This design comes from an exercise in tuning for small area and a short achievable clock period on the open sky130 flow, not from production work.
At most, simulation tests tie the RTL to the original design; equivalence was not proved.
Not every run is shown, and edits may drop behaviour that the tests do not exercise.
No functional check of the RTL was part of runs 2 to 5 and 13.

==> design/flow/design.v <==
module PWM_duty_cycle (
    input clk,            
    input rst,            
    input pwm_in,         
    output reg [7:0] duty_cycle   
);
    reg [15:0] high_count, total_count;   
    reg pwm_prev;        
    reg update_flag;     
    reg first_period;    
    always @(posedge clk or posedge rst) begin
        if (rst) begin
            high_count <= 0;
            total_count <= 0;
            duty_cycle <= 0;
            pwm_prev <= 0;
            update_flag <= 0;
            first_period <= 1;   
        end else begin
            total_count <= total_count + 1;
            if (pwm_in) high_count <= high_count + 1;
            if (pwm_prev && ~pwm_in) begin
                if (!first_period && total_count > 0) begin
                    duty_cycle <= (high_count * 100) / total_count;   
                end
                first_period <= 0;   
                high_count <= 0;
                total_count <= 0;
            end
            pwm_prev <= pwm_in;   
        end
    end
endmodule
==> design/flow/run.sh <==
#!/bin/bash
# synth_recipe.tcl (not shown) runs the flow's synth.tcl, then flattens the netlist and writes it again
# the make line also repeats each setting of config.mk as NAME=value (left out here)
make -C /OpenROAD-flow-scripts/flow DESIGN_CONFIG=/design/flow/config.mk WORK_HOME=/design/flow/orfs CLKGATE_MAP_FILE= SYNTH_SCRIPT=/design/flow/synth_recipe.tcl finish
==> design/flow/config.mk <==
export PLATFORM = sky130hd
export DESIGN_NAME = PWM_duty_cycle
export DESIGN_NICKNAME = PWM_duty_cycle
export VERILOG_FILES = /design/flow/design.v
export SDC_FILE = /design/flow/constraint.sdc
export NUM_CORES = 4
export LEC_CHECK = 0
export CAP_MARGIN = 20
export CORE_MARGIN = 2
export CORE_UTILIZATION = 40
export SLEW_MARGIN = 20
==> design/flow/constraint.sdc <==
create_clock -name core_clock -period 110.0 [get_ports {clk}]
set_input_delay 22.0000 -clock core_clock [delete_from_list [all_inputs] [get_ports {clk}]]
set_output_delay 22.0000 -clock core_clock [all_outputs]
set_load 0.01 [all_outputs]
==> results.ini, run 1 <==
[logic_synthesis]
synth_fa_ha_area_frac = 0.146
yosysSeqAreaShare = 0.0263
synth-edff-count = 0
synth-simple-area-share = 0.290
synth_top_family_by_area = compound AO/OA/AOI/OAI gates
yosys.area_share.xor_xnor = 0.114
yosys_warnings = 1
synth_area_um2 = 40000
synth_top_area_frac = 0.140
synth_most_common_cell = nor2_1
synth_compound_area_frac = 0.325
netlist_instances = 5606
ys_ff_latch = 42
synth_area_leader_cell = ha_1
synthTopCellsByArea = ha_1 14%, a21oi_1 7.2%, xnor2_1 6.9%
syn_nets = 6069
synth_ff_type = dfrtp_1
synthDistinctLibCells = 192
synth_mux_area_frac = 0.0475
netlist_top_cells_count = 594 x nor2_1, 573 x a21oi_1, 448 x ha_1
syn_area_per_cell_um2 = 7.14
ys_async_sr_fraction = 1.00

[layout]
multi_input_area_share = 0.891
layout_commonest_cell = nor2_1
seq_share = 0.0251
post-route-util = 0.422
antenna_cells = 1
inv_count = 206
clkbuf_count = 5
num-multi-input-gates = 5189
buffers = 119
regArea_um2 = 1050
drive_gt1_frac = 0.133
finalNetCount = 6026
multi_input_area_um2 = 37400
area_growth_pct = 4.98
largestClassByArea = multi-input combinational cells
seq_cells = 42
final-clk-cell-share = 0.00366
buffer_area_frac = 0.0230
fin_area_um2 = 42000
layout_common_cells = 586 x nor2_1, 564 x a21oi_1, 448 x ha_1
top_regs = high_count (16), total_count (16), duty_cycle (8)

[timing]
skew_ps = 12.8
finalHoldViolCount = 0
setup_tns_ps = 0
setup_viol = 0
period_share = 0.926
drv_slew = 0
final.min_clock_period_ps = 101840
slew_headroom = 0.227
max_clock_freq_mhz = 9.82
worst_pin_slew_ps = 1150
whs_ps = 490
finalWorstSetupSlack_ps = 8160

[grt]
use_met1 = 0.360
grt_max_degree = 45
grt_pass1_vias = 40162
grt_pass1_wl_um = 226000
antenna_found_initial = 3
grt.busiest_layer = met2
grtUsageMet3 = 0.0263
overflow = 0
grt.met2_usage = 0.455
grt.total_usage = 0.272

[die]
ios = 11
die_width_um = 320
dieArea_um2 = 103000
die_h_um = 320
start_util = 0.402

[drt]
first_pass_iters = 7
ant_nets = 0
met1Wirelength_um = 64300
drt_iter0_drc = 3722
drt_wl_total_um = 148000
top_layer_used = met5
avgViaCountPerCell = 6.34
drc_errors = 0
routedWlPerCell_um = 21.6
vias = 43499
met2_length_um = 67000
route.met3.wl_um = 10300

[clock_tree]
numCtsBuffers = 5
insertion_delay_ps = 310
postCtsSetupRepairBufs = 0
htree_levels = 2
clk_path_buf_depth = 2
clk_pin_slew_ps = 70
cts_root_buf = clkbuf_16
hold_buffers = 0
clkSinkCount = 42
cts_tree = yes
cts_resized = 5

[worst_hold_path]
hp-start = first_period
whs_endpoint = first_period
holdPathStages = 1
hold_class = reg -> reg

[critical_path]
r2r-end = duty_cycle[0]
rrSetupSlack_ps = 8160
timing.critical_path.buf_inv = 34
crit_cells = 538
reg2reg_depth = 538
crit_path_max_incr_delay_ps = 690
critPathSlowestCell = or4_4
critPathKind = reg -> reg
start_kind = register
crit_start = high_count[9]
arrival_ps = 102000
cp.required_ps = 110160
crit_family = compound AO/OA/AOI/OAI gates
crit_top_cell = a21oi_1
end_kind = register
crit_path_end = duty_cycle[0]
critPathMaxFanout = 44
reg2reg_from = high_count[9]

[placed_design]
gp_congestion = 0.963
place_ws_ps = -1180
hpwl_um = 114000
dpl.cell_count = 6804
place_area_um2 = 41000
io_buffers = 10

[job]
drv_cap = 0

[outcome]
status = no timing/DRC/antenna violations

Fig. 1: run 1, metal layers overlaid
Scale: 1 px per um.
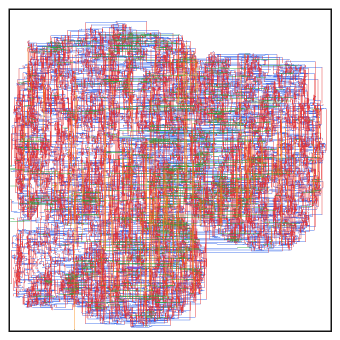
legend:
  met5:
    colour: purple
    wire_length: 14.7 um
  met4:
    colour: orange
    wire_length: 6490 um
  met3:
    colour: green
    wire_length: 10300 um
  met2:
    colour: red
    wire_length: 67.0 mm
  met1:
    colour: blue
    wire_length: 64.3 mm

Fig. 2: run 1, placed standard cells
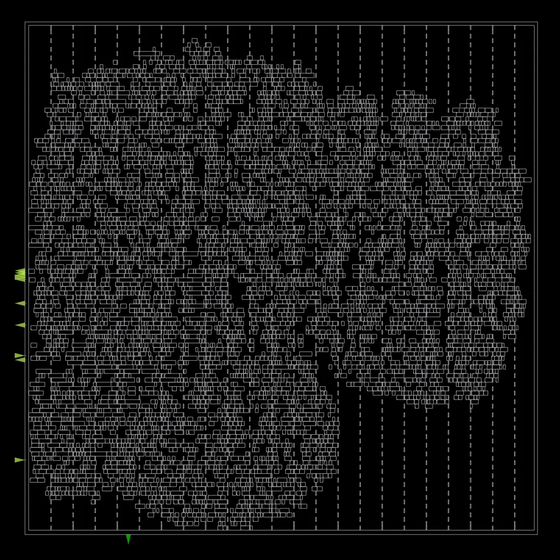
core area: 99700 um2
fin cells: 6863
fill cell total of the finished layout: 10382
n_taps: 1298
row count: 116

Fig. 3: run 1, met1 routing
Scale: 2 px per um. Cells faint in the background.
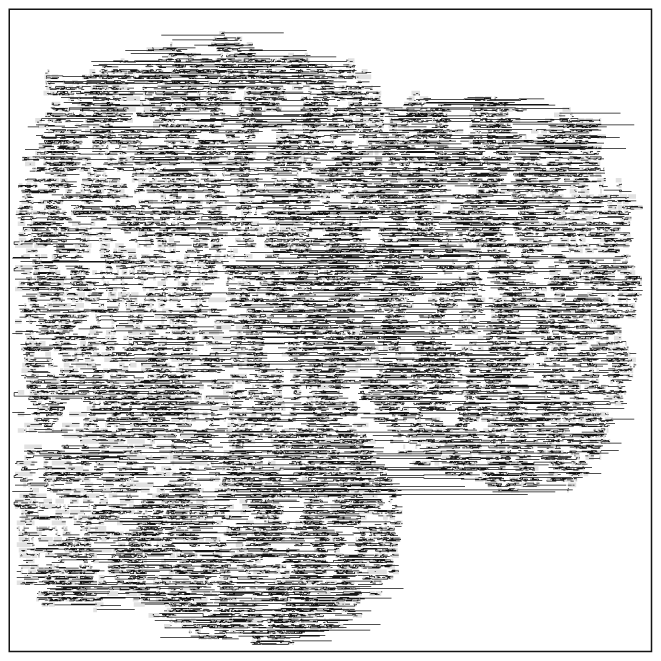
wire length on this layer: 64.3 mm
nets with wire on the layer: 5839

==> run 2: too many edits to list; what changed since run 1 <==
design/flow/design.v: 33 -> 1252 lines; modules unchanged: 0
  PWM_duty_cycle: edited, 33 -> 1252 lines
==> run 2 against run 1 <==
- still clean
- area after synthesis fell by 62%
- register-to-register slack better by 79000 ps
- setup slack better by 78000 ps
- synthesized cell count decreased by 70%
- sequential share of layout area grew 7.8 points
- design area down 62%
- worst hold slack got worse by 6.8 ps
- clock skew decreased by 3.8 ps
- non-clock buffer count shrank 85
- first-iteration DRC count fell by 85%
- critical path type is now in -> reg
- highest routed layer is now met4
==> results.ini, run 2 <==
[layout]
buffer_area_frac = 0.0174
fin_cells = 2204
layout_common_cells = 224 x ha_1, 156 x inv_1, 119 x fa_1
fin_area_um2 = 16100
buffers = 34
final-clk-cell-share = 0.0199
antenna_cells = 0
layout_commonest_cell = ha_1
drive_gt1_frac = 0.105
top_regs = a (21), t (16), pr3 (15)
clkbuf_count = 12
inv_count = 159
regArea_um2 = 1660
multi_input_area_um2 = 12600
multi_input_area_share = 0.783
area_growth_pct = 6.98
finalNetCount = 2034
largestClassByArea = multi-input combinational cells

[clock_tree]
insertion_delay_ps = 350
postCtsSetupRepairBufs = 0
cts_resized = 0
htree_levels = 3
clk_path_buf_depth = 2
cts_tree = yes
numCtsBuffers = 9
clk_pin_slew_ps = 70
hold_buffers = 0
cts_root_buf = clkbuf_16

[logic_synthesis]
ys_ff_latch = 71
synth_area_leader_cell = ha_1
ys_async_sr_fraction = 0.662
synth_area_um2 = 15100
yosys_warnings = 1
syn_nets = 2032
synth_fa_ha_area_frac = 0.344
synth_mux_area_frac = 0.107
synth_most_common_cell = ha_1
syn_area_per_cell_um2 = 8.94
synth_top_area_frac = 0.186
synth-simple-area-share = 0.139
netlist_top_cells_count = 224 x ha_1, 157 x inv_1, 119 x fa_1
synth_compound_area_frac = 0.170
synthDistinctLibCells = 94
netlist_instances = 1686
synthTopCellsByArea = ha_1 19%, fa_1 16%, dfrtp_1 7.1%
synth-edff-count = 0

[critical_path]
timing.critical_path.buf_inv = 2
reg2reg_from = t[1]
reg2reg_depth = 89
crit_path_max_incr_delay_ps = 570
crit_cells = 9
critPathKind = in -> reg
arrival_ps = 24380
cp.required_ps = 110240
start_kind = input port
r2r-end = duty_cycle[0]
critPathMaxFanout = 14
critPathSlowestCell = clkdlybuf4s50_1
worstPathCellList = clkdlybuf4s50_1, nand2b_1, a311o_1, buf_4, a221oi_1, o41ai_1, nor4b_1, o2bb2ai_1, a32oi_1
crit_start = pwm_in
rrSetupSlack_ps = 86910

[drt]
met1Wirelength_um = 17100
met2_length_um = 17100
first_pass_iters = 6
drc_errors = 0
drt_iter0_drc = 544
ant_nets = 0

[timing]
max_clock_freq_mhz = 41.4
setup_tns_ps = 0
slew_headroom = 0.286
skew_ps = 9.02
worst_pin_slew_ps = 1070
setup_viol = 0
period_share = 0.219
finalHoldViolCount = 0
finalWorstSetupSlack_ps = 85860
final.min_clock_period_ps = 24140

[outcome]
status = no timing/DRC/antenna violations

[worst_hold_path]
hp-start = duty_cycle[2]
hold_class = reg -> reg
whs_endpoint = duty_cycle[2]
holdPathStages = 2

[grt]
overflow = 0
grtUsageMet3 = 0.0204
grt_max_degree = 48
grt_pass1_vias = 12449
grt.met2_usage = 0.341
grt_pass1_wl_um = 61900

[die]
start_util = 0.403
die_h_um = 198
die_width_um = 198
ios = 11
taps = 511
rows = 71
dieArea_um2 = 39200

[job]
drv_cap = 0

[placed_design]
place_area_um2 = 15800
hpwl_um = 29100
place_ws_ps = 85540
gp_congestion = 0.853
dpl.cell_count = 2188

Fig. 4: run 2, metal layers overlaid
Scale: 2 px per um.
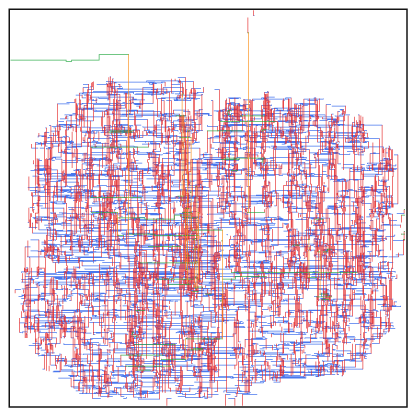
legend:
  met3:
    colour: green
    wire_length: 727 um
  met2:
    colour: red
    wire_length: 17100 um
  met4:
    colour: orange
    wire_length: 639 um
  met1:
    colour: blue
    wire_length: 17100 um
WL/cell: 16.2 um
gr usage total: 0.194

Fig. 5: run 2, placed standard cells
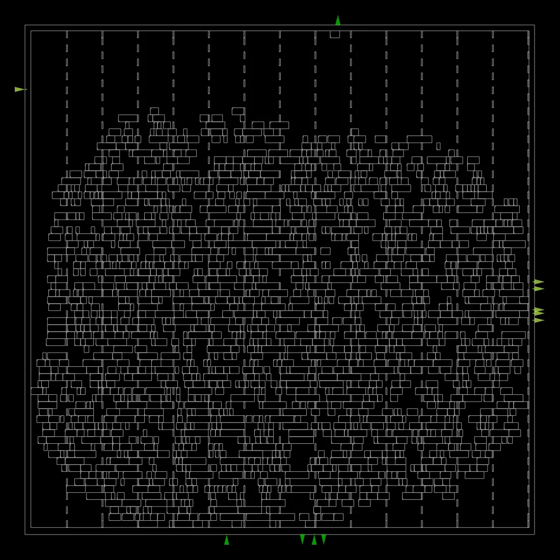
Util after Layout: 0.431
sequential cell area share: 0.103
core area: 37400 um2
fill cell total of the finished layout: 3707
Seq Cell Count: 71

Fig. 6: run 2, met1 routing
Scale: 3 px per um. Cells faint in the background.
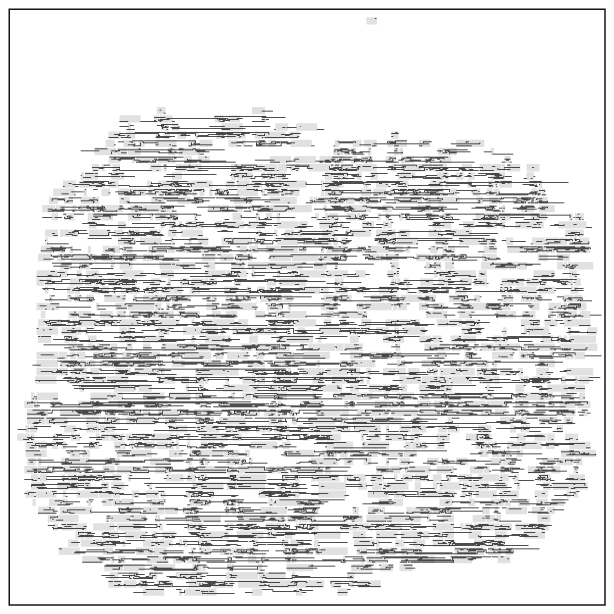
longest straight run: 57.1 um
main direction: horizontal
share of all routed wire: 48%
nets with wire on the layer: 1939
Routed WL: 35600 um
M1 GR Usage: 0.255
routed via count: 11899

Fig. 7: run 2, where the registers sit
Scale: 3 px per um. Other sequential cells in the stronger grey, the rest of the logic in the fainter grey.
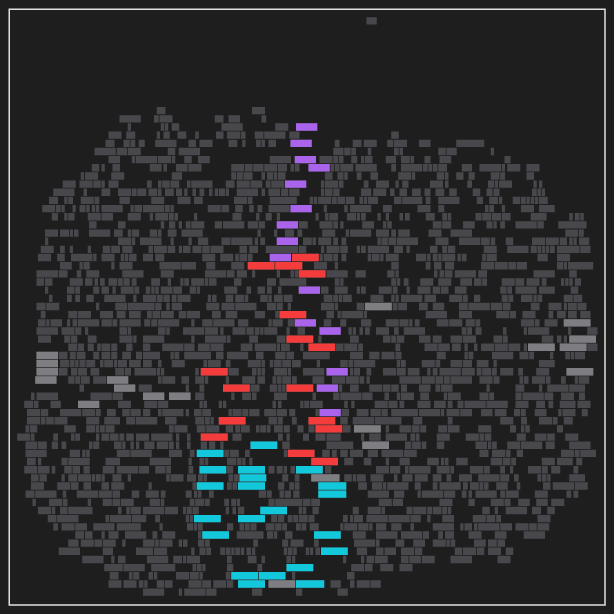

==> inputs of run 3 (changes only) <==
--- a/design/flow/config.mk
+++ b/design/flow/config.mk
@@ -7,5 +7,5 @@
 export LEC_CHECK = 0
 export CAP_MARGIN = 20
 export CORE_MARGIN = 2
-export CORE_UTILIZATION = 40
+export CORE_UTILIZATION = 70
 export SLEW_MARGIN = 20
Fig. 8: run 3, where the registers sit
Scale: 4 px per um. Other sequential cells in the stronger grey, the rest of the logic in the fainter grey.
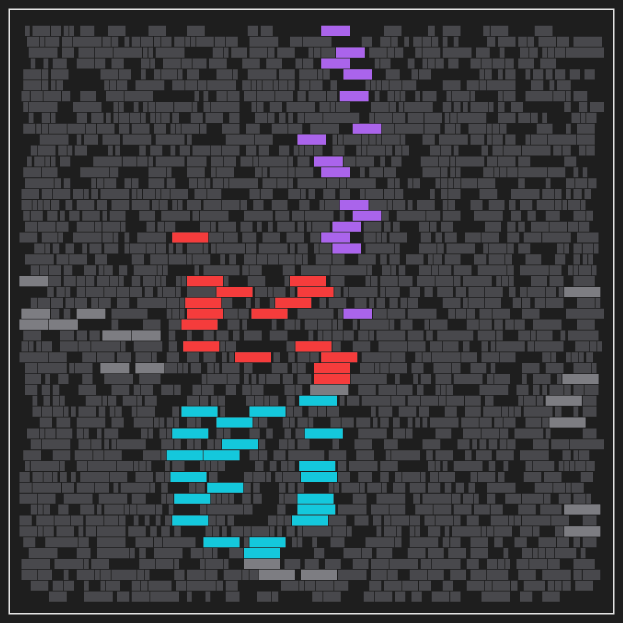
legend:
  pr3:
    colour: purple
    flops: 15
  a:
    colour: cyan
    flops: 21
  t:
    colour: red
    flops: 16
    where: centre

Fig. 9: run 3, the whole layout, all layers
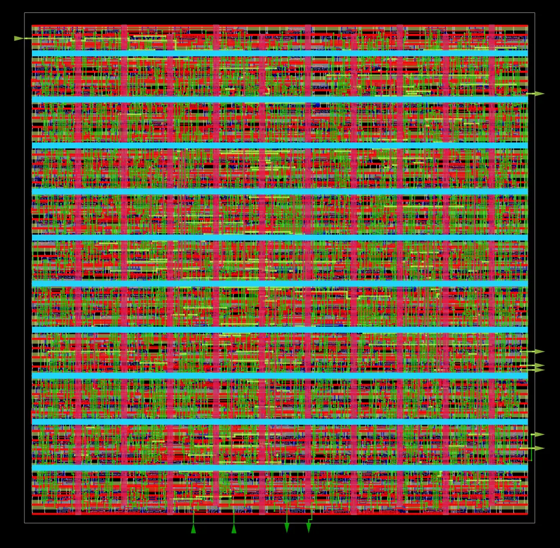
Die Y-Extent: 151 um
die area: 22700 um2

==> run 3 against run 2 <==
- still clean on timing, DRC and antenna
- via count increased by 2.8%
- design area decreased by 2.2%
- cell count decreased by 11%
- count of clock-buffer cells in the layout decreased by 1
- core utilization increased by 32 points
- wire length decreased by 1.9%
- area after synthesis unchanged
- critical path type unchanged
==> results.ini, run 3 <==
[outcome]
status = no timing/DRC/antenna violations

[layout]
clkbuf_count = 11
buffers = 31
multi_input_area_share = 0.801
largestClassByArea = multi-input combinational cells
regMostFlops = a
fill_cells = 1619
top_regs = a (21), t (16), pr3 (15)
layout_common_cells = 224 x ha_1, 156 x inv_1, 119 x fa_1
post-route-util = 0.747
multi_input_area_um2 = 12600
area_growth_pct = 4.58
buffer_area_frac = 0.0164
fin_cells = 1965
inv_count = 159
num-multi-input-gates = 1413
fin_area_um2 = 15800
finalNetCount = 2031
layout_commonest_cell = ha_1
drive_gt1_frac = 0.103
largest_reg_flops = 21
seq_share = 0.105
antenna_cells = 0
final-clk-cell-share = 0.0176
seq_cells = 71
regArea_um2 = 1660

[grt]
grt_pass1_wl_um = 58300
grt_max_degree = 48
grtUsageMet3 = 0.0391
antenna_found_initial = 0
grt.total_usage = 0.322
overflow = 0
grt.busiest_layer = met2
grt.met2_usage = 0.568
grt_pass1_vias = 12256
use_met1 = 0.402

[critical_path]
reg2reg_depth = 95
crit_path_max_incr_delay_ps = 610
crit_cells = 8
crit_family = compound AO/OA/AOI/OAI gates
cp.required_ps = 110190
timing.critical_path.buf_inv = 1
end_kind = register
arrival_ps = 24630
worstPathCellList = clkdlybuf4s50_1, nand2b_1, a311o_1, a221oi_1, o41ai_1, nor4b_1, o2bb2ai_1, a32oi_1
crit_path_end = duty_cycle[0]
critPathSlowestCell = a311o_1
reg2reg_from = a[0]
rrSetupSlack_ps = 87660
critPathMaxFanout = 14
start_kind = input port
r2r-end = duty_cycle[0]
critPathKind = in -> reg
crit_start = pwm_in

[clock_tree]
postCtsSetupRepairBufs = 0
cts_resized = 0
clk_path_buf_depth = 2
cts_tree = yes
clkSinkCount = 71
clk_pin_slew_ps = 60
numCtsBuffers = 9
htree_levels = 3
cts_root_buf = clkbuf_16
hold_buffers = 0
insertion_delay_ps = 350

[logic_synthesis]
synthDistinctLibCells = 94
ys_ff_latch = 71
synth_area_leader_cell = ha_1
synth_top_family_by_area = adder cells
synth_compound_area_frac = 0.170
synth_fa_ha_area_frac = 0.344
ys_async_sr_fraction = 0.662
synthTopCellsByArea = ha_1 19%, fa_1 16%, dfrtp_1 7.1%
yosys.area_share.xor_xnor = 0.0761
yosysSeqAreaShare = 0.110
synth_mux_area_frac = 0.107
yosys_warnings = 1
synth_area_um2 = 15100
synth-edff-count = 0
netlist_top_cells_count = 224 x ha_1, 157 x inv_1, 119 x fa_1
netlist_instances = 1686
synth_ff_type = dfrtp_1
synth-simple-area-share = 0.139
synth_most_common_cell = ha_1
syn_area_per_cell_um2 = 8.94
syn_nets = 2032
synth_top_area_frac = 0.186

[placed_design]
place_area_um2 = 15500
dpl.cell_count = 1949
hpwl_um = 28200
io_buffers = 10
gp_congestion = 0.881
place_ws_ps = 85260

[drt]
routedWlPerCell_um = 17.8
top_layer_used = met4
avgViaCountPerCell = 6.22
route.met3.wl_um = 1210
drc_errors = 0
drt_iter0_drc = 607
met1Wirelength_um = 15200
first_pass_iters = 5
ant_nets = 0
met2_length_um = 17400

[timing]
setup_tns_ps = 0
slew_headroom = 0.289
whs_ps = 481
max_clock_freq_mhz = 40.9
setup_viol = 0
final.min_clock_period_ps = 24440
skew_ps = 9.50
worst_pin_slew_ps = 1070
period_share = 0.222
drv_slew = 0
rsz0062_at_grt = false
finalHoldViolCount = 0
finalWorstSetupSlack_ps = 85560

[die]
rows = 53
start_util = 0.715
die_width_um = 151
taps = 275
core_area_um2 = 21100
ios = 11

[worst_hold_path]
holdPathStages = 2
hp-start = duty_cycle[3]
hold_class = reg -> reg
whs_endpoint = duty_cycle[3]

[job]
drv_cap = 0

Fig. 10: run 3, met1 routing
Scale: 4 px per um. Cells faint in the background.
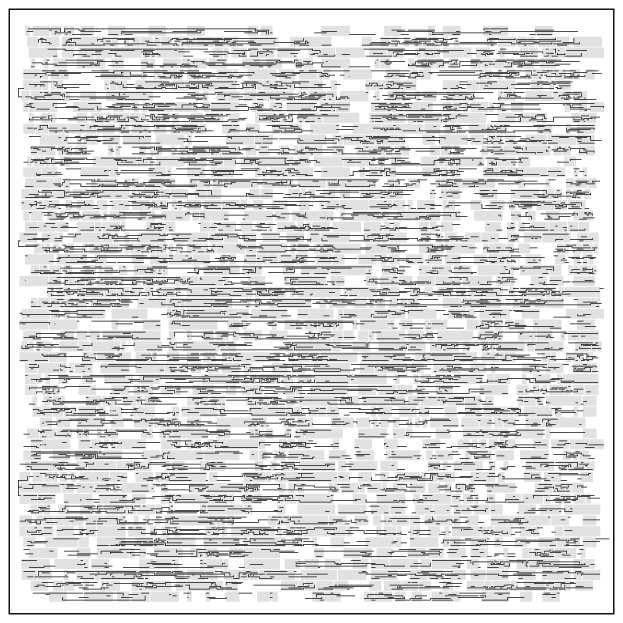
share of all routed wire: 43%
main direction: horizontal
nets with wire on the layer: 1942
wire length on this layer: 15200 um
longest straight run: 64.4 um
routed via count: 12229
Routed WL: 35000 um

==> inputs of run 4 (changes only) <==
--- a/design/flow/design.v
+++ b/design/flow/design.v
@@ -12,7 +12,7 @@
     wire        a_top = (a == 21'd1638375);  
     wire [20:0] a_inc = a_top ? 21'd0 : a + 21'd25;
     wire [22:0] n = {a, 2'b00};        
-    reg [8:0] pr2;
+    reg [7:0] pr2;
     reg [14:0] pr3;
     wire [15:0] T1 = t + 16'd2;
     wire [16:0] tz1;               
@@ -40,10 +40,7 @@
     wire [0:0] s1d22;
     assign s1b22[0] = 1'b0;
     assign s1d22[0] = s1v22[0] ^ T1[0] ^ s1b22[0];
-    wire [0:0] s1g22, s1p22;
-    assign s1g22[0] = ~s1v22[0] & T1[0];
-    assign s1p22[0] = ~(s1v22[0] ^ T1[0]);
-    assign s1b22[1] = s1g22[0] | (s1p22[0] & s1b22[0]);
+    assign s1b22[1] = (~s1v22[0] & T1[0]) | (~(s1v22[0] ^ T1[0]) & s1b22[0]);
     wire s1ge22 = ~s1b22[1] & tz1[1];
     wire [0:0] s1r22 = s1ge22 ? s1d22[0:0] : s1v22[0:0];
     wire [1:0] s1v21 = {s1r22[0:0], n[21]};
@@ -52,13 +49,8 @@
     assign s1b21[0] = 1'b0;
     assign s1d21[0] = s1v21[0] ^ T1[0] ^ s1b21[0];
     assign s1d21[1] = s1v21[1] ^ T1[1] ^ s1b21[1];
-    wire [1:0] s1g21, s1p21;
-    assign s1g21[0] = ~s1v21[0] & T1[0];
-    assign s1p21[0] = ~(s1v21[0] ^ T1[0]);
-    assign s1g21[1] = ~s1v21[1] & T1[1];
-    assign s1p21[1] = ~(s1v21[1] ^ T1[1]);
-    assign s1b21[1] = s1g21[0] | (s1p21[0] & s1b21[0]);
-    assign s1b21[2] = s1g21[1] | (s1p21[1] & s1g21[0]) | (s1p21[1] & s1p21[0] & s1b21[0]);
+    assign s1b21[1] = (~s1v21[0] & T1[0]) | (~(s1v21[0] ^ T1[0]) & s1b21[0]);
+    assign s1b21[2] = (~s1v21[1] & T1[1]) | (~(s1v21[1] ^ T1[1]) & s1b21[1]);
     wire s1ge21 = ~s1b21[2] & tz1[2];
     wire [1:0] s1r21 = s1ge21 ? s1d21[1:0] : s1v21[1:0];
     wire [2:0] s1v20 = {s1r21[1:0], n[20]};
@@ -68,16 +60,9 @@
     assign s1d20[0] = s1v20[0] ^ T1[0] ^ s1b20[0];
     assign s1d20[1] = s1v20[1] ^ T1[1] ^ s1b20[1];
     assign s1d20[2] = s1v20[2] ^ T1[2] ^ s1b20[2];
-    wire [2:0] s1g20, s1p20;
-    assign s1g20[0] = ~s1v20[0] & T1[0];
-    assign s1p20[0] = ~(s1v20[0] ^ T1[0]);
-    assign s1g20[1] = ~s1v20[1] & T1[1];
-    assign s1p20[1] = ~(s1v20[1] ^ T1[1]);
-    assign s1g20[2] = ~s1v20[2] & T1[2];
-    assign s1p20[2] = ~(s1v20[2] ^ T1[2]);
-    assign s1b20[1] = s1g20[0] | (s1p20[0] & s1b20[0]);
-    assign s1b20[2] = s1g20[1] | (s1p20[1] & s1g20[0]) | (s1p20[1] & s1p20[0] & s1b20[0]);
-    assign s1b20[3] = s1g20[2] | (s1p20[2] & s1b20[2]);
+    assign s1b20[1] = (~s1v20[0] & T1[0]) | (~(s1v20[0] ^ T1[0]) & s1b20[0]);
+    assign s1b20[2] = (~s1v20[1] & T1[1]) | (~(s1v20[1] ^ T1[1]) & s1b20[1]);
+    assign s1b20[3] = (~s1v20[2] & T1[2]) | (~(s1v20[2] ^ T1[2]) & s1b20[2]);
     wire s1ge20 = ~s1b20[3] & tz1[3];
     wire [2:0] s1r20 = s1ge20 ? s1d20[2:0] : s1v20[2:0];
     wire [3:0] s1v19 = {s1r20[2:0], n[19]};
@@ -88,19 +73,10 @@
     assign s1d19[1] = s1v19[1] ^ T1[1] ^ s1b19[1];
     assign s1d19[2] = s1v19[2] ^ T1[2] ^ s1b19[2];
     assign s1d19[3] = s1v19[3] ^ T1[3] ^ s1b19[3];
-    wire [3:0] s1g19, s1p19;
-    assign s1g19[0] = ~s1v19[0] & T1[0];
-    assign s1p19[0] = ~(s1v19[0] ^ T1[0]);
-    assign s1g19[1] = ~s1v19[1] & T1[1];
-    assign s1p19[1] = ~(s1v19[1] ^ T1[1]);
-    assign s1g19[2] = ~s1v19[2] & T1[2];
-    assign s1p19[2] = ~(s1v19[2] ^ T1[2]);
-    assign s1g19[3] = ~s1v19[3] & T1[3];
-    assign s1p19[3] = ~(s1v19[3] ^ T1[3]);
-    assign s1b19[1] = s1g19[0] | (s1p19[0] & s1b19[0]);
-    assign s1b19[2] = s1g19[1] | (s1p19[1] & s1g19[0]) | (s1p19[1] & s1p19[0] & s1b19[0]);
-    assign s1b19[3] = s1g19[2] | (s1p19[2] & s1b19[2]);
-    assign s1b19[4] = s1g19[3] | (s1p19[3] & s1g19[2]) | (s1p19[3] & s1p19[2] & s1b19[2]);
+    assign s1b19[1] = (~s1v19[0] & T1[0]) | (~(s1v19[0] ^ T1[0]) & s1b19[0]);
+    assign s1b19[2] = (~s1v19[1] & T1[1]) | (~(s1v19[1] ^ T1[1]) & s1b19[1]);
+    assign s1b19[3] = (~s1v19[2] & T1[2]) | (~(s1v19[2] ^ T1[2]) & s1b19[2]);
+    assign s1b19[4] = (~s1v19[3] & T1[3]) | (~(s1v19[3] ^ T1[3]) & s1b19[3]);
     wire s1ge19 = ~s1b19[4] & tz1[4];
     wire [3:0] s1r19 = s1ge19 ? s1d19[3:0] : s1v19[3:0];
     wire [4:0] s1v18 = {s1r19[3:0], n[18]};
@@ -112,22 +88,11 @@
     assign s1d18[2] = s1v18[2] ^ T1[2] ^ s1b18[2];
     assign s1d18[3] = s1v18[3] ^ T1[3] ^ s1b18[3];
     assign s1d18[4] = s1v18[4] ^ T1[4] ^ s1b18[4];
-    wire [4:0] s1g18, s1p18;
-    assign s1g18[0] = ~s1v18[0] & T1[0];
-    assign s1p18[0] = ~(s1v18[0] ^ T1[0]);
-    assign s1g18[1] = ~s1v18[1] & T1[1];
-    assign s1p18[1] = ~(s1v18[1] ^ T1[1]);
-    assign s1g18[2] = ~s1v18[2] & T1[2];
-    assign s1p18[2] = ~(s1v18[2] ^ T1[2]);
-    assign s1g18[3] = ~s1v18[3] & T1[3];
-    assign s1p18[3] = ~(s1v18[3] ^ T1[3]);
-    assign s1g18[4] = ~s1v18[4] & T1[4];
-    assign s1p18[4] = ~(s1v18[4] ^ T1[4]);
-    assign s1b18[1] = s1g18[0] | (s1p18[0] & s1b18[0]);
-    assign s1b18[2] = s1g18[1] | (s1p18[1] & s1g18[0]) | (s1p18[1] & s1p18[0] & s1b18[0]);
-    assign s1b18[3] = s1g18[2] | (s1p18[2] & s1b18[2]);
-    assign s1b18[4] = s1g18[3] | (s1p18[3] & s1g18[2]) | (s1p18[3] & s1p18[2] & s1b18[2]);
-    assign s1b18[5] = s1g18[4] | (s1p18[4] & s1b18[4]);
+    assign s1b18[1] = (~s1v18[0] & T1[0]) | (~(s1v18[0] ^ T1[0]) & s1b18[0]);
+    assign s1b18[2] = (~s1v18[1] & T1[1]) | (~(s1v18[1] ^ T1[1]) & s1b18[1]);
+    assign s1b18[3] = (~s1v18[2] & T1[2]) | (~(s1v18[2] ^ T1[2]) & s1b18[2]);
+    assign s1b18[4] = (~s1v18[3] & T1[3]) | (~(s1v18[3] ^ T1[3]) & s1b18[3]);
+    assign s1b18[5] = (~s1v18[4] & T1[4]) | (~(s1v18[4] ^ T1[4]) & s1b18[4]);
     wire s1ge18 = ~s1b18[5] & tz1[5];
     wire [4:0] s1r18 = s1ge18 ? s1d18[4:0] : s1v18[4:0];
     wire [5:0] s1v17 = {s1r18[4:0], n[17]};
@@ -140,25 +105,12 @@
     assign s1d17[3] = s1v17[3] ^ T1[3] ^ s1b17[3];
     assign s1d17[4] = s1v17[4] ^ T1[4] ^ s1b17[4];
     assign s1d17[5] = s1v17[5] ^ T1[5] ^ s1b17[5];
-    wire [5:0] s1g17, s1p17;
-    assign s1g17[0] = ~s1v17[0] & T1[0];
-    assign s1p17[0] = ~(s1v17[0] ^ T1[0]);
-    assign s1g17[1] = ~s1v17[1] & T1[1];
-    assign s1p17[1] = ~(s1v17[1] ^ T1[1]);
-    assign s1g17[2] = ~s1v17[2] & T1[2];
-    assign s1p17[2] = ~(s1v17[2] ^ T1[2]);
-    assign s1g17[3] = ~s1v17[3] & T1[3];
-    assign s1p17[3] = ~(s1v17[3] ^ T1[3]);
-    assign s1g17[4] = ~s1v17[4] & T1[4];
-    assign s1p17[4] = ~(s1v17[4] ^ T1[4]);
-    assign s1g17[5] = ~s1v17[5] & T1[5];
-    assign s1p17[5] = ~(s1v17[5] ^ T1[5]);
-    assign s1b17[1] = s1g17[0] | (s1p17[0] & s1b17[0]);
-    assign s1b17[2] = s1g17[1] | (s1p17[1] & s1g17[0]) | (s1p17[1] & s1p17[0] & s1b17[0]);
-    assign s1b17[3] = s1g17[2] | (s1p17[2] & s1b17[2]);
-    assign s1b17[4] = s1g17[3] | (s1p17[3] & s1g17[2]) | (s1p17[3] & s1p17[2] & s1b17[2]);
-    assign s1b17[5] = s1g17[4] | (s1p17[4] & s1b17[4]);
-    assign s1b17[6] = s1g17[5] | (s1p17[5] & s1g17[4]) | (s1p17[5] & s1p17[4] & s1b17[4]);
+    assign s1b17[1] = (~s1v17[0] & T1[0]) | (~(s1v17[0] ^ T1[0]) & s1b17[0]);
+    assign s1b17[2] = (~s1v17[1] & T1[1]) | (~(s1v17[1] ^ T1[1]) & s1b17[1]);
+    assign s1b17[3] = (~s1v17[2] & T1[2]) | (~(s1v17[2] ^ T1[2]) & s1b17[2]);
+    assign s1b17[4] = (~s1v17[3] & T1[3]) | (~(s1v17[3] ^ T1[3]) & s1b17[3]);
+    assign s1b17[5] = (~s1v17[4] & T1[4]) | (~(s1v17[4] ^ T1[4]) & s1b17[4]);
+    assign s1b17[6] = (~s1v17[5] & T1[5]) | (~(s1v17[5] ^ T1[5]) & s1b17[5]);
     wire s1ge17 = ~s1b17[6] & tz1[6];
     wire [5:0] s1r17 = s1ge17 ? s1d17[5:0] : s1v17[5:0];
     wire [6:0] s1v16 = {s1r17[5:0], n[16]};
@@ -172,28 +124,13 @@
     assign s1d16[4] = s1v16[4] ^ T1[4] ^ s1b16[4];
     assign s1d16[5] = s1v16[5] ^ T1[5] ^ s1b16[5];
     assign s1d16[6] = s1v16[6] ^ T1[6] ^ s1b16[6];
-    wire [6:0] s1g16, s1p16;
-    assign s1g16[0] = ~s1v16[0] & T1[0];
-    assign s1p16[0] = ~(s1v16[0] ^ T1[0]);
-    assign s1g16[1] = ~s1v16[1] & T1[1];
-    assign s1p16[1] = ~(s1v16[1] ^ T1[1]);
-    assign s1g16[2] = ~s1v16[2] & T1[2];
-    assign s1p16[2] = ~(s1v16[2] ^ T1[2]);
-    assign s1g16[3] = ~s1v16[3] & T1[3];
-    assign s1p16[3] = ~(s1v16[3] ^ T1[3]);
-    assign s1g16[4] = ~s1v16[4] & T1[4];
-    assign s1p16[4] = ~(s1v16[4] ^ T1[4]);
-    assign s1g16[5] = ~s1v16[5] & T1[5];
-    assign s1p16[5] = ~(s1v16[5] ^ T1[5]);
-    assign s1g16[6] = ~s1v16[6] & T1[6];
-    assign s1p16[6] = ~(s1v16[6] ^ T1[6]);
-    assign s1b16[1] = s1g16[0] | (s1p16[0] & s1b16[0]);
-    assign s1b16[2] = s1g16[1] | (s1p16[1] & s1g16[0]) | (s1p16[1] & s1p16[0] & s1b16[0]);
-    assign s1b16[3] = s1g16[2] | (s1p16[2] & s1b16[2]);
-    assign s1b16[4] = s1g16[3] | (s1p16[3] & s1g16[2]) | (s1p16[3] & s1p16[2] & s1b16[2]);
-    assign s1b16[5] = s1g16[4] | (s1p16[4] & s1b16[4]);
-    assign s1b16[6] = s1g16[5] | (s1p16[5] & s1g16[4]) | (s1p16[5] & s1p16[4] & s1b16[4]);
-    assign s1b16[7] = s1g16[6] | (s1p16[6] & s1b16[6]);
+    assign s1b16[1] = (~s1v16[0] & T1[0]) | (~(s1v16[0] ^ T1[0]) & s1b16[0]);
+    assign s1b16[2] = (~s1v16[1] & T1[1]) | (~(s1v16[1] ^ T1[1]) & s1b16[1]);
+    assign s1b16[3] = (~s1v16[2] & T1[2]) | (~(s1v16[2] ^ T1[2]) & s1b16[2]);
+    assign s1b16[4] = (~s1v16[3] & T1[3]) | (~(s1v16[3] ^ T1[3]) & s1b16[3]);
+    assign s1b16[5] = (~s1v16[4] & T1[4]) | (~(s1v16[4] ^ T1[4]) & s1b16[4]);
+    assign s1b16[6] = (~s1v16[5] & T1[5]) | (~(s1v16[5] ^ T1[5]) & s1b16[5]);
+    assign s1b16[7] = (~s1v16[6] & T1[6]) | (~(s1v16[6] ^ T1[6]) & s1b16[6]);
     wire s1ge16 = ~s1b16[7] & tz1[7];
     wire [6:0] s1r16 = s1ge16 ? s1d16[6:0] : s1v16[6:0];
     wire [7:0] s1v15 = {s1r16[6:0], n[15]};
@@ -208,82 +145,65 @@
     assign s1d15[5] = s1v15[5] ^ T1[5] ^ s1b15[5];
     assign s1d15[6] = s1v15[6] ^ T1[6] ^ s1b15[6];
     assign s1d15[7] = s1v15[7] ^ T1[7] ^ s1b15[7];
-    wire [7:0] s1g15, s1p15;
-    assign s1g15[0] = ~s1v15[0] & T1[0];
-    assign s1p15[0] = ~(s1v15[0] ^ T1[0]);
-    assign s1g15[1] = ~s1v15[1] & T1[1];
-    assign s1p15[1] = ~(s1v15[1] ^ T1[1]);
-    assign s1g15[2] = ~s1v15[2] & T1[2];
-    assign s1p15[2] = ~(s1v15[2] ^ T1[2]);
-    assign s1g15[3] = ~s1v15[3] & T1[3];
-    assign s1p15[3] = ~(s1v15[3] ^ T1[3]);
-    assign s1g15[4] = ~s1v15[4] & T1[4];
-    assign s1p15[4] = ~(s1v15[4] ^ T1[4]);
-    assign s1g15[5] = ~s1v15[5] & T1[5];
-    assign s1p15[5] = ~(s1v15[5] ^ T1[5]);
-    assign s1g15[6] = ~s1v15[6] & T1[6];
-    assign s1p15[6] = ~(s1v15[6] ^ T1[6]);
-    assign s1g15[7] = ~s1v15[7] & T1[7];
-    assign s1p15[7] = ~(s1v15[7] ^ T1[7]);
-    assign s1b15[1] = s1g15[0] | (s1p15[0] & s1b15[0]);
-    assign s1b15[2] = s1g15[1] | (s1p15[1] & s1g15[0]) | (s1p15[1] & s1p15[0] & s1b15[0]);
-    assign s1b15[3] = s1g15[2] | (s1p15[2] & s1b15[2]);
-    assign s1b15[4] = s1g15[3] | (s1p15[3] & s1g15[2]) | (s1p15[3] & s1p15[2] & s1b15[2]);
-    assign s1b15[5] = s1g15[4] | (s1p15[4] & s1b15[4]);
-    assign s1b15[6] = s1g15[5] | (s1p15[5] & s1g15[4]) | (s1p15[5] & s1p15[4] & s1b15[4]);
-    assign s1b15[7] = s1g15[6] | (s1p15[6] & s1b15[6]);
-    assign s1b15[8] = s1g15[7] | (s1p15[7] & s1g15[6]) | (s1p15[7] & s1p15[6] & s1b15[6]);
+    assign s1b15[1] = (~s1v15[0] & T1[0]) | (~(s1v15[0] ^ T1[0]) & s1b15[0]);
+    assign s1b15[2] = (~s1v15[1] & T1[1]) | (~(s1v15[1] ^ T1[1]) & s1b15[1]);
+    assign s1b15[3] = (~s1v15[2] & T1[2]) | (~(s1v15[2] ^ T1[2]) & s1b15[2]);
+    assign s1b15[4] = (~s1v15[3] & T1[3]) | (~(s1v15[3] ^ T1[3]) & s1b15[3]);
+    assign s1b15[5] = (~s1v15[4] & T1[4]) | (~(s1v15[4] ^ T1[4]) & s1b15[4]);
+    assign s1b15[6] = (~s1v15[5] & T1[5]) | (~(s1v15[5] ^ T1[5]) & s1b15[5]);
+    assign s1b15[7] = (~s1v15[6] & T1[6]) | (~(s1v15[6] ^ T1[6]) & s1b15[6]);
+    assign s1b15[8] = (~s1v15[7] & T1[7]) | (~(s1v15[7] ^ T1[7]) & s1b15[7]);
     wire s1ge15 = ~s1b15[8] & tz1[8];
     wire [7:0] s1r15 = s1ge15 ? s1d15[7:0] : s1v15[7:0];
-    wire [8:0] s1v14 = {s1r15[7:0], n[14]};
-    wire [9:0] s1b14;
-    wire [8:0] s1d14;
-    assign s1b14[0] = 1'b0;
-    assign s1d14[0] = s1v14[0] ^ T1[0] ^ s1b14[0];
-    assign s1d14[1] = s1v14[1] ^ T1[1] ^ s1b14[1];
-    assign s1d14[2] = s1v14[2] ^ T1[2] ^ s1b14[2];
-    assign s1d14[3] = s1v14[3] ^ T1[3] ^ s1b14[3];
-    assign s1d14[4] = s1v14[4] ^ T1[4] ^ s1b14[4];
-    assign s1d14[5] = s1v14[5] ^ T1[5] ^ s1b14[5];
-    assign s1d14[6] = s1v14[6] ^ T1[6] ^ s1b14[6];
-    assign s1d14[7] = s1v14[7] ^ T1[7] ^ s1b14[7];
-    assign s1d14[8] = s1v14[8] ^ T1[8] ^ s1b14[8];
-    wire [8:0] s1g14, s1p14;
-    assign s1g14[0] = ~s1v14[0] & T1[0];
-    assign s1p14[0] = ~(s1v14[0] ^ T1[0]);
-    assign s1g14[1] = ~s1v14[1] & T1[1];
-    assign s1p14[1] = ~(s1v14[1] ^ T1[1]);
-    assign s1g14[2] = ~s1v14[2] & T1[2];
-    assign s1p14[2] = ~(s1v14[2] ^ T1[2]);
-    assign s1g14[3] = ~s1v14[3] & T1[3];
-    assign s1p14[3] = ~(s1v14[3] ^ T1[3]);
-    assign s1g14[4] = ~s1v14[4] & T1[4];
-    assign s1p14[4] = ~(s1v14[4] ^ T1[4]);
-    assign s1g14[5] = ~s1v14[5] & T1[5];
-    assign s1p14[5] = ~(s1v14[5] ^ T1[5]);
-    assign s1g14[6] = ~s1v14[6] & T1[6];
-    assign s1p14[6] = ~(s1v14[6] ^ T1[6]);
-    assign s1g14[7] = ~s1v14[7] & T1[7];
-    assign s1p14[7] = ~(s1v14[7] ^ T1[7]);
-    assign s1g14[8] = ~s1v14[8] & T1[8];
-    assign s1p14[8] = ~(s1v14[8] ^ T1[8]);
-    assign s1b14[1] = s1g14[0] | (s1p14[0] & s1b14[0]);
-    assign s1b14[2] = s1g14[1] | (s1p14[1] & s1g14[0]) | (s1p14[1] & s1p14[0] & s1b14[0]);
-    assign s1b14[3] = s1g14[2] | (s1p14[2] & s1b14[2]);
-    assign s1b14[4] = s1g14[3] | (s1p14[3] & s1g14[2]) | (s1p14[3] & s1p14[2] & s1b14[2]);
-    assign s1b14[5] = s1g14[4] | (s1p14[4] & s1b14[4]);
-    assign s1b14[6] = s1g14[5] | (s1p14[5] & s1g14[4]) | (s1p14[5] & s1p14[4] & s1b14[4]);
-    assign s1b14[7] = s1g14[6] | (s1p14[6] & s1b14[6]);
-    assign s1b14[8] = s1g14[7] | (s1p14[7] & s1g14[6]) | (s1p14[7] & s1p14[6] & s1b14[6]);
-    assign s1b14[9] = s1g14[8] | (s1p14[8] & s1b14[8]);
-    wire s1ge14 = ~s1b14[9] & tz1[9];
-    wire [8:0] s1r14 = s1ge14 ? s1d14[8:0] : s1v14[8:0];
-    wire sm2 = (a[20:12] == 0);              
-    wire cb2 = p & (a[11:0] < 12'd25);   
-    wire [8:0] pi2 = pr2 + cb2;
-    wire pe2 = ({7'd0, pi2} == T2);
-    wire [8:0] P2 = (sm2 | pe2) ? 9'd0 : pi2;
-    wire [9:0] s2v13 = {P2[8:0], n[13]};
+    wire sm2 = (a[20:13] == 0);              
+    wire cb2 = p & (a[12:0] < 13'd25);   
+    wire [7:0] pi2 = pr2 + cb2;
+    wire pe2 = ({8'd0, pi2} == T2);
+    wire [7:0] P2 = (sm2 | pe2) ? 8'd0 : pi2;
+    wire [8:0] s2v14 = {P2[7:0], n[14]};
+    wire [9:0] s2b14;
+    wire [8:0] s2d14;
+    assign s2b14[0] = 1'b0;
+    assign s2d14[0] = s2v14[0] ^ T2[0] ^ s2b14[0];
+    assign s2d14[1] = s2v14[1] ^ T2[1] ^ s2b14[1];
+    assign s2d14[2] = s2v14[2] ^ T2[2] ^ s2b14[2];
+    assign s2d14[3] = s2v14[3] ^ T2[3] ^ s2b14[3];
+    assign s2d14[4] = s2v14[4] ^ T2[4] ^ s2b14[4];
+    assign s2d14[5] = s2v14[5] ^ T2[5] ^ s2b14[5];
+    assign s2d14[6] = s2v14[6] ^ T2[6] ^ s2b14[6];
+    assign s2d14[7] = s2v14[7] ^ T2[7] ^ s2b14[7];
+    assign s2d14[8] = s2v14[8] ^ T2[8] ^ s2b14[8];
+    wire [8:0] s2g14, s2p14;
+    assign s2g14[0] = ~s2v14[0] & T2[0];
+    assign s2p14[0] = ~(s2v14[0] ^ T2[0]);
+    assign s2g14[1] = ~s2v14[1] & T2[1];
+    assign s2p14[1] = ~(s2v14[1] ^ T2[1]);
+    assign s2g14[2] = ~s2v14[2] & T2[2];
+    assign s2p14[2] = ~(s2v14[2] ^ T2[2]);
+    assign s2g14[3] = ~s2v14[3] & T2[3];
+    assign s2p14[3] = ~(s2v14[3] ^ T2[3]);
+    assign s2g14[4] = ~s2v14[4] & T2[4];
+    assign s2p14[4] = ~(s2v14[4] ^ T2[4]);
+    assign s2g14[5] = ~s2v14[5] & T2[5];
+    assign s2p14[5] = ~(s2v14[5] ^ T2[5]);
+    assign s2g14[6] = ~s2v14[6] & T2[6];
+    assign s2p14[6] = ~(s2v14[6] ^ T2[6]);
+    assign s2g14[7] = ~s2v14[7] & T2[7];
+    assign s2p14[7] = ~(s2v14[7] ^ T2[7]);
+    assign s2g14[8] = ~s2v14[8] & T2[8];
+    assign s2p14[8] = ~(s2v14[8] ^ T2[8]);
+    assign s2b14[1] = s2g14[0] | (s2p14[0] & s2b14[0]);
+    assign s2b14[2] = s2g14[1] | (s2p14[1] & s2g14[0]) | (s2p14[1] & s2p14[0] & s2b14[0]);
+    assign s2b14[3] = s2g14[2] | (s2p14[2] & s2b14[2]);
+    assign s2b14[4] = s2g14[3] | (s2p14[3] & s2g14[2]) | (s2p14[3] & s2p14[2] & s2b14[2]);
+    assign s2b14[5] = s2g14[4] | (s2p14[4] & s2b14[4]);
+    assign s2b14[6] = s2g14[5] | (s2p14[5] & s2g14[4]) | (s2p14[5] & s2p14[4] & s2b14[4]);
+    assign s2b14[7] = s2g14[6] | (s2p14[6] & s2b14[6]);
+    assign s2b14[8] = s2g14[7] | (s2p14[7] & s2g14[6]) | (s2p14[7] & s2p14[6] & s2b14[6]);
+    assign s2b14[9] = s2g14[8] | (s2p14[8] & s2b14[8]);
+    wire s2ge14 = ~s2b14[9] & tz2[9];
+    wire [8:0] s2r14 = s2ge14 ? s2d14[8:0] : s2v14[8:0];
+    wire [9:0] s2v13 = {s2r14[8:0], n[13]};
     wire [10:0] s2b13;
     wire [9:0] s2d13;
     assign s2b13[0] = 1'b0;
@@ -1226,13 +1146,20 @@
     wire [15:0] s3r0 = s3ge0 ? s3d0[15:0] : s3v0[15:0];
     wire [7:0] q = {s3ge7, s3ge6, s3ge5, s3ge4, s3ge3, s3ge2, s3ge1, s3ge0};
     always @(posedge clk) begin
-        pr2 <= s1r14;
+        pr2 <= s1r15;
         pr3 <= s2r8;
     end
-    always @(posedge clk or posedge rst) begin
-        if (rst) begin
+    always @(posedge clk) begin
+        if (fe) begin
             a <= 21'd25;
             t <= 16'd0;
+        end else begin
+            t <= T2;
+            if (pwm_in) a <= a_inc;
+        end
+    end
+    always @(posedge clk or posedge rst) begin
+        if (rst) begin
             p <= 1'b0;
             first <= 1'b1;
             duty_cycle <= 8'd0;
@@ -1240,11 +1167,6 @@
             if (fe) begin
                 if (!first && !tz3[0]) duty_cycle <= q;
                 first <= 1'b0;
-                a <= 21'd25;
-                t <= 16'd0;
-            end else begin
-                t <= T2;
-                if (pwm_in) a <= a_inc;
             end
             p <= pwm_in;
         end
--- a/design/flow/config.mk
+++ b/design/flow/config.mk
@@ -7,5 +7,5 @@
 export LEC_CHECK = 0
 export CAP_MARGIN = 20
 export CORE_MARGIN = 2
-export CORE_UTILIZATION = 70
+export CORE_UTILIZATION = 40
 export SLEW_MARGIN = 20
Fig. 11: run 4, metal layers overlaid
Scale: 2 px per um.
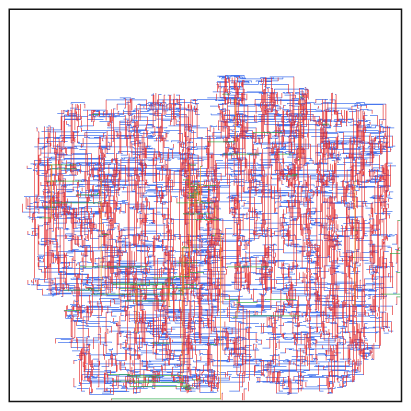
Routed WL: 35700 um
WL/cell: 16.6 um

Fig. 12: run 4, nets reached from selected ports
Scale: 2 px per um.
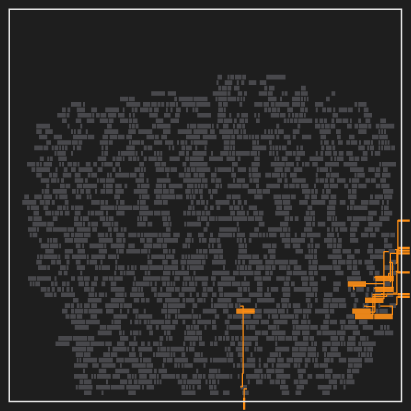
legend:
  duty_cycle:
    colour: orange
    bits: 8
    direction: output
    edge: 7 right, 1 bottom
    end_cells: 8
    buffers: 8
    wire: 273 um

Fig. 13: run 4, placed standard cells
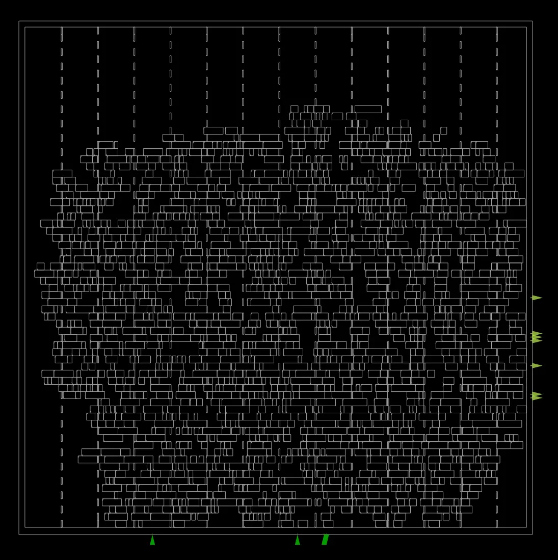
fin cells: 2149
sequential cell area share: 0.0928
row count: 70
Util after Layout: 0.431
n_taps: 468

==> run 4 against run 3 <==
- sequential share of layout area shrank 1.3 points
- critical path type is now reg -> reg
- flip-flop and latch count fell by 1
- clock skew up 3.8 ps
- count of clock-buffer cells in the layout is 1 lower
- global-route usage is 13 points lower
- setup slack gained 630 ps
- design area down 0.64%
- worst hold slack got worse by 3.7 ps
- first-iteration DRC count up 9.7%
- register-to-register slack lost 1500 ps
- still clean
- synthesized cell count down 0.89%
==> results.ini, run 4 <==
[critical_path]
crit_start = t[3]
crit_cells = 103
reg2reg_from = t[3]
cp.required_ps = 110220
end_kind = register
reg2reg_depth = 103

[clock_tree]
clk_pin_slew_ps = 60
htree_levels = 3
postCtsSetupRepairBufs = 0
insertion_delay_ps = 350
cts_resized = 0
cts_tree = yes
cts_root_buf = clkbuf_16
clkSinkCount = 70

[timing]
max_clock_freq_mhz = 42.0
finalWorstSetupSlack_ps = 86200
finalHoldViolCount = 0
period_share = 0.216
setup_tns_ps = 0

[die]
start_util = 0.403
core_area_um2 = 36300
dieArea_um2 = 38200
ios = 11
die_h_um = 195

[placed_design]
dpl.cell_count = 2133
place_area_um2 = 15400
gp_congestion = 0.864
place_ws_ps = 85850
io_buffers = 10

[layout]
multi_input_area_share = 0.796
largestClassByArea = multi-input combinational cells
largest_reg_flops = 21
layout_common_cells = 206 x ha_1, 163 x inv_1, 128 x fa_1
finalNetCount = 2013
area_growth_pct = 6.84
fin_area_um2 = 15700
multi_input_area_um2 = 12500
fill_cells = 3567
drive_gt1_frac = 0.0934
regMostFlops = a
regArea_um2 = 1450
antenna_cells = 0

[logic_synthesis]
ys_async_sr_fraction = 0.143
synth-edff-count = 0
synth_top_area_frac = 0.176
synth_most_common_cell = ha_1
syn_area_per_cell_um2 = 8.77
synth_top_family_by_area = adder cells
netlist_instances = 1671
ys_ff_latch = 70
syn_nets = 2008
yosysSeqAreaShare = 0.0991

[worst_hold_path]
hold_class = reg -> reg
holdPathStages = 2
hp-start = duty_cycle[1]

[grt]
grt.busiest_layer = met2
antenna_found_initial = 0
grt.total_usage = 0.195
grt_pass1_wl_um = 61300
grt_max_degree = 26

[drt]
route.met3.wl_um = 851
drt_iter0_drc = 666
met2_length_um = 17800

[outcome]
status = no timing/DRC/antenna violations

--- run 5: outline of the changes from run 4 ---
design/flow/design.v: 1174 -> 987 lines; modules unchanged: 0
  PWM_duty_cycle: edited, 1174 -> 987 lines
Fig. 14: run 5, where the registers sit
Scale: 3 px per um. Other sequential cells in the stronger grey, the rest of the logic in the fainter grey.
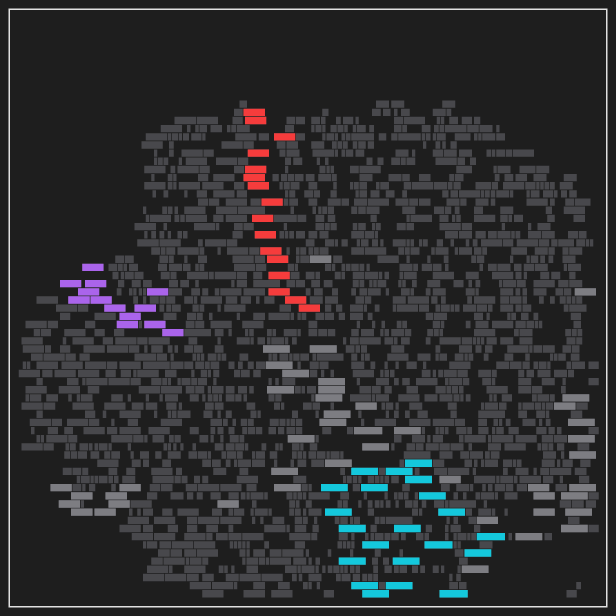
register area: 2150 um2
sequential cell area share: 0.134
Util after Layout: 0.429

Fig. 15: run 5, metal layers overlaid
Scale: 2 px per um.
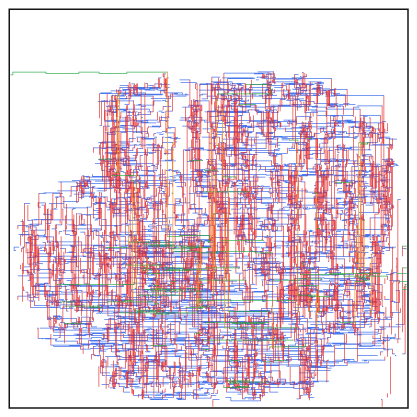
Routed WL: 37300 um
WL/cell: 17.3 um
routed via count: 11712
gr usage total: 0.202

Fig. 16: run 5, met1 routing
Scale: 3 px per um. Cells faint in the background.
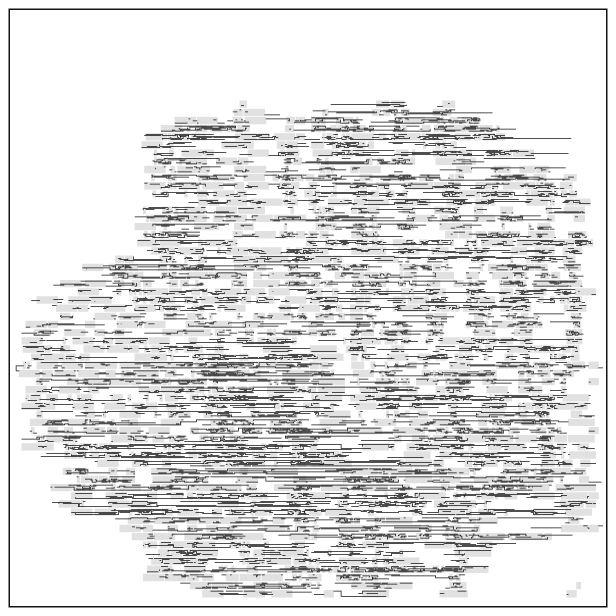
M1 GR Usage: 0.258

==> run 5 against run 4 <==
- global-route usage up 0.72 points
- flip-flop and latch count up 25
- design area up 2.6%
- synthesized cell count down 0.90%
- still clean on timing, DRC and antenna
==> results.ini, run 5 <==
[clock_tree]
htree_levels = 3
clk_path_buf_depth = 2
hold_buffers = 0
numCtsBuffers = 9
cts_root_buf = clkbuf_16
clk_pin_slew_ps = 80
cts_tree = yes
clkSinkCount = 95
cts_resized = 0
insertion_delay_ps = 370
postCtsSetupRepairBufs = 0

[drt]
top_layer_used = met4
met1Wirelength_um = 16700
route.met3.wl_um = 1290
avgViaCountPerCell = 5.44
met2_length_um = 18200
ant_nets = 0
first_pass_iters = 5
drt_iter0_drc = 564
drc_errors = 0

[logic_synthesis]
yosys.area_share.xor_xnor = 0.0948
synth_fa_ha_area_frac = 0.329
ys_async_sr_fraction = 0.505
synth-edff-count = 0
yosys_warnings = 1
synth-simple-area-share = 0.144
syn_nets = 1958
synth_area_um2 = 15200
synth_most_common_cell = fa_1
netlist_instances = 1656
synthTopCellsByArea = fa_1 22%, ha_1 11%, dfrtp_1 7.3%
yosysSeqAreaShare = 0.142
synth_top_area_frac = 0.219
ys_ff_latch = 95
netlist_top_cells_count = 166 x fa_1, 154 x inv_1, 133 x ha_1
synth_mux_area_frac = 0.116
synth_top_family_by_area = adder cells
synth_compound_area_frac = 0.118
synth_ff_type = dfxtp_1
synth_area_leader_cell = fa_1
syn_area_per_cell_um2 = 9.15
synthDistinctLibCells = 79

[timing]
slew_headroom = 0.368
whs_ps = 466
drv_slew = 0
rsz0062_at_grt = false
setup_viol = 0
final.min_clock_period_ps = 23760
max_clock_freq_mhz = 42.1
skew_ps = 22.4
worst_pin_slew_ps = 924
setup_tns_ps = 0
finalHoldViolCount = 0
finalWorstSetupSlack_ps = 86240
period_share = 0.216

[worst_hold_path]
hold_class = reg -> reg
holdPathStages = 1
whs_endpoint = duty_cycle[6]
hp-start = q[6]

[placed_design]
place_ws_ps = 85880
hpwl_um = 31200
io_buffers = 10
place_area_um2 = 15800
gp_congestion = 0.871
dpl.cell_count = 2136

[grt]
grt_pass1_wl_um = 63100
grt_max_degree = 49
antenna_found_initial = 0
grtUsageMet3 = 0.0237
grt_pass1_vias = 12209
grt.busiest_layer = met2
grt.met2_usage = 0.352
overflow = 0

[die]
die_width_um = 199
start_util = 0.404
dieArea_um2 = 39500
die_h_um = 199
ios = 11
taps = 511
rows = 71
core_area_um2 = 37500

[critical_path]
reg2reg_from = t[2]
end_kind = register
crit_top_cell = o21ai_0
crit_start = t[2]
critPathSlowestCell = dfrtp_1
timing.critical_path.buf_inv = 12
reg2reg_depth = 90
critPathKind = reg -> reg
cp.required_ps = 110270
r2r-end = q[0]
critPathMaxFanout = 23
crit_cells = 90
arrival_ps = 24030
rrSetupSlack_ps = 86240
crit_path_max_incr_delay_ps = 820
start_kind = register
crit_family = compound AO/OA/AOI/OAI gates
crit_path_end = q[0]

[layout]
layout_common_cells = 166 x fa_1, 153 x inv_1, 133 x ha_1
fill_cells = 3650
regMostFlops = a
fin_area_um2 = 16100
fin_cells = 2153
drive_gt1_frac = 0.0798
layout_commonest_cell = fa_1
area_growth_pct = 6.03
buffer_area_frac = 0.0151
finalNetCount = 1939
antenna_cells = 0
largestClassByArea = multi-input combinational cells
num-multi-input-gates = 1345
buffers = 29
largest_reg_flops = 21
final-clk-cell-share = 0.0170
seq_cells = 95
clkbuf_count = 10
inv_count = 157
multi_input_area_um2 = 12200
top_regs = a (21), pr4 (16), t (16)
multi_input_area_share = 0.758

[outcome]
status = no timing/DRC/antenna violations

[job]
drv_cap = 0

==> inputs of run 6 (changes only) <==
--- a/design/flow/design.v
+++ b/design/flow/design.v
@@ -8,38 +8,37 @@
     reg [15:0] t;                        
     reg        p;                        
     reg        first;                    
-    reg        ok;                       
-    reg  [7:0] q;                        
+    wire        fe = p & ~pwm_in;
+    wire        a_top = (a == 21'd1638375);  
+    wire [20:0] a_inc = a_top ? 21'd0 : a + 21'd25;
+    wire [22:0] n = {a, 2'b00};        
     reg [8:0] pr2;
     reg [12:0] pr3;
     reg [15:0] pr4;
-    reg [0:0] qh;
-    wire        fe = p & ~pwm_in;
-    wire [20:0] a_inc = (a == 21'd1638375) ? 21'd0 : a + 21'd25;
-    wire [22:0] n = {a, 2'b00};                         
-    wire [15:0] T1 = t + 16'd4;
-    wire [16:0] tz1;                   
+    reg qr7;
+    wire [15:0] T1 = t + 16'd3;
+    wire [16:0] tz1;               
     assign tz1[16] = 1'b1;
     genvar g1;
     generate for (g1 = 0; g1 < 16; g1 = g1 + 1) begin : g_tz1
         assign tz1[g1] = tz1[g1+1] & ~T1[g1];
     end endgenerate
-    wire [15:0] T2 = t + 16'd3;
-    wire [16:0] tz2;                   
+    wire [15:0] T2 = t + 16'd2;
+    wire [16:0] tz2;               
     assign tz2[16] = 1'b1;
     genvar g2;
     generate for (g2 = 0; g2 < 16; g2 = g2 + 1) begin : g_tz2
         assign tz2[g2] = tz2[g2+1] & ~T2[g2];
     end endgenerate
-    wire [15:0] T3 = t + 16'd2;
-    wire [16:0] tz3;                   
+    wire [15:0] T3 = t + 16'd1;
+    wire [16:0] tz3;               
     assign tz3[16] = 1'b1;
     genvar g3;
     generate for (g3 = 0; g3 < 16; g3 = g3 + 1) begin : g_tz3
         assign tz3[g3] = tz3[g3+1] & ~T3[g3];
     end endgenerate
-    wire [15:0] T4 = t + 16'd1;
-    wire [16:0] tz4;                   
+    wire [15:0] T4 = t;
+    wire [16:0] tz4;               
     assign tz4[16] = 1'b1;
     genvar g4;
     generate for (g4 = 0; g4 < 16; g4 = g4 + 1) begin : g_tz4
@@ -189,10 +188,10 @@
     assign s1b14[9] = (~s1v14[8] & T1[8]) | (~(s1v14[8] ^ T1[8]) & s1b14[8]);
     wire s1ge14 = ~s1b14[9] & tz1[9];
     wire [8:0] s1r14 = s1ge14 ? s1d14[8:0] : s1v14[8:0];
-    wire sm2 = (a[20:12] == 0);          
+    wire sm2 = 1'b0;   
     wire cb2 = p & (a[11:0] < 12'd25);   
     wire [8:0] pi2 = pr2 + cb2;
-    wire pe2 = ({7'd0, pi2} == T2);     
+    wire pe2 = ({7'd0, pi2} == T2);
     wire [8:0] P2 = (sm2 | pe2) ? 9'd0 : pi2;
     wire [9:0] s2v13 = {P2[8:0], n[13]};
     wire [10:0] s2b13;
@@ -310,10 +309,10 @@
     assign s2b10[13] = (~s2v10[12] & T2[12]) | (~(s2v10[12] ^ T2[12]) & s2b10[12]);
     wire s2ge10 = ~s2b10[13] & tz2[13];
     wire [12:0] s2r10 = s2ge10 ? s2d10[12:0] : s2v10[12:0];
-    wire sm3 = (a[20:8] == 0);          
+    wire sm3 = (a[20:8] == 0);              
     wire cb3 = p & (a[7:0] < 8'd25);   
     wire [12:0] pi3 = pr3 + cb3;
-    wire pe3 = ({3'd0, pi3} == T3);     
+    wire pe3 = ({3'd0, pi3} == T3);
     wire [12:0] P3 = (sm3 | pe3) ? 13'd0 : pi3;
     wire [13:0] s3v9 = {P3[12:0], n[9]};
     wire [14:0] s3b9;
@@ -423,12 +422,10 @@
     assign s3b7[16] = (~s3v7[15] & T3[15]) | (~(s3v7[15] ^ T3[15]) & s3b7[15]);
     wire s3ge7 = ~s3b7[16];
     wire [15:0] s3r7 = s3ge7 ? s3d7[15:0] : s3v7[15:0];
-    wire sm4 = (a[20:5] == 0);          
-    wire cb4 = p & (a[4:0] < 5'd25);   
-    wire [15:0] pi4 = pr4 + cb4;
-    wire pe4 = (pi4 == T4);     
-    wire [15:0] P4 = (sm4 | pe4) ? 16'd0 : pi4;
-    wire [16:0] s4v6 = {P4[15:0], n[6]};
+    wire [4:0] al = a[4:0] - 5'd25;
+    wire [6:0] nd4 = {al, 2'b00};
+    wire [15:0] P4 = pr4;
+    wire [16:0] s4v6 = {P4[15:0], nd4[6]};
     wire [17:0] s4b6;
     wire [16:0] s4d6;
     assign s4b6[0] = 1'b0;
@@ -503,7 +500,7 @@
     assign s4b6[17] = s4g6[16] | (s4p6[16] & s4b6[16]);
     wire s4ge6 = ~s4b6[17];
     wire [15:0] s4r6 = s4ge6 ? s4d6[15:0] : s4v6[15:0];
-    wire [16:0] s4v5 = {s4r6[15:0], n[5]};
+    wire [16:0] s4v5 = {s4r6[15:0], nd4[5]};
     wire [17:0] s4b5;
     wire [16:0] s4d5;
     assign s4b5[0] = 1'b0;
@@ -578,7 +575,7 @@
     assign s4b5[17] = s4g5[16] | (s4p5[16] & s4b5[16]);
     wire s4ge5 = ~s4b5[17];
     wire [15:0] s4r5 = s4ge5 ? s4d5[15:0] : s4v5[15:0];
-    wire [16:0] s4v4 = {s4r5[15:0], n[4]};
+    wire [16:0] s4v4 = {s4r5[15:0], nd4[4]};
     wire [17:0] s4b4;
     wire [16:0] s4d4;
     assign s4b4[0] = 1'b0;
@@ -653,7 +650,7 @@
     assign s4b4[17] = s4g4[16] | (s4p4[16] & s4b4[16]);
     wire s4ge4 = ~s4b4[17];
     wire [15:0] s4r4 = s4ge4 ? s4d4[15:0] : s4v4[15:0];
-    wire [16:0] s4v3 = {s4r4[15:0], n[3]};
+    wire [16:0] s4v3 = {s4r4[15:0], nd4[3]};
     wire [17:0] s4b3;
     wire [16:0] s4d3;
     assign s4b3[0] = 1'b0;
@@ -728,7 +725,7 @@
     assign s4b3[17] = s4g3[16] | (s4p3[16] & s4b3[16]);
     wire s4ge3 = ~s4b3[17];
     wire [15:0] s4r3 = s4ge3 ? s4d3[15:0] : s4v3[15:0];
-    wire [16:0] s4v2 = {s4r3[15:0], n[2]};
+    wire [16:0] s4v2 = {s4r3[15:0], nd4[2]};
     wire [17:0] s4b2;
     wire [16:0] s4d2;
     assign s4b2[0] = 1'b0;
@@ -803,7 +800,7 @@
     assign s4b2[17] = s4g2[16] | (s4p2[16] & s4b2[16]);
     wire s4ge2 = ~s4b2[17];
     wire [15:0] s4r2 = s4ge2 ? s4d2[15:0] : s4v2[15:0];
-    wire [16:0] s4v1 = {s4r2[15:0], n[1]};
+    wire [16:0] s4v1 = {s4r2[15:0], nd4[1]};
     wire [17:0] s4b1;
     wire [16:0] s4d1;
     assign s4b1[0] = 1'b0;
@@ -878,7 +875,7 @@
     assign s4b1[17] = s4g1[16] | (s4p1[16] & s4b1[16]);
     wire s4ge1 = ~s4b1[17];
     wire [15:0] s4r1 = s4ge1 ? s4d1[15:0] : s4v1[15:0];
-    wire [16:0] s4v0 = {s4r1[15:0], n[0]};
+    wire [16:0] s4v0 = {s4r1[15:0], nd4[0]};
     wire [17:0] s4b0;
     wire [16:0] s4d0;
     assign s4b0[0] = 1'b0;
@@ -953,14 +950,12 @@
     assign s4b0[17] = s4g0[16] | (s4p0[16] & s4b0[16]);
     wire s4ge0 = ~s4b0[17];
     wire [15:0] s4r0 = s4ge0 ? s4d0[15:0] : s4v0[15:0];
-    wire [0:0] qhc = sm4 ? 1'd0 : qh + pe4;
-    wire [7:0] qn = {qhc, s4ge6, s4ge5, s4ge4, s4ge3, s4ge2, s4ge1, s4ge0};
+    wire [7:0] q = {qr7, s4ge6, s4ge5, s4ge4, s4ge3, s4ge2, s4ge1, s4ge0};
     always @(posedge clk) begin
         pr2 <= s1r14;
         pr3 <= s2r10;
         pr4 <= s3r7;
-        qh <= {s3ge7};
-        q <= qn;
+        qr7 <= s3ge7;
     end
     always @(posedge clk or posedge rst) begin
         if (rst) begin
@@ -968,17 +963,15 @@
             t <= 16'd0;
             p <= 1'b0;
             first <= 1'b1;
-            ok <= 1'b0;
             duty_cycle <= 8'd0;
         end else begin
-            if (fe & ok) duty_cycle <= q;
-            ok <= ~first & (t != 16'hffff);
             if (fe) begin
+                if (!first && !tz4[0]) duty_cycle <= q;
                 first <= 1'b0;
                 a <= 21'd25;
                 t <= 16'd0;
             end else begin
-                t <= T4;
+                t <= T3;
                 if (pwm_in) a <= a_inc;
             end
             p <= pwm_in;
--- a/design/flow/config.mk
+++ b/design/flow/config.mk
@@ -5,7 +5,7 @@
 export SDC_FILE = /design/flow/constraint.sdc
 export NUM_CORES = 4
 export LEC_CHECK = 0
-export CAP_MARGIN = 20
+export CAP_MARGIN = 80
 export CORE_MARGIN = 2
 export CORE_UTILIZATION = 40
-export SLEW_MARGIN = 20
+export SLEW_MARGIN = 80
==> run 6 against run 5 <==
- flip-flop and latch count shrank 9
- count of clock-buffer cells in the layout is the same
- core utilization grew 5.6 points
- synthesized cell count shrank 8.0%
- sequential share of layout area shrank 1.6 points
- wire length shrank 11%
- global-route usage shrank 0.90 points
- critical path type is now in -> reg
==> results.ini, run 6 <==
[logic_synthesis]
synth_area_leader_cell = fa_1
synth_area_um2 = 14200
synth_most_common_cell = fa_1
syn_area_per_cell_um2 = 9.32
yosys_warnings = 1
yosysSeqAreaShare = 0.138
synth_mux_area_frac = 0.127
synth-edff-count = 0
synthTopCellsByArea = fa_1 24%, ha_1 12%, dfrtp_1 7.6%
synth_top_area_frac = 0.235
ys_ff_latch = 86
synth_fa_ha_area_frac = 0.351

[grt]
grt_max_degree = 30
grt.busiest_layer = met2

[critical_path]
start_kind = input port
worstPathCellList = buf_2, nor2b_1, buf_4, nand3b_1, buf_2, buf_2, mux2_2
end_kind = register
crit_path_end = duty_cycle[2]
critPathMaxFanout = 18
reg2reg_depth = 70
cp.required_ps = 110230
crit_path_max_incr_delay_ps = 340
crit_family = buffers and inverters

[drt]
met2_length_um = 16900
drc_errors = 0
ant_nets = 0
met1Wirelength_um = 15100
avgViaCountPerCell = 5.43

[timing]
drv_slew = 0
setup_viol = 0
worst_pin_slew_ps = 307
period_share = 0.211

[layout]
multi_input_area_share = 0.755
buffers = 111
post-route-util = 0.485
drive_gt1_frac = 0.249
fill_cells = 3252
largest_reg_flops = 21
inv_count = 125
antenna_cells = 0
finalNetCount = 1888
buffer_area_frac = 0.0498
seq_cells = 86
regArea_um2 = 2010
regMostFlops = a
top_regs = a (21), pr4 (16), t (16)
num-multi-input-gates = 1254
area_growth_pct = 20.2
fin_cells = 2053
layout_commonest_cell = fa_1

[die]
die_width_um = 192
taps = 461
die_h_um = 192

[placed_design]
place_ws_ps = 86380
hpwl_um = 27600
io_buffers = 10
dpl.cell_count = 2032
place_area_um2 = 16200

[clock_tree]
numCtsBuffers = 9

[outcome]
status = no timing/DRC/antenna violations

[worst_hold_path]
whs_endpoint = first

Fig. 17: run 6, nets reached from selected ports
Scale: 2 px per um.
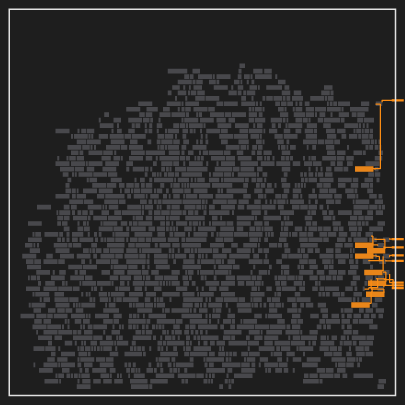
legend:
  duty_cycle:
    colour: orange
    bits: 8
    direction: output
    edge: right
    end_cells: 8
    buffers: 8
    wire: 164 um

Fig. 18: run 6, the whole layout, all layers
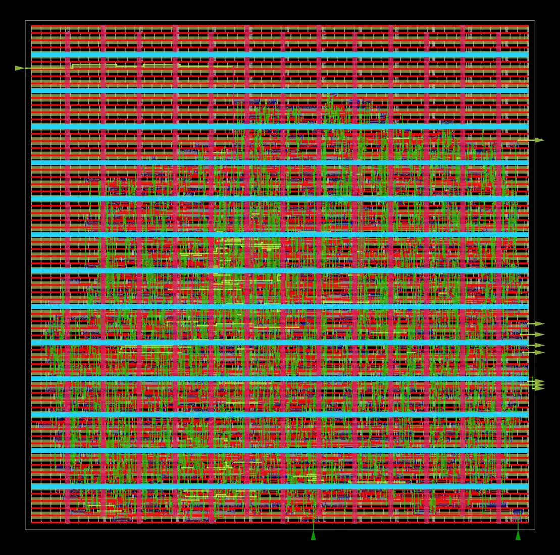
die area: 37000 um2
row count: 69

Fig. 19: run 6, metal layers overlaid
Scale: 2 px per um.
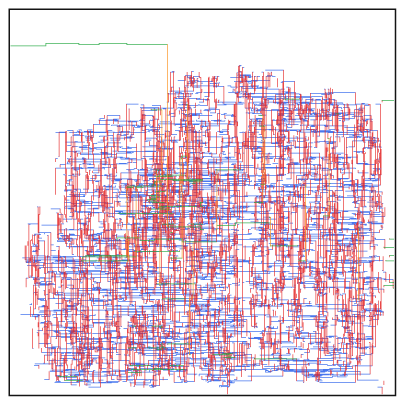
WL/cell: 16.3 um
Routed WL: 33400 um
gr usage total: 0.193
routed via count: 11144

==> inputs of run 7 (changes only) <==
--- a/design/flow/config.mk
+++ b/design/flow/config.mk
@@ -5,7 +5,7 @@
 export SDC_FILE = /design/flow/constraint.sdc
 export NUM_CORES = 4
 export LEC_CHECK = 0
-export CAP_MARGIN = 80
+export CAP_MARGIN = 20
 export CORE_MARGIN = 2
 export CORE_UTILIZATION = 40
-export SLEW_MARGIN = 80
+export SLEW_MARGIN = 20
Fig. 20: run 7, met1 routing
Scale: 3 px per um. Cells faint in the background.
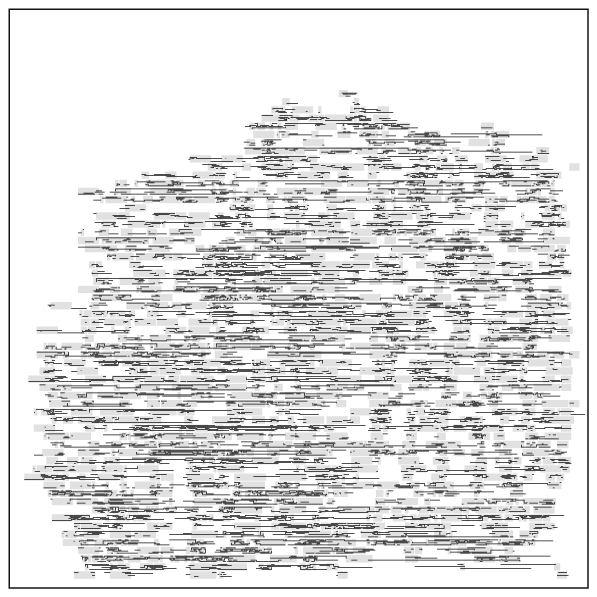
share of all routed wire: 46%
main direction: horizontal
longest straight run: 58.4 um
nets with wire on the layer: 1728

Fig. 21: run 7, the whole layout, all layers
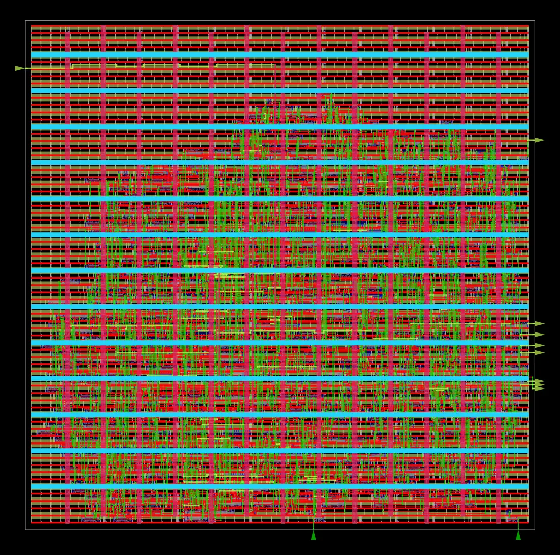
fin cells: 1974
Routed WL: 31900 um

==> run 7 against run 6 <==
- via count is 4.1% lower
- synthesized cell count unchanged
- critical path depth shrank 1
- clock skew rose by 3.9 ps
- wire length fell by 4.6%
- highest routed layer unchanged
- core utilization down 5.5 points
- fmax is 2.6% lower
- die area unchanged
- sequential share of layout area up 1.2 points
- design area fell by 11%
==> results.ini, run 7 <==
[outcome]
status = no timing/DRC/antenna violations

[grt]
overflow = 0
use_met1 = 0.240
grt_pass1_vias = 11173
grt.busiest_layer = met2
grt_max_degree = 48
grt.met2_usage = 0.331
grt_pass1_wl_um = 55600
antenna_found_initial = 0
grtUsageMet3 = 0.0222
grt.total_usage = 0.186

[critical_path]
crit_cells = 6
critPathSlowestCell = clkdlybuf4s50_1
critPathKind = in -> reg
cp.required_ps = 110250
critPathMaxFanout = 18
end_kind = register
r2r-end = pr2[7]
reg2reg_depth = 82
crit_path_end = duty_cycle[0]
timing.critical_path.buf_inv = 2
reg2reg_from = t[0]
arrival_ps = 24140
worstPathCellList = clkdlybuf4s50_1, nor2b_1, buf_4, nand3b_1, a211o_1, o31a_1
crit_family = buffers and inverters
crit_path_max_incr_delay_ps = 610
start_kind = input port
rrSetupSlack_ps = 87860
crit_start = pwm_in

[timing]
final.min_clock_period_ps = 23890
period_share = 0.217
slew_headroom = 0.337
setup_viol = 0
drv_slew = 0
finalWorstSetupSlack_ps = 86110
max_clock_freq_mhz = 41.9
whs_ps = 479
finalHoldViolCount = 0
rsz0062_at_grt = false
skew_ps = 15.5
worst_pin_slew_ps = 987

[layout]
largest_reg_flops = 21
drive_gt1_frac = 0.0925
final-clk-cell-share = 0.0222
fin_area_um2 = 15100
buffers = 32
layout_common_cells = 167 x fa_1, 131 x ha_1, 124 x inv_1
inv_count = 125
seq_cells = 86
layout_commonest_cell = fa_1
multi_input_area_share = 0.761
num-multi-input-gates = 1254
fill_cells = 3456
buffer_area_frac = 0.0175
top_regs = a (21), pr4 (16), t (16)
largestClassByArea = multi-input combinational cells
regMostFlops = a
multi_input_area_um2 = 11500
seq_share = 0.130
antenna_cells = 0
regArea_um2 = 1960
area_growth_pct = 6.52
clkbuf_count = 9

[logic_synthesis]
netlist_top_cells_count = 167 x fa_1, 131 x ha_1, 125 x inv_1
synth_most_common_cell = fa_1
synth_mux_area_frac = 0.127
synth_area_leader_cell = fa_1
synthDistinctLibCells = 74
synth_top_area_frac = 0.235
yosysSeqAreaShare = 0.138
yosys.area_share.xor_xnor = 0.0740
netlist_instances = 1524
syn_nets = 1825
yosys_warnings = 1
synth_ff_type = dfrtp_1
ys_ff_latch = 86
synth-edff-count = 0
synthTopCellsByArea = fa_1 24%, ha_1 12%, dfrtp_1 7.6%
synth_fa_ha_area_frac = 0.351
synth_top_family_by_area = adder cells
synth_area_um2 = 14200
syn_area_per_cell_um2 = 9.32
synth_compound_area_frac = 0.113
ys_async_sr_fraction = 0.547

[clock_tree]
clk_pin_slew_ps = 70
cts_resized = 0
clkSinkCount = 86
cts_root_buf = clkbuf_16
cts_tree = yes
numCtsBuffers = 9
hold_buffers = 0
clk_path_buf_depth = 2
postCtsSetupRepairBufs = 0
insertion_delay_ps = 370
htree_levels = 3

[drt]
route.met3.wl_um = 712
avgViaCountPerCell = 5.41
routedWlPerCell_um = 16.1
vias = 10682
top_layer_used = met4
ant_nets = 0
met1Wirelength_um = 14800
first_pass_iters = 5
drc_errors = 0
drt_iter0_drc = 609

[worst_hold_path]
hp-start = duty_cycle[3]
whs_endpoint = duty_cycle[3]
holdPathStages = 2
hold_class = reg -> reg

[placed_design]
hpwl_um = 26400
dpl.cell_count = 1958
place_ws_ps = 85710
gp_congestion = 0.819
place_area_um2 = 14800

[job]
drv_cap = 0

[die]
dieArea_um2 = 37000
taps = 461
core_area_um2 = 35200
rows = 69
die_width_um = 192
start_util = 0.403

Fig. 22: run 7, nets reached from selected ports
Scale: 2 px per um.
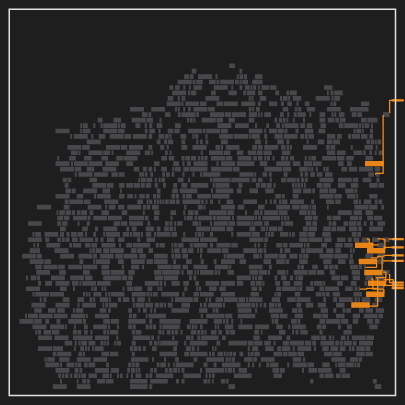
Port Buffers: 10
I/O pin cnt: 11

==> inputs of run 8 (changes only) <==
--- a/design/flow/design.v
+++ b/design/flow/design.v
@@ -957,10 +957,17 @@
         pr4 <= s3r7;
         qr7 <= s3ge7;
     end
-    always @(posedge clk or posedge rst) begin
-        if (rst) begin
+    always @(posedge clk) begin
+        if (fe) begin
             a <= 21'd25;
             t <= 16'd0;
+        end else begin
+            t <= T3;
+            if (pwm_in) a <= a_inc;
+        end
+    end
+    always @(posedge clk or posedge rst) begin
+        if (rst) begin
             p <= 1'b0;
             first <= 1'b1;
             duty_cycle <= 8'd0;
@@ -968,11 +975,6 @@
             if (fe) begin
                 if (!first && !tz4[0]) duty_cycle <= q;
                 first <= 1'b0;
-                a <= 21'd25;
-                t <= 16'd0;
-            end else begin
-                t <= T3;
-                if (pwm_in) a <= a_inc;
             end
             p <= pwm_in;
         end
--- a/design/flow/config.mk
+++ b/design/flow/config.mk
@@ -8,4 +8,4 @@
 export CAP_MARGIN = 20
 export CORE_MARGIN = 2
 export CORE_UTILIZATION = 40
-export SLEW_MARGIN = 20
+export SLEW_MARGIN = 60
==> run 8 against run 7 <==
- non-clock buffer count grew 2
- die area shrank 2.6%
- sequential share of layout area shrank 1.1 points
- fmax is essentially flat
- worst hold slack lost 13 ps
- setup slack gained 2.7 ps
- wire length shrank 3.8%
- first-iteration DRC count shrank 19%
- largest cell class unchanged
==> results.ini, run 8 <==
[clock_tree]
clk_path_buf_depth = 2
cts_resized = 0
hold_buffers = 0
numCtsBuffers = 9
insertion_delay_ps = 360
htree_levels = 3
clkSinkCount = 86
clk_pin_slew_ps = 80

[critical_path]
reg2reg_from = a[0]
crit_family = simple AND/OR/NAND/NOR gates
r2r-end = pr4[1]
critPathKind = in -> reg
reg2reg_depth = 70
crit_cells = 8
arrival_ps = 24180
critPathMaxFanout = 14
start_kind = input port
worstPathCellList = clkdlybuf4s50_1, nand2_1, a21oi_1, and3_1, and2_0, nand2_1, or3_1, a21oi_1

[timing]
period_share = 0.217
finalHoldViolCount = 0
max_clock_freq_mhz = 41.9
setup_viol = 0
drv_slew = 0
rsz0062_at_grt = false
skew_ps = 12.1

[layout]
largest_reg_flops = 21
top_regs = a (21), pr4 (16), t (16)
antenna_cells = 0
buffer_area_frac = 0.0186
multi_input_area_share = 0.772
num-multi-input-gates = 1235
layout_common_cells = 167 x fa_1, 131 x ha_1, 122 x inv_1
drive_gt1_frac = 0.118
fill_cells = 3319
clkbuf_count = 9
final-clk-cell-share = 0.0210
layout_commonest_cell = fa_1
buffers = 34

[logic_synthesis]
syn_area_per_cell_um2 = 9.21
synth_most_common_cell = fa_1
netlist_top_cells_count = 167 x fa_1, 131 x ha_1, 126 x inv_1
synthTopCellsByArea = fa_1 24%, ha_1 12%, dfxtp_1 11%
synthDistinctLibCells = 71
syn_nets = 1802
yosysSeqAreaShare = 0.128
synth_top_area_frac = 0.242
yosys.area_share.xor_xnor = 0.0836
yosys_warnings = 1
synth_ff_type = dfxtp_1
synth_top_family_by_area = adder cells
synth_mux_area_frac = 0.125

[placed_design]
place_ws_ps = 85770
hpwl_um = 25300
dpl.cell_count = 1936
place_area_um2 = 14600
io_buffers = 10

[job]
drv_cap = 0

[outcome]
status = no timing/DRC/antenna violations

[worst_hold_path]
holdPathStages = 1
whs_endpoint = duty_cycle[7]

[drt]
drt_iter0_drc = 491
route.met3.wl_um = 625
met2_length_um = 15400
met1Wirelength_um = 14200

[die]
ios = 11

[grt]
grt.met2_usage = 0.325
overflow = 0
grt_pass1_vias = 10763

Fig. 23: run 8, the whole layout, all layers
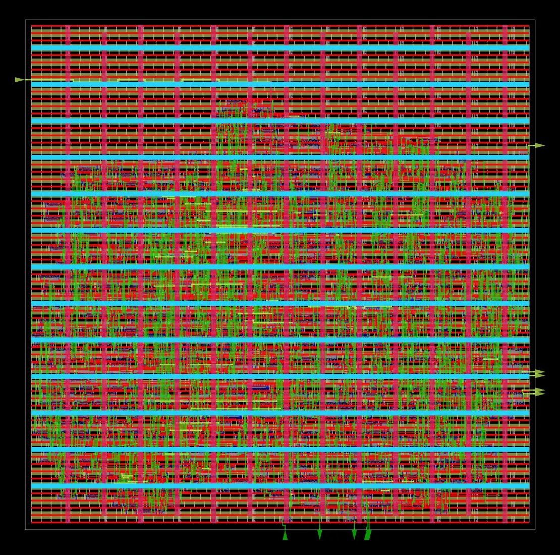
Util after Layout: 0.438
die area: 36100 um2
Die Y-Extent: 190 um
row count: 68
Die Wd: 190 um

Fig. 24: run 8, metal layers overlaid
Scale: 2 px per um.
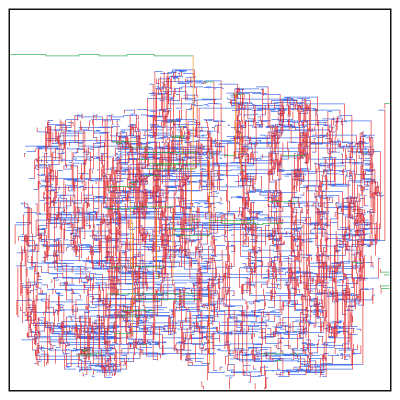
Routed WL: 30600 um
routed via count: 10419
WL/cell: 15.7 um

Fig. 25: run 8, placed standard cells
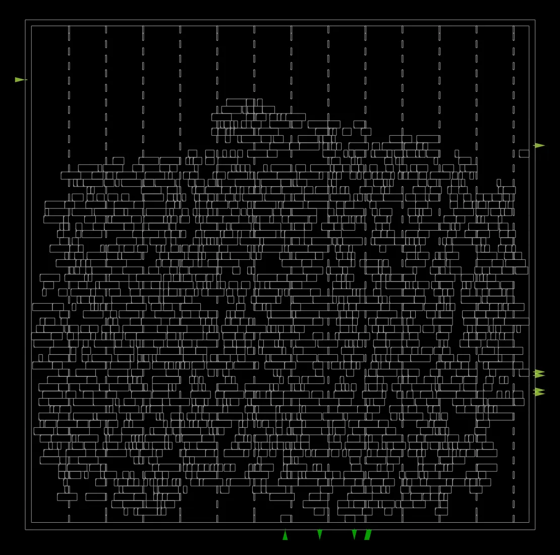
Seq Cell Count: 86
fin cells: 1952
n_taps: 455
sequential cell area share: 0.119
core area: 34300 um2

==> inputs of run 9 (changes only) <==
--- a/design/flow/config.mk
+++ b/design/flow/config.mk
@@ -8,4 +8,4 @@
 export CAP_MARGIN = 20
 export CORE_MARGIN = 2
 export CORE_UTILIZATION = 40
-export SLEW_MARGIN = 60
+export SLEW_MARGIN = 20
==> run 9 against run 8 <==
- still clean on timing, DRC and antenna
- setup slack gained 56 ps
- worst hold slack lost 4.8 ps
- wire length grew 0.21%
- area after synthesis is the same
- flip-flop and latch count is the same
- die area is the same
- global-route usage grew 0.063 points
- sequential share of layout area grew 0.13 points
- cell count is the same
- clock skew shrank 3.4 ps
==> results.ini, run 9 <==
[placed_design]
gp_congestion = 0.811
place_ws_ps = 85810
hpwl_um = 25400
place_area_um2 = 14500

[layout]
final-clk-cell-share = 0.0207
num-multi-input-gates = 1235
seq_cells = 86
layout_common_cells = 167 x fa_1, 131 x ha_1, 126 x inv_1
antenna_cells = 0
buffer_area_frac = 0.0190
finalNetCount = 1793
largestClassByArea = multi-input combinational cells
clkbuf_count = 9
fin_cells = 1952
fin_area_um2 = 14800
multi_input_area_um2 = 11400

[clock_tree]
hold_buffers = 0
htree_levels = 3
clk_path_buf_depth = 2
cts_root_buf = clkbuf_16

[logic_synthesis]
synth_most_common_cell = fa_1
netlist_top_cells_count = 167 x fa_1, 131 x ha_1, 126 x inv_1
synth_mux_area_frac = 0.125
synthTopCellsByArea = fa_1 24%, ha_1 12%, dfxtp_1 11%
synthDistinctLibCells = 71
ys_ff_latch = 86
synth_top_family_by_area = adder cells
yosys.area_share.xor_xnor = 0.0836
synth_ff_type = dfxtp_1
synth_top_area_frac = 0.242
yosysSeqAreaShare = 0.128

[die]
core_area_um2 = 34300
dieArea_um2 = 36100
taps = 455
ios = 11

[critical_path]
rrSetupSlack_ps = 87780
r2r-end = pr2[1]
cp.required_ps = 110280
reg2reg_from = t[1]
crit_start = pwm_in
crit_family = simple AND/OR/NAND/NOR gates
crit_cells = 8

[grt]
grt.met2_usage = 0.327
grt.total_usage = 0.180
grt_max_degree = 35
antenna_found_initial = 0

[timing]
drv_slew = 0
rsz0062_at_grt = false
max_clock_freq_mhz = 42.0
finalWorstSetupSlack_ps = 86170
setup_viol = 0
skew_ps = 8.77

[outcome]
status = no timing/DRC/antenna violations

[worst_hold_path]
hold_class = reg -> reg
whs_endpoint = duty_cycle[7]

[drt]
vias = 10377
avgViaCountPerCell = 5.32
drt_iter0_drc = 522
met1Wirelength_um = 14300
ant_nets = 0
route.met3.wl_um = 524
drt_wl_total_um = 30700
met2_length_um = 15400

Fig. 26: run 9, where the registers sit
Scale: 3 px per um. Other sequential cells in the stronger grey, the rest of the logic in the fainter grey.
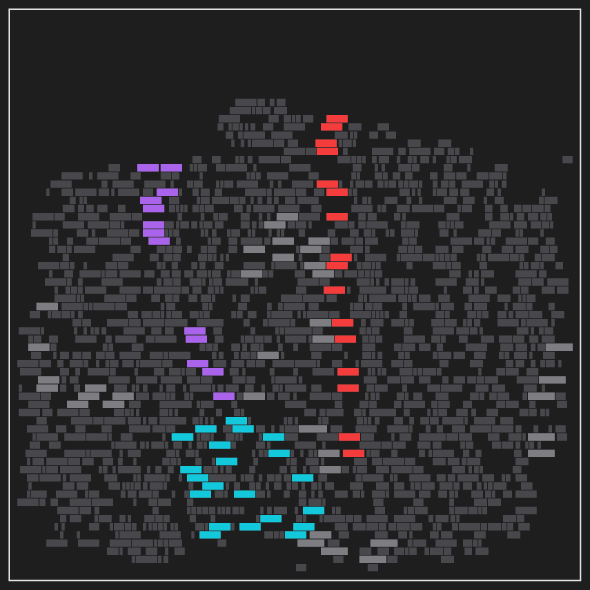
legend:
  pr4:
    colour: red
    flops: 16
  a:
    colour: cyan
    flops: 21
    where: bottom centre
  pr3:
    colour: purple
    flops: 13

Fig. 27: run 9, nets reached from selected ports
Scale: 2 px per um.
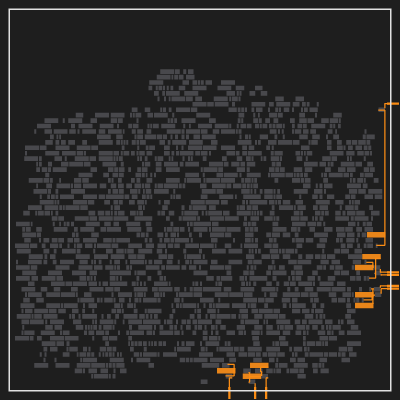
legend:
  duty_cycle:
    colour: orange
    bits: 8
    direction: output
    edge: 5 right, 3 bottom
    end_cells: 8
    buffers: 8
    wire: 190 um

Fig. 28: run 9, placed standard cells
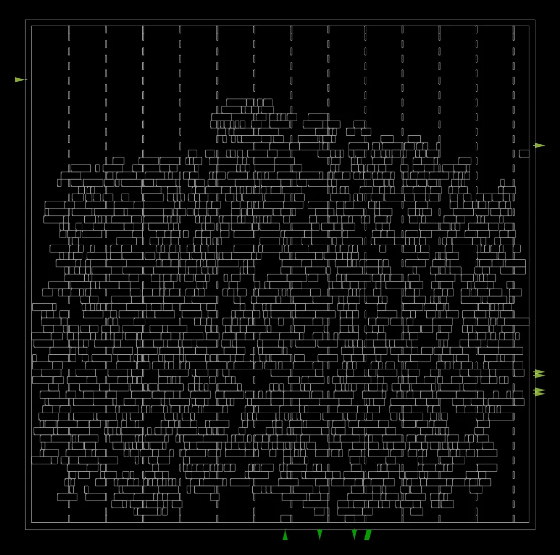
Util after Layout: 0.431
fill cell total of the finished layout: 3365
sequential cell area share: 0.120

==> inputs of run 10 (changes only) <==
--- a/design/flow/config.mk
+++ b/design/flow/config.mk
@@ -8,4 +8,5 @@
 export CAP_MARGIN = 20
 export CORE_MARGIN = 2
 export CORE_UTILIZATION = 40
+export CTS_BUF_LIST = sky130_fd_sc_hd__clkbuf_8
 export SLEW_MARGIN = 20
==> run 10 against run 9 <==
- still clean on timing, DRC and antenna
- via count fell by 0.17%
- worst hold slack improved by 5.8 ps
- non-clock buffer count did not move
- setup slack improved by 35 ps
- critical path type unchanged
- critical endpoint unchanged
- largest cell class unchanged
==> results.ini, run 10 <==
[critical_path]
reg2reg_from = t[1]
critPathSlowestCell = clkdlybuf4s50_1
crit_path_max_incr_delay_ps = 740
start_kind = input port
rrSetupSlack_ps = 87800
reg2reg_depth = 77
crit_cells = 8
end_kind = register
cp.required_ps = 110320
timing.critical_path.buf_inv = 1
r2r-end = pr2[1]
crit_start = pwm_in
crit_path_end = a[20]
worstPathCellList = clkdlybuf4s50_1, nand2_1, a21oi_1, and3_1, and2_0, nand2_1, or3_1, a21oi_1
critPathMaxFanout = 14
crit_family = simple AND/OR/NAND/NOR gates
critPathKind = in -> reg

[placed_design]
hpwl_um = 25400
io_buffers = 10
place_area_um2 = 14500
gp_congestion = 0.811
dpl.cell_count = 1936
place_ws_ps = 85810

[grt]
antenna_found_initial = 0
grt_pass1_wl_um = 52900
grt_pass1_vias = 10770
grt.busiest_layer = met2
grtUsageMet3 = 0.0175
overflow = 0
use_met1 = 0.232
grt_max_degree = 35
grt.met2_usage = 0.324

[clock_tree]
numCtsBuffers = 9
hold_buffers = 0
clkSinkCount = 86
cts_root_buf = clkbuf_8
cts_resized = 0
postCtsSetupRepairBufs = 0
insertion_delay_ps = 390
htree_levels = 3
clk_path_buf_depth = 2
cts_tree = yes
clk_pin_slew_ps = 100

[logic_synthesis]
synth_area_um2 = 13800
synth_compound_area_frac = 0.108
synth-simple-area-share = 0.144
synth_fa_ha_area_frac = 0.360
synth_ff_type = dfxtp_1
synth_mux_area_frac = 0.125
netlist_instances = 1501
synthDistinctLibCells = 71
syn_nets = 1802
synth_top_family_by_area = adder cells
synth_most_common_cell = fa_1
syn_area_per_cell_um2 = 9.21
ys_async_sr_fraction = 0.116
ys_ff_latch = 86
synth_area_leader_cell = fa_1
yosys_warnings = 1
synth_top_area_frac = 0.242
synth-edff-count = 0
yosysSeqAreaShare = 0.128
netlist_top_cells_count = 167 x fa_1, 131 x ha_1, 126 x inv_1
yosys.area_share.xor_xnor = 0.0836
synthTopCellsByArea = fa_1 24%, ha_1 12%, dfxtp_1 11%

[layout]
seq_share = 0.121
num-multi-input-gates = 1235
largestClassByArea = multi-input combinational cells
buffer_area_frac = 0.0191
fin_cells = 1952
drive_gt1_frac = 0.0922
finalNetCount = 1793
multi_input_area_um2 = 11400
clkbuf_count = 9
buffers = 34
regArea_um2 = 1770
largest_reg_flops = 21
multi_input_area_share = 0.775
final-clk-cell-share = 0.0140
regMostFlops = a
layout_commonest_cell = fa_1
inv_count = 126
antenna_cells = 0
area_growth_pct = 6.11
layout_common_cells = 167 x fa_1, 131 x ha_1, 126 x inv_1
top_regs = a (21), pr4 (16), t (16)
fill_cells = 3384
seq_cells = 86

[drt]
drc_errors = 0
met2_length_um = 15200
route.met3.wl_um = 633
avgViaCountPerCell = 5.31
drt_iter0_drc = 538
top_layer_used = met4
first_pass_iters = 5
ant_nets = 0
met1Wirelength_um = 14200

[job]
drv_cap = 0

[outcome]
status = no timing/DRC/antenna violations

[timing]
finalHoldViolCount = 0
worst_pin_slew_ps = 1050
drv_slew = 0
max_clock_freq_mhz = 42.0
final.min_clock_period_ps = 23800
whs_ps = 467
slew_headroom = 0.300
setup_tns_ps = 0
setup_viol = 0
rsz0062_at_grt = false
period_share = 0.216
finalWorstSetupSlack_ps = 86200

[die]
start_util = 0.403
core_area_um2 = 34300
ios = 11
taps = 455
die_width_um = 190
rows = 68
die_h_um = 190
dieArea_um2 = 36100

[worst_hold_path]
hold_class = reg -> reg
whs_endpoint = duty_cycle[7]
holdPathStages = 1
hp-start = qr7

Fig. 29: run 10, nets reached from selected ports
Scale: 2 px per um.
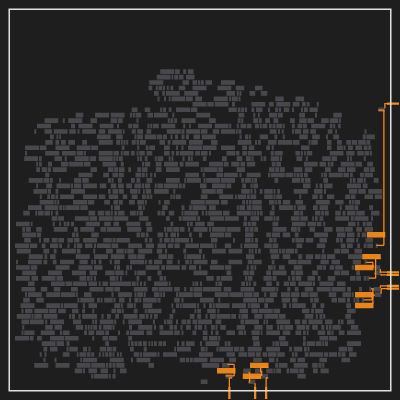
legend:
  duty_cycle:
    colour: orange
    bits: 8
    direction: output
    edge: 5 right, 3 bottom
    end_cells: 8
    buffers: 8
    wire: 189 um

Fig. 30: run 10, the whole layout, all layers
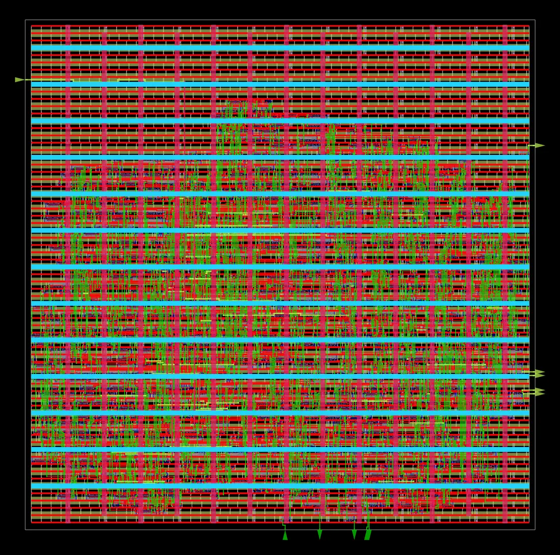
Routed WL: 30500 um
cell area after layout: 14700 um2
Util after Layout: 0.428

Fig. 31: run 10, metal layers overlaid
Scale: 2 px per um.
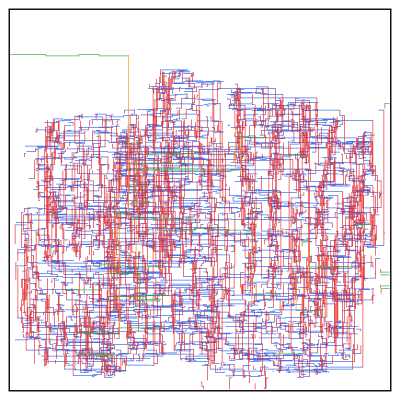
legend:
  met2:
    colour: red
    wire_length: 15200 um
  met1:
    colour: blue
    wire_length: 14200 um
  met4:
    colour: orange
    wire_length: 415 um
  met3:
    colour: green
    wire_length: 633 um
WL/cell: 15.6 um
routed via count: 10359
gr usage total: 0.179

==> inputs of run 11 (changes only) <==
--- a/design/flow/config.mk
+++ b/design/flow/config.mk
@@ -8,5 +8,6 @@
 export CAP_MARGIN = 20
 export CORE_MARGIN = 2
 export CORE_UTILIZATION = 40
-export CTS_BUF_LIST = sky130_fd_sc_hd__clkbuf_8
+export CTS_BUF_LIST = sky130_fd_sc_hd__clkbuf_4 sky130_fd_sc_hd__clkbuf_8
+export GPL_TIMING_DRIVEN = 0
 export SLEW_MARGIN = 20
Fig. 32: run 11, nets reached from selected ports
Scale: 2 px per um.
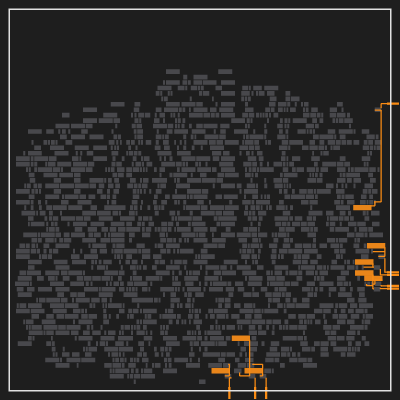
legend:
  duty_cycle:
    colour: orange
    bits: 8
    direction: output
    edge: 5 right, 3 bottom
    end_cells: 8
    buffers: 8
    wire: 189 um

Fig. 33: run 11, placed standard cells
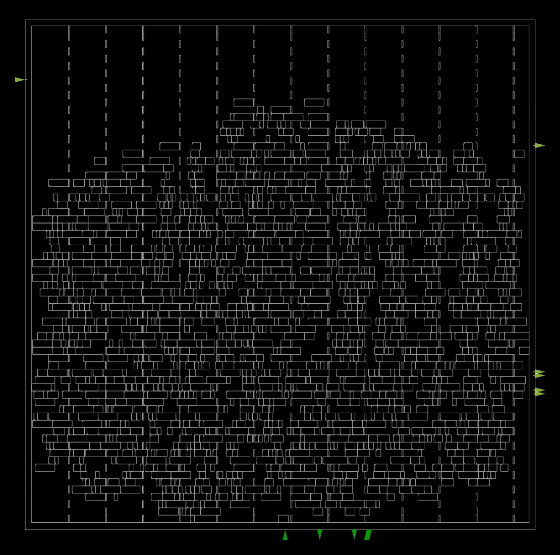
fin cells: 1983
Util after Layout: 0.430
fill cell total of the finished layout: 3381

==> run 11 against run 10 <==
- still clean on timing, DRC and antenna
- clock skew is essentially flat
- largest cell class unchanged
- critical path depth is the same
- die area is the same
- register-to-register slack lost 970 ps
- critical path type unchanged
==> results.ini, run 11 <==
[outcome]
status = no timing/DRC/antenna violations

[logic_synthesis]
synth_ff_type = dfxtp_1
synth_fa_ha_area_frac = 0.360
syn_area_per_cell_um2 = 9.21
yosysSeqAreaShare = 0.128
synthTopCellsByArea = fa_1 24%, ha_1 12%, dfxtp_1 11%
yosys_warnings = 1
ys_async_sr_fraction = 0.116
synth_compound_area_frac = 0.108
synth_top_family_by_area = adder cells
synth_area_um2 = 13800
netlist_top_cells_count = 167 x fa_1, 131 x ha_1, 126 x inv_1
synth-edff-count = 0
synth_most_common_cell = fa_1
synthDistinctLibCells = 71
syn_nets = 1802
synth_mux_area_frac = 0.125
netlist_instances = 1501
synth-simple-area-share = 0.144
ys_ff_latch = 86
synth_area_leader_cell = fa_1

[worst_hold_path]
whs_endpoint = duty_cycle[7]
hold_class = reg -> reg
hp-start = qr7

[critical_path]
crit_cells = 8
reg2reg_from = t[0]
worstPathCellList = clkdlybuf4s50_1, nor2b_1, clkbuf_1, nor2b_1, o41ai_2, clkbuf_1, nor3_1, a32oi_1
critPathMaxFanout = 10
crit_path_max_incr_delay_ps = 510
start_kind = input port
rrSetupSlack_ps = 86830
reg2reg_depth = 64
cp.required_ps = 110260
critPathSlowestCell = clkdlybuf4s50_1
r2r-end = pr4[12]
crit_start = pwm_in
timing.critical_path.buf_inv = 3
arrival_ps = 24010

[drt]
drt_iter0_drc = 407
first_pass_iters = 5
vias = 10659
routedWlPerCell_um = 16.5
met2_length_um = 16100
route.met3.wl_um = 783
avgViaCountPerCell = 5.38
drc_errors = 0
met1Wirelength_um = 15100
top_layer_used = met4

[placed_design]
place_area_um2 = 14500
hpwl_um = 27700
dpl.cell_count = 1967
gp_congestion = 0.843
place_ws_ps = 85810

[clock_tree]
hold_buffers = 0
htree_levels = 3
clkSinkCount = 86
postCtsSetupRepairBufs = 0
clk_path_buf_depth = 2
cts_tree = yes
clk_pin_slew_ps = 100
cts_resized = 0
numCtsBuffers = 9

[timing]
slew_headroom = 0.275
drv_slew = 0
skew_ps = 14.9
max_clock_freq_mhz = 42.1
whs_ps = 474
setup_tns_ps = 0
finalWorstSetupSlack_ps = 86250
final.min_clock_period_ps = 23750
finalHoldViolCount = 0
rsz0062_at_grt = false
period_share = 0.216
worst_pin_slew_ps = 1080
setup_viol = 0

[die]
dieArea_um2 = 36100
rows = 68
ios = 11
start_util = 0.403
die_width_um = 190
taps = 455

[layout]
fin_area_um2 = 14700
largest_reg_flops = 21
layout_common_cells = 167 x fa_1, 131 x ha_1, 126 x inv_1
buffer_area_frac = 0.0228
regArea_um2 = 1770
layout_commonest_cell = fa_1
seq_cells = 86
top_regs = a (21), pr4 (16), t (16)
finalNetCount = 1824
clkbuf_count = 9
area_growth_pct = 6.63
antenna_cells = 0
seq_share = 0.120
regMostFlops = a
drive_gt1_frac = 0.0831
multi_input_area_share = 0.771
largestClassByArea = multi-input combinational cells
num-multi-input-gates = 1235

[grt]
use_met1 = 0.252
grt_pass1_wl_um = 55900
grt.busiest_layer = met2
grt.total_usage = 0.191
overflow = 0
grtUsageMet3 = 0.0188
grt_max_degree = 17
grt.met2_usage = 0.336
antenna_found_initial = 0
grt_pass1_vias = 10993

[job]
drv_cap = 0

Fig. 34: run 11, met1 routing
Scale: 4 px per um. Cells faint in the background.
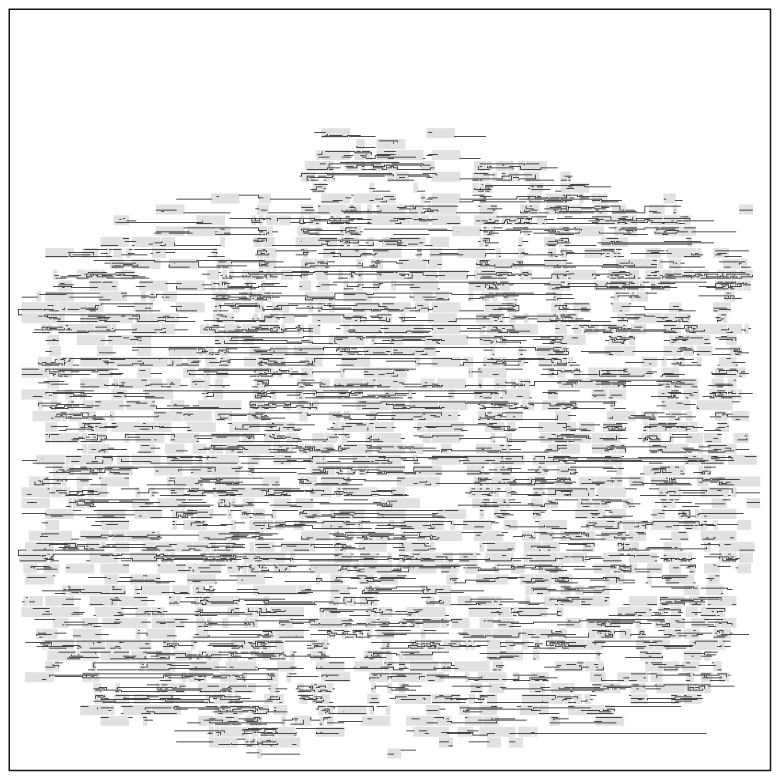
main direction: horizontal
wire length on this layer: 15100 um
longest straight run: 52.9 um
share of all routed wire: 46%
nets with wire on the layer: 1734

==> inputs of run 12 (changes only) <==
--- a/design/flow/config.mk
+++ b/design/flow/config.mk
@@ -9,5 +9,4 @@
 export CORE_MARGIN = 2
 export CORE_UTILIZATION = 40
 export CTS_BUF_LIST = sky130_fd_sc_hd__clkbuf_4 sky130_fd_sc_hd__clkbuf_8
-export GPL_TIMING_DRIVEN = 0
 export SLEW_MARGIN = 20
Fig. 35: run 12, placed standard cells
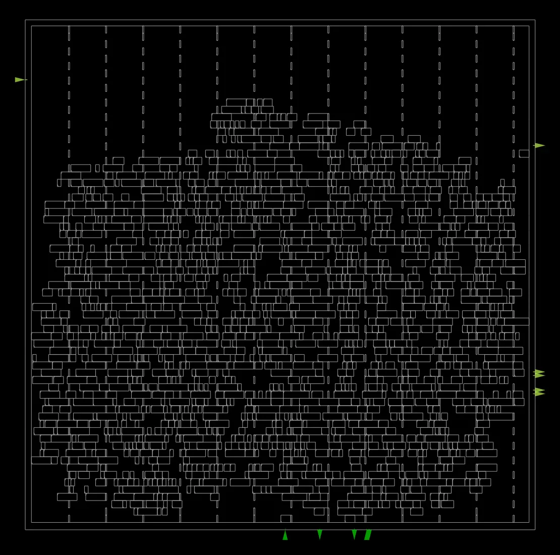
fin cells: 1952
fill cell total of the finished layout: 3384
Util after Layout: 0.428
sequential cell area share: 0.121

Fig. 36: run 12, met1 routing
Scale: 4 px per um. Cells faint in the background.
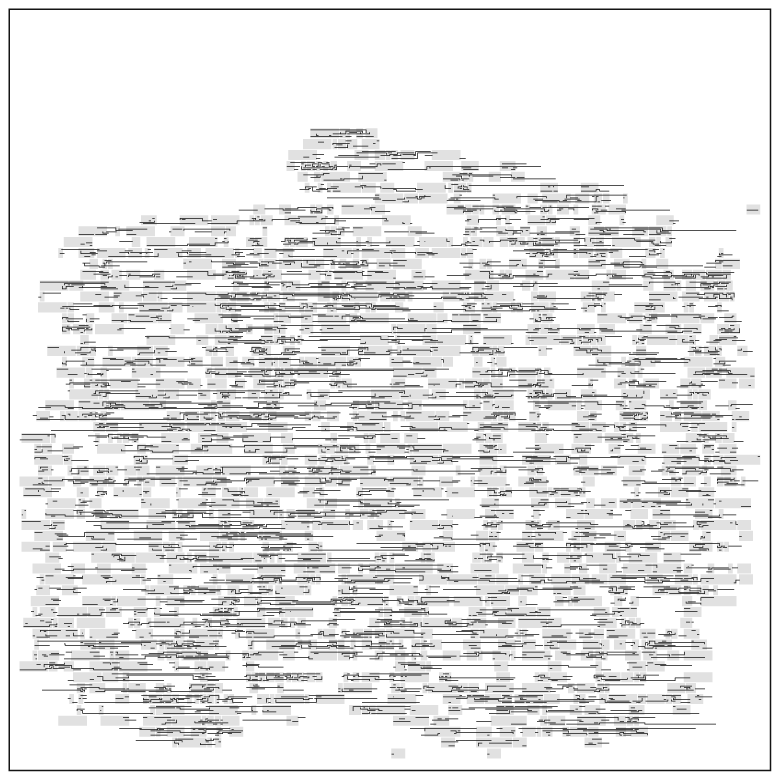
share of all routed wire: 47%
main direction: horizontal
nets with wire on the layer: 1696
longest straight run: 57.5 um
wire length on this layer: 14200 um

==> run 12 against run 11 <==
- critical endpoint is now a[20]
- worst hold slack got worse by 6.7 ps
- still clean on timing, DRC and antenna
- synthesized cell count unchanged
- critical path depth unchanged
- largest cell class unchanged
- register-to-register slack improved by 970 ps
- clock skew about the same
==> results.ini, run 12 <==
[critical_path]
critPathMaxFanout = 14
crit_cells = 8
critPathSlowestCell = clkdlybuf4s50_1
r2r-end = pr2[1]
end_kind = register
crit_path_max_incr_delay_ps = 740
reg2reg_from = t[1]
timing.critical_path.buf_inv = 1
worstPathCellList = clkdlybuf4s50_1, nand2_1, a21oi_1, and3_1, and2_0, nand2_1, or3_1, a21oi_1
arrival_ps = 24120
crit_family = simple AND/OR/NAND/NOR gates
crit_path_end = a[20]
reg2reg_depth = 77
rrSetupSlack_ps = 87800
critPathKind = in -> reg

[drt]
vias = 10359
met2_length_um = 15200
drt_iter0_drc = 538
top_layer_used = met4
drc_errors = 0
routedWlPerCell_um = 15.6
drt_wl_total_um = 30500
route.met3.wl_um = 633
ant_nets = 0
avgViaCountPerCell = 5.31

[layout]
fin_area_um2 = 14700
layout_commonest_cell = fa_1
largest_reg_flops = 21
inv_count = 126
top_regs = a (21), pr4 (16), t (16)
multi_input_area_share = 0.775
multi_input_area_um2 = 11400
regMostFlops = a
regArea_um2 = 1770
seq_cells = 86
area_growth_pct = 6.11
antenna_cells = 0
drive_gt1_frac = 0.0922
clkbuf_count = 9
finalNetCount = 1793
buffers = 34
num-multi-input-gates = 1235
final-clk-cell-share = 0.0140
buffer_area_frac = 0.0191
largestClassByArea = multi-input combinational cells

[logic_synthesis]
synth_area_leader_cell = fa_1
synth_ff_type = dfxtp_1
yosysSeqAreaShare = 0.128
synth_mux_area_frac = 0.125
netlist_instances = 1501
ys_async_sr_fraction = 0.116
synthTopCellsByArea = fa_1 24%, ha_1 12%, dfxtp_1 11%
synth-simple-area-share = 0.144
synth_top_family_by_area = adder cells
synth-edff-count = 0
synth_compound_area_frac = 0.108
synth_area_um2 = 13800
synth_fa_ha_area_frac = 0.360
ys_ff_latch = 86
syn_area_per_cell_um2 = 9.21
syn_nets = 1802
yosys.area_share.xor_xnor = 0.0836
synthDistinctLibCells = 71
yosys_warnings = 1
synth_top_area_frac = 0.242

[grt]
grtUsageMet3 = 0.0175
grt.total_usage = 0.179
grt_pass1_wl_um = 52900
grt_pass1_vias = 10770
grt.met2_usage = 0.324
overflow = 0
antenna_found_initial = 0
use_met1 = 0.232
grt_max_degree = 35
grt.busiest_layer = met2

[clock_tree]
clkSinkCount = 86
htree_levels = 3
insertion_delay_ps = 390
cts_resized = 0
clk_pin_slew_ps = 100
cts_tree = yes
postCtsSetupRepairBufs = 0
clk_path_buf_depth = 2
cts_root_buf = clkbuf_8

[timing]
setup_viol = 0
finalWorstSetupSlack_ps = 86200
rsz0062_at_grt = false
final.min_clock_period_ps = 23800
drv_slew = 0
finalHoldViolCount = 0
slew_headroom = 0.300
period_share = 0.216
setup_tns_ps = 0
whs_ps = 467
max_clock_freq_mhz = 42.0
worst_pin_slew_ps = 1050
skew_ps = 15.3

[placed_design]
place_ws_ps = 85810
dpl.cell_count = 1936
gp_congestion = 0.811
hpwl_um = 25400
place_area_um2 = 14500
io_buffers = 10

[job]
drv_cap = 0

[die]
start_util = 0.403
die_width_um = 190
core_area_um2 = 34300
taps = 455
ios = 11
dieArea_um2 = 36100

[worst_hold_path]
hp-start = qr7
holdPathStages = 1
whs_endpoint = duty_cycle[7]
hold_class = reg -> reg

[outcome]
status = no timing/DRC/antenna violations

Fig. 37: run 12, where the registers sit
Scale: 3 px per um. Other sequential cells in the stronger grey, the rest of the logic in the fainter grey.
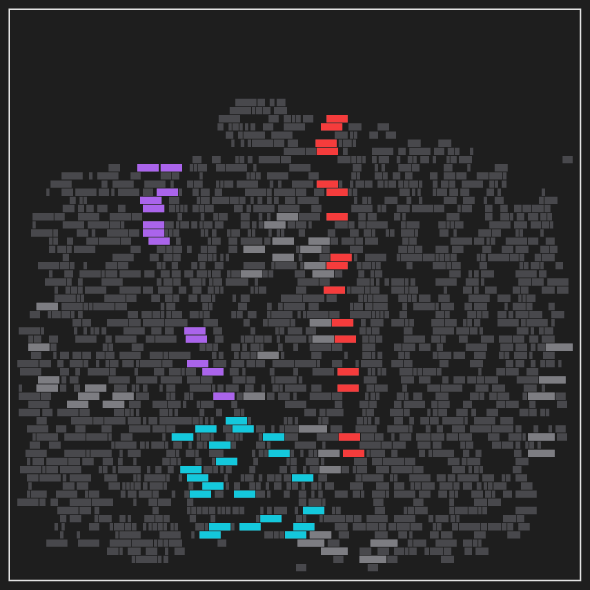
legend:
  pr3:
    colour: purple
    flops: 13
  a:
    colour: cyan
    flops: 21
    where: bottom centre
  pr4:
    colour: red
    flops: 16

==> inputs of run 13 (changes only) <==
--- a/design/flow/design.v
+++ b/design/flow/design.v
@@ -957,14 +957,19 @@
         pr4 <= s3r7;
         qr7 <= s3ge7;
     end
+    wire        ok = ~first & ~tz4[0];    
+    wire [20:0] a_n;
+    wire [15:0] t_n;
+    wire  [7:0] duty_n;
+    wire        first_n;
+    PWM_duty_cycle_next u_next (
+        .pwm_in(pwm_in), .p(p), .ok(ok), .first(first),
+        .a(a), .a_inc(a_inc), .t1(T3), .q(q), .duty(duty_cycle),
+        .a_n(a_n), .t_n(t_n), .duty_n(duty_n), .first_n(first_n)
+    );
     always @(posedge clk) begin
-        if (fe) begin
-            a <= 21'd25;
-            t <= 16'd0;
-        end else begin
-            t <= T3;
-            if (pwm_in) a <= a_inc;
-        end
+        a <= a_n;
+        t <= t_n;
     end
     always @(posedge clk or posedge rst) begin
         if (rst) begin
@@ -972,11 +977,30 @@
             first <= 1'b1;
             duty_cycle <= 8'd0;
         end else begin
-            if (fe) begin
-                if (!first && !tz4[0]) duty_cycle <= q;
-                first <= 1'b0;
-            end
+            duty_cycle <= duty_n;
+            first <= first_n;
             p <= pwm_in;
         end
     end
 endmodule
+module PWM_duty_cycle_next (
+    input         pwm_in,
+    input         p,
+    input         ok,
+    input         first,
+    input  [20:0] a,
+    input  [20:0] a_inc,
+    input  [15:0] t1,
+    input   [7:0] q,
+    input   [7:0] duty,
+    output [20:0] a_n,
+    output [15:0] t_n,
+    output  [7:0] duty_n,
+    output        first_n
+);
+    wire fe = p & ~pwm_in;               
+    assign a_n = fe ? 21'd25 : (pwm_in ? a_inc : a);
+    assign t_n = fe ? 16'd0 : t1;
+    assign duty_n = (fe & ok) ? q : duty;
+    assign first_n = first & ~fe;
+endmodule
--- a/design/flow/config.mk
+++ b/design/flow/config.mk
@@ -8,5 +8,5 @@
 export CAP_MARGIN = 20
 export CORE_MARGIN = 2
 export CORE_UTILIZATION = 40
-export CTS_BUF_LIST = sky130_fd_sc_hd__clkbuf_4 sky130_fd_sc_hd__clkbuf_8
 export SLEW_MARGIN = 20
+export SYNTH_HIERARCHICAL = 1
Fig. 38: run 13, nets reached from selected ports
Scale: 2 px per um.
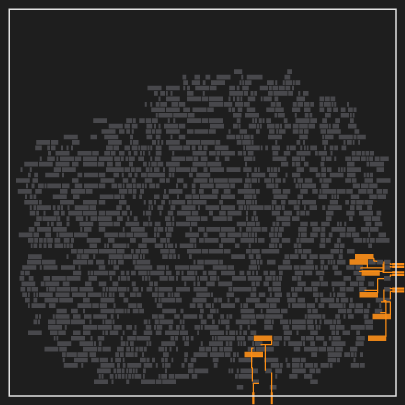

Fig. 39: run 13, placed standard cells
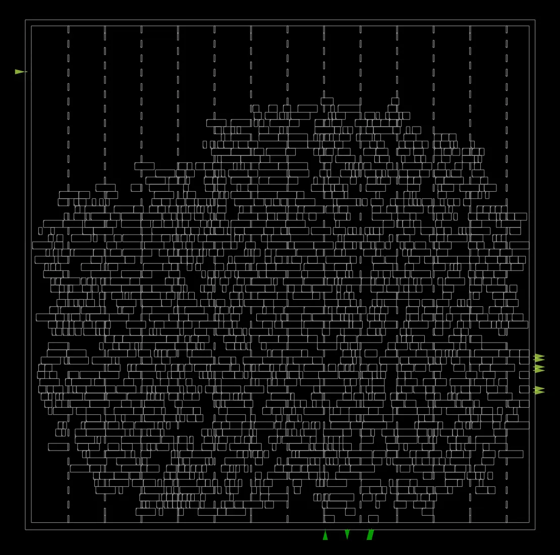
n_taps: 461
sequential cell area share: 0.117
row count: 69

Fig. 40: run 13, metal layers overlaid
Scale: 2 px per um.
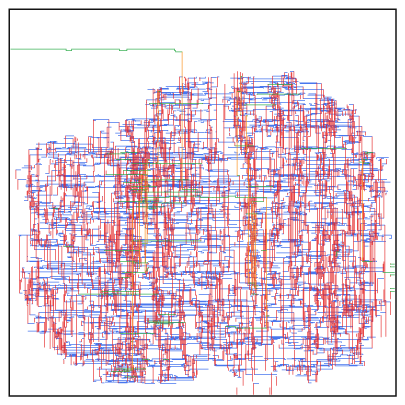
legend:
  met2:
    colour: red
    wire_length: 15800 um
  met1:
    colour: blue
    wire_length: 14600 um
  met3:
    colour: green
    wire_length: 881 um
  met4:
    colour: orange
    wire_length: 703 um

==> run 13 against run 12 <==
- critical endpoint is now a[11]
- cell count grew 1.0%
- via count grew 1.7%
- clock skew is essentially flat
- synthesized cell count increased by 0.53%
- critical path type unchanged
- highest routed layer unchanged
- largest cell class unchanged
- still clean on timing, DRC and antenna
==> results.ini, run 13 <==
[timing]
setup_viol = 0
skew_ps = 15.3
finalHoldViolCount = 0
rsz0062_at_grt = false
setup_tns_ps = 0
slew_headroom = 0.357
whs_ps = 489
final.min_clock_period_ps = 23670

[logic_synthesis]
synth-edff-count = 0
synth_area_um2 = 14200
synth_mux_area_frac = 0.140
yosysSeqAreaShare = 0.125
synthDistinctLibCells = 70
syn_nets = 1810
synth_ff_type = dfxtp_1
synth_top_family_by_area = adder cells
netlist_top_cells_count = 167 x fa_1, 131 x ha_1, 124 x inv_1
synth_fa_ha_area_frac = 0.350
synth_compound_area_frac = 0.106
synth-simple-area-share = 0.141
synth_top_area_frac = 0.235
synthTopCellsByArea = fa_1 23%, ha_1 12%, dfxtp_1 11%
ys_async_sr_fraction = 0.116
yosys_warnings = 7
yosys.area_share.xor_xnor = 0.0855

[grt]
grt.total_usage = 0.186
grt_pass1_wl_um = 55500
antenna_found_initial = 0
use_met1 = 0.239

[placed_design]
hpwl_um = 26500
place_area_um2 = 14900
gp_congestion = 0.848
io_buffers = 10
place_ws_ps = 85900

[die]
dieArea_um2 = 37100
start_util = 0.403
core_area_um2 = 35300

[critical_path]
critPathMaxFanout = 28
reg2reg_from = t[1]
worstPathCellList = clkdlybuf4s50_1, nor2_2, a22o_1
timing.critical_path.buf_inv = 1
crit_start = pwm_in
critPathSlowestCell = clkdlybuf4s50_1
start_kind = input port
r2r-end = pr4[1]
arrival_ps = 23970
critPathKind = in -> reg
rrSetupSlack_ps = 88270
cp.required_ps = 110300

[layout]
area_growth_pct = 6.58
multi_input_area_um2 = 11700
drive_gt1_frac = 0.107
finalNetCount = 1807
fill_cells = 3481
post-route-util = 0.430
layout_common_cells = 167 x fa_1, 131 x ha_1, 124 x inv_1
largest_reg_flops = 21
seq_cells = 86
fin_cells = 1972
fin_area_um2 = 15200
inv_count = 126
final-clk-cell-share = 0.0204
layout_commonest_cell = fa_1
regMostFlops = a
num-multi-input-gates = 1244
buffers = 39

[drt]
top_layer_used = met4
avgViaCountPerCell = 5.34
route.met3.wl_um = 880
drt_wl_total_um = 32000
routedWlPerCell_um = 16.2
first_pass_iters = 4
drc_errors = 0

[worst_hold_path]
holdPathStages = 1
hold_class = reg -> reg
hp-start = qr7

[outcome]
status = no timing/DRC/antenna violations

[clock_tree]
clkSinkCount = 86
cts_root_buf = clkbuf_16
postCtsSetupRepairBufs = 0
hold_buffers = 0
clk_pin_slew_ps = 70
clk_path_buf_depth = 2
cts_resized = 0
insertion_delay_ps = 360

[re-timing with driven ports]
No port has a modelled driver above. Below, the same layouts with a new extraction and two added sets of constraints. Step 1 sets driving cells, clkbuf_16 on the clock port and buf_2 on the other inputs (assumed; they add their load-dependent delay and slew). Step 2, shift: input delay + t, output delay - t, t = (earliest + latest rising clock arrival at the registers) / 2. This alone moves slack from input paths to output paths. a / b / c = no drivers / after step 1 / after step 2; a / b = the first two.
run	t (ns)	setup slack, ns	worst setup path after step 2
run 1	0.337	8.161 / 8.161 / 8.161	register to register
run 2	0.402	85.858 / 85.890 / 85.489	input to register
run 3	0.395	85.564 / 85.591 / 85.196	input to register
run 4	0.383	86.197 / 86.197 / 85.844	input to register
run 5	0.410	86.244 / 86.244 / 85.875	input to register
run 6	0.403	86.739 / 86.695 / 86.368	input to register
run 7	0.409	86.110 / 86.141 / 85.732	input to register
run 8	0.399	86.113 / 86.140 / 85.742	input to register
run 9	0.402	86.169 / 86.197 / 85.795	input to register
run 10	0.429	86.203 / 86.228 / 85.799	input to register
run 11	0.428	86.249 / 86.275 / 85.847	input to register
run 12	0.429	86.203 / 86.228 / 85.799	input to register
run 13	0.402	86.326 / 86.354 / 85.952	input to register
After both steps setup and hold are still met in every run listed.
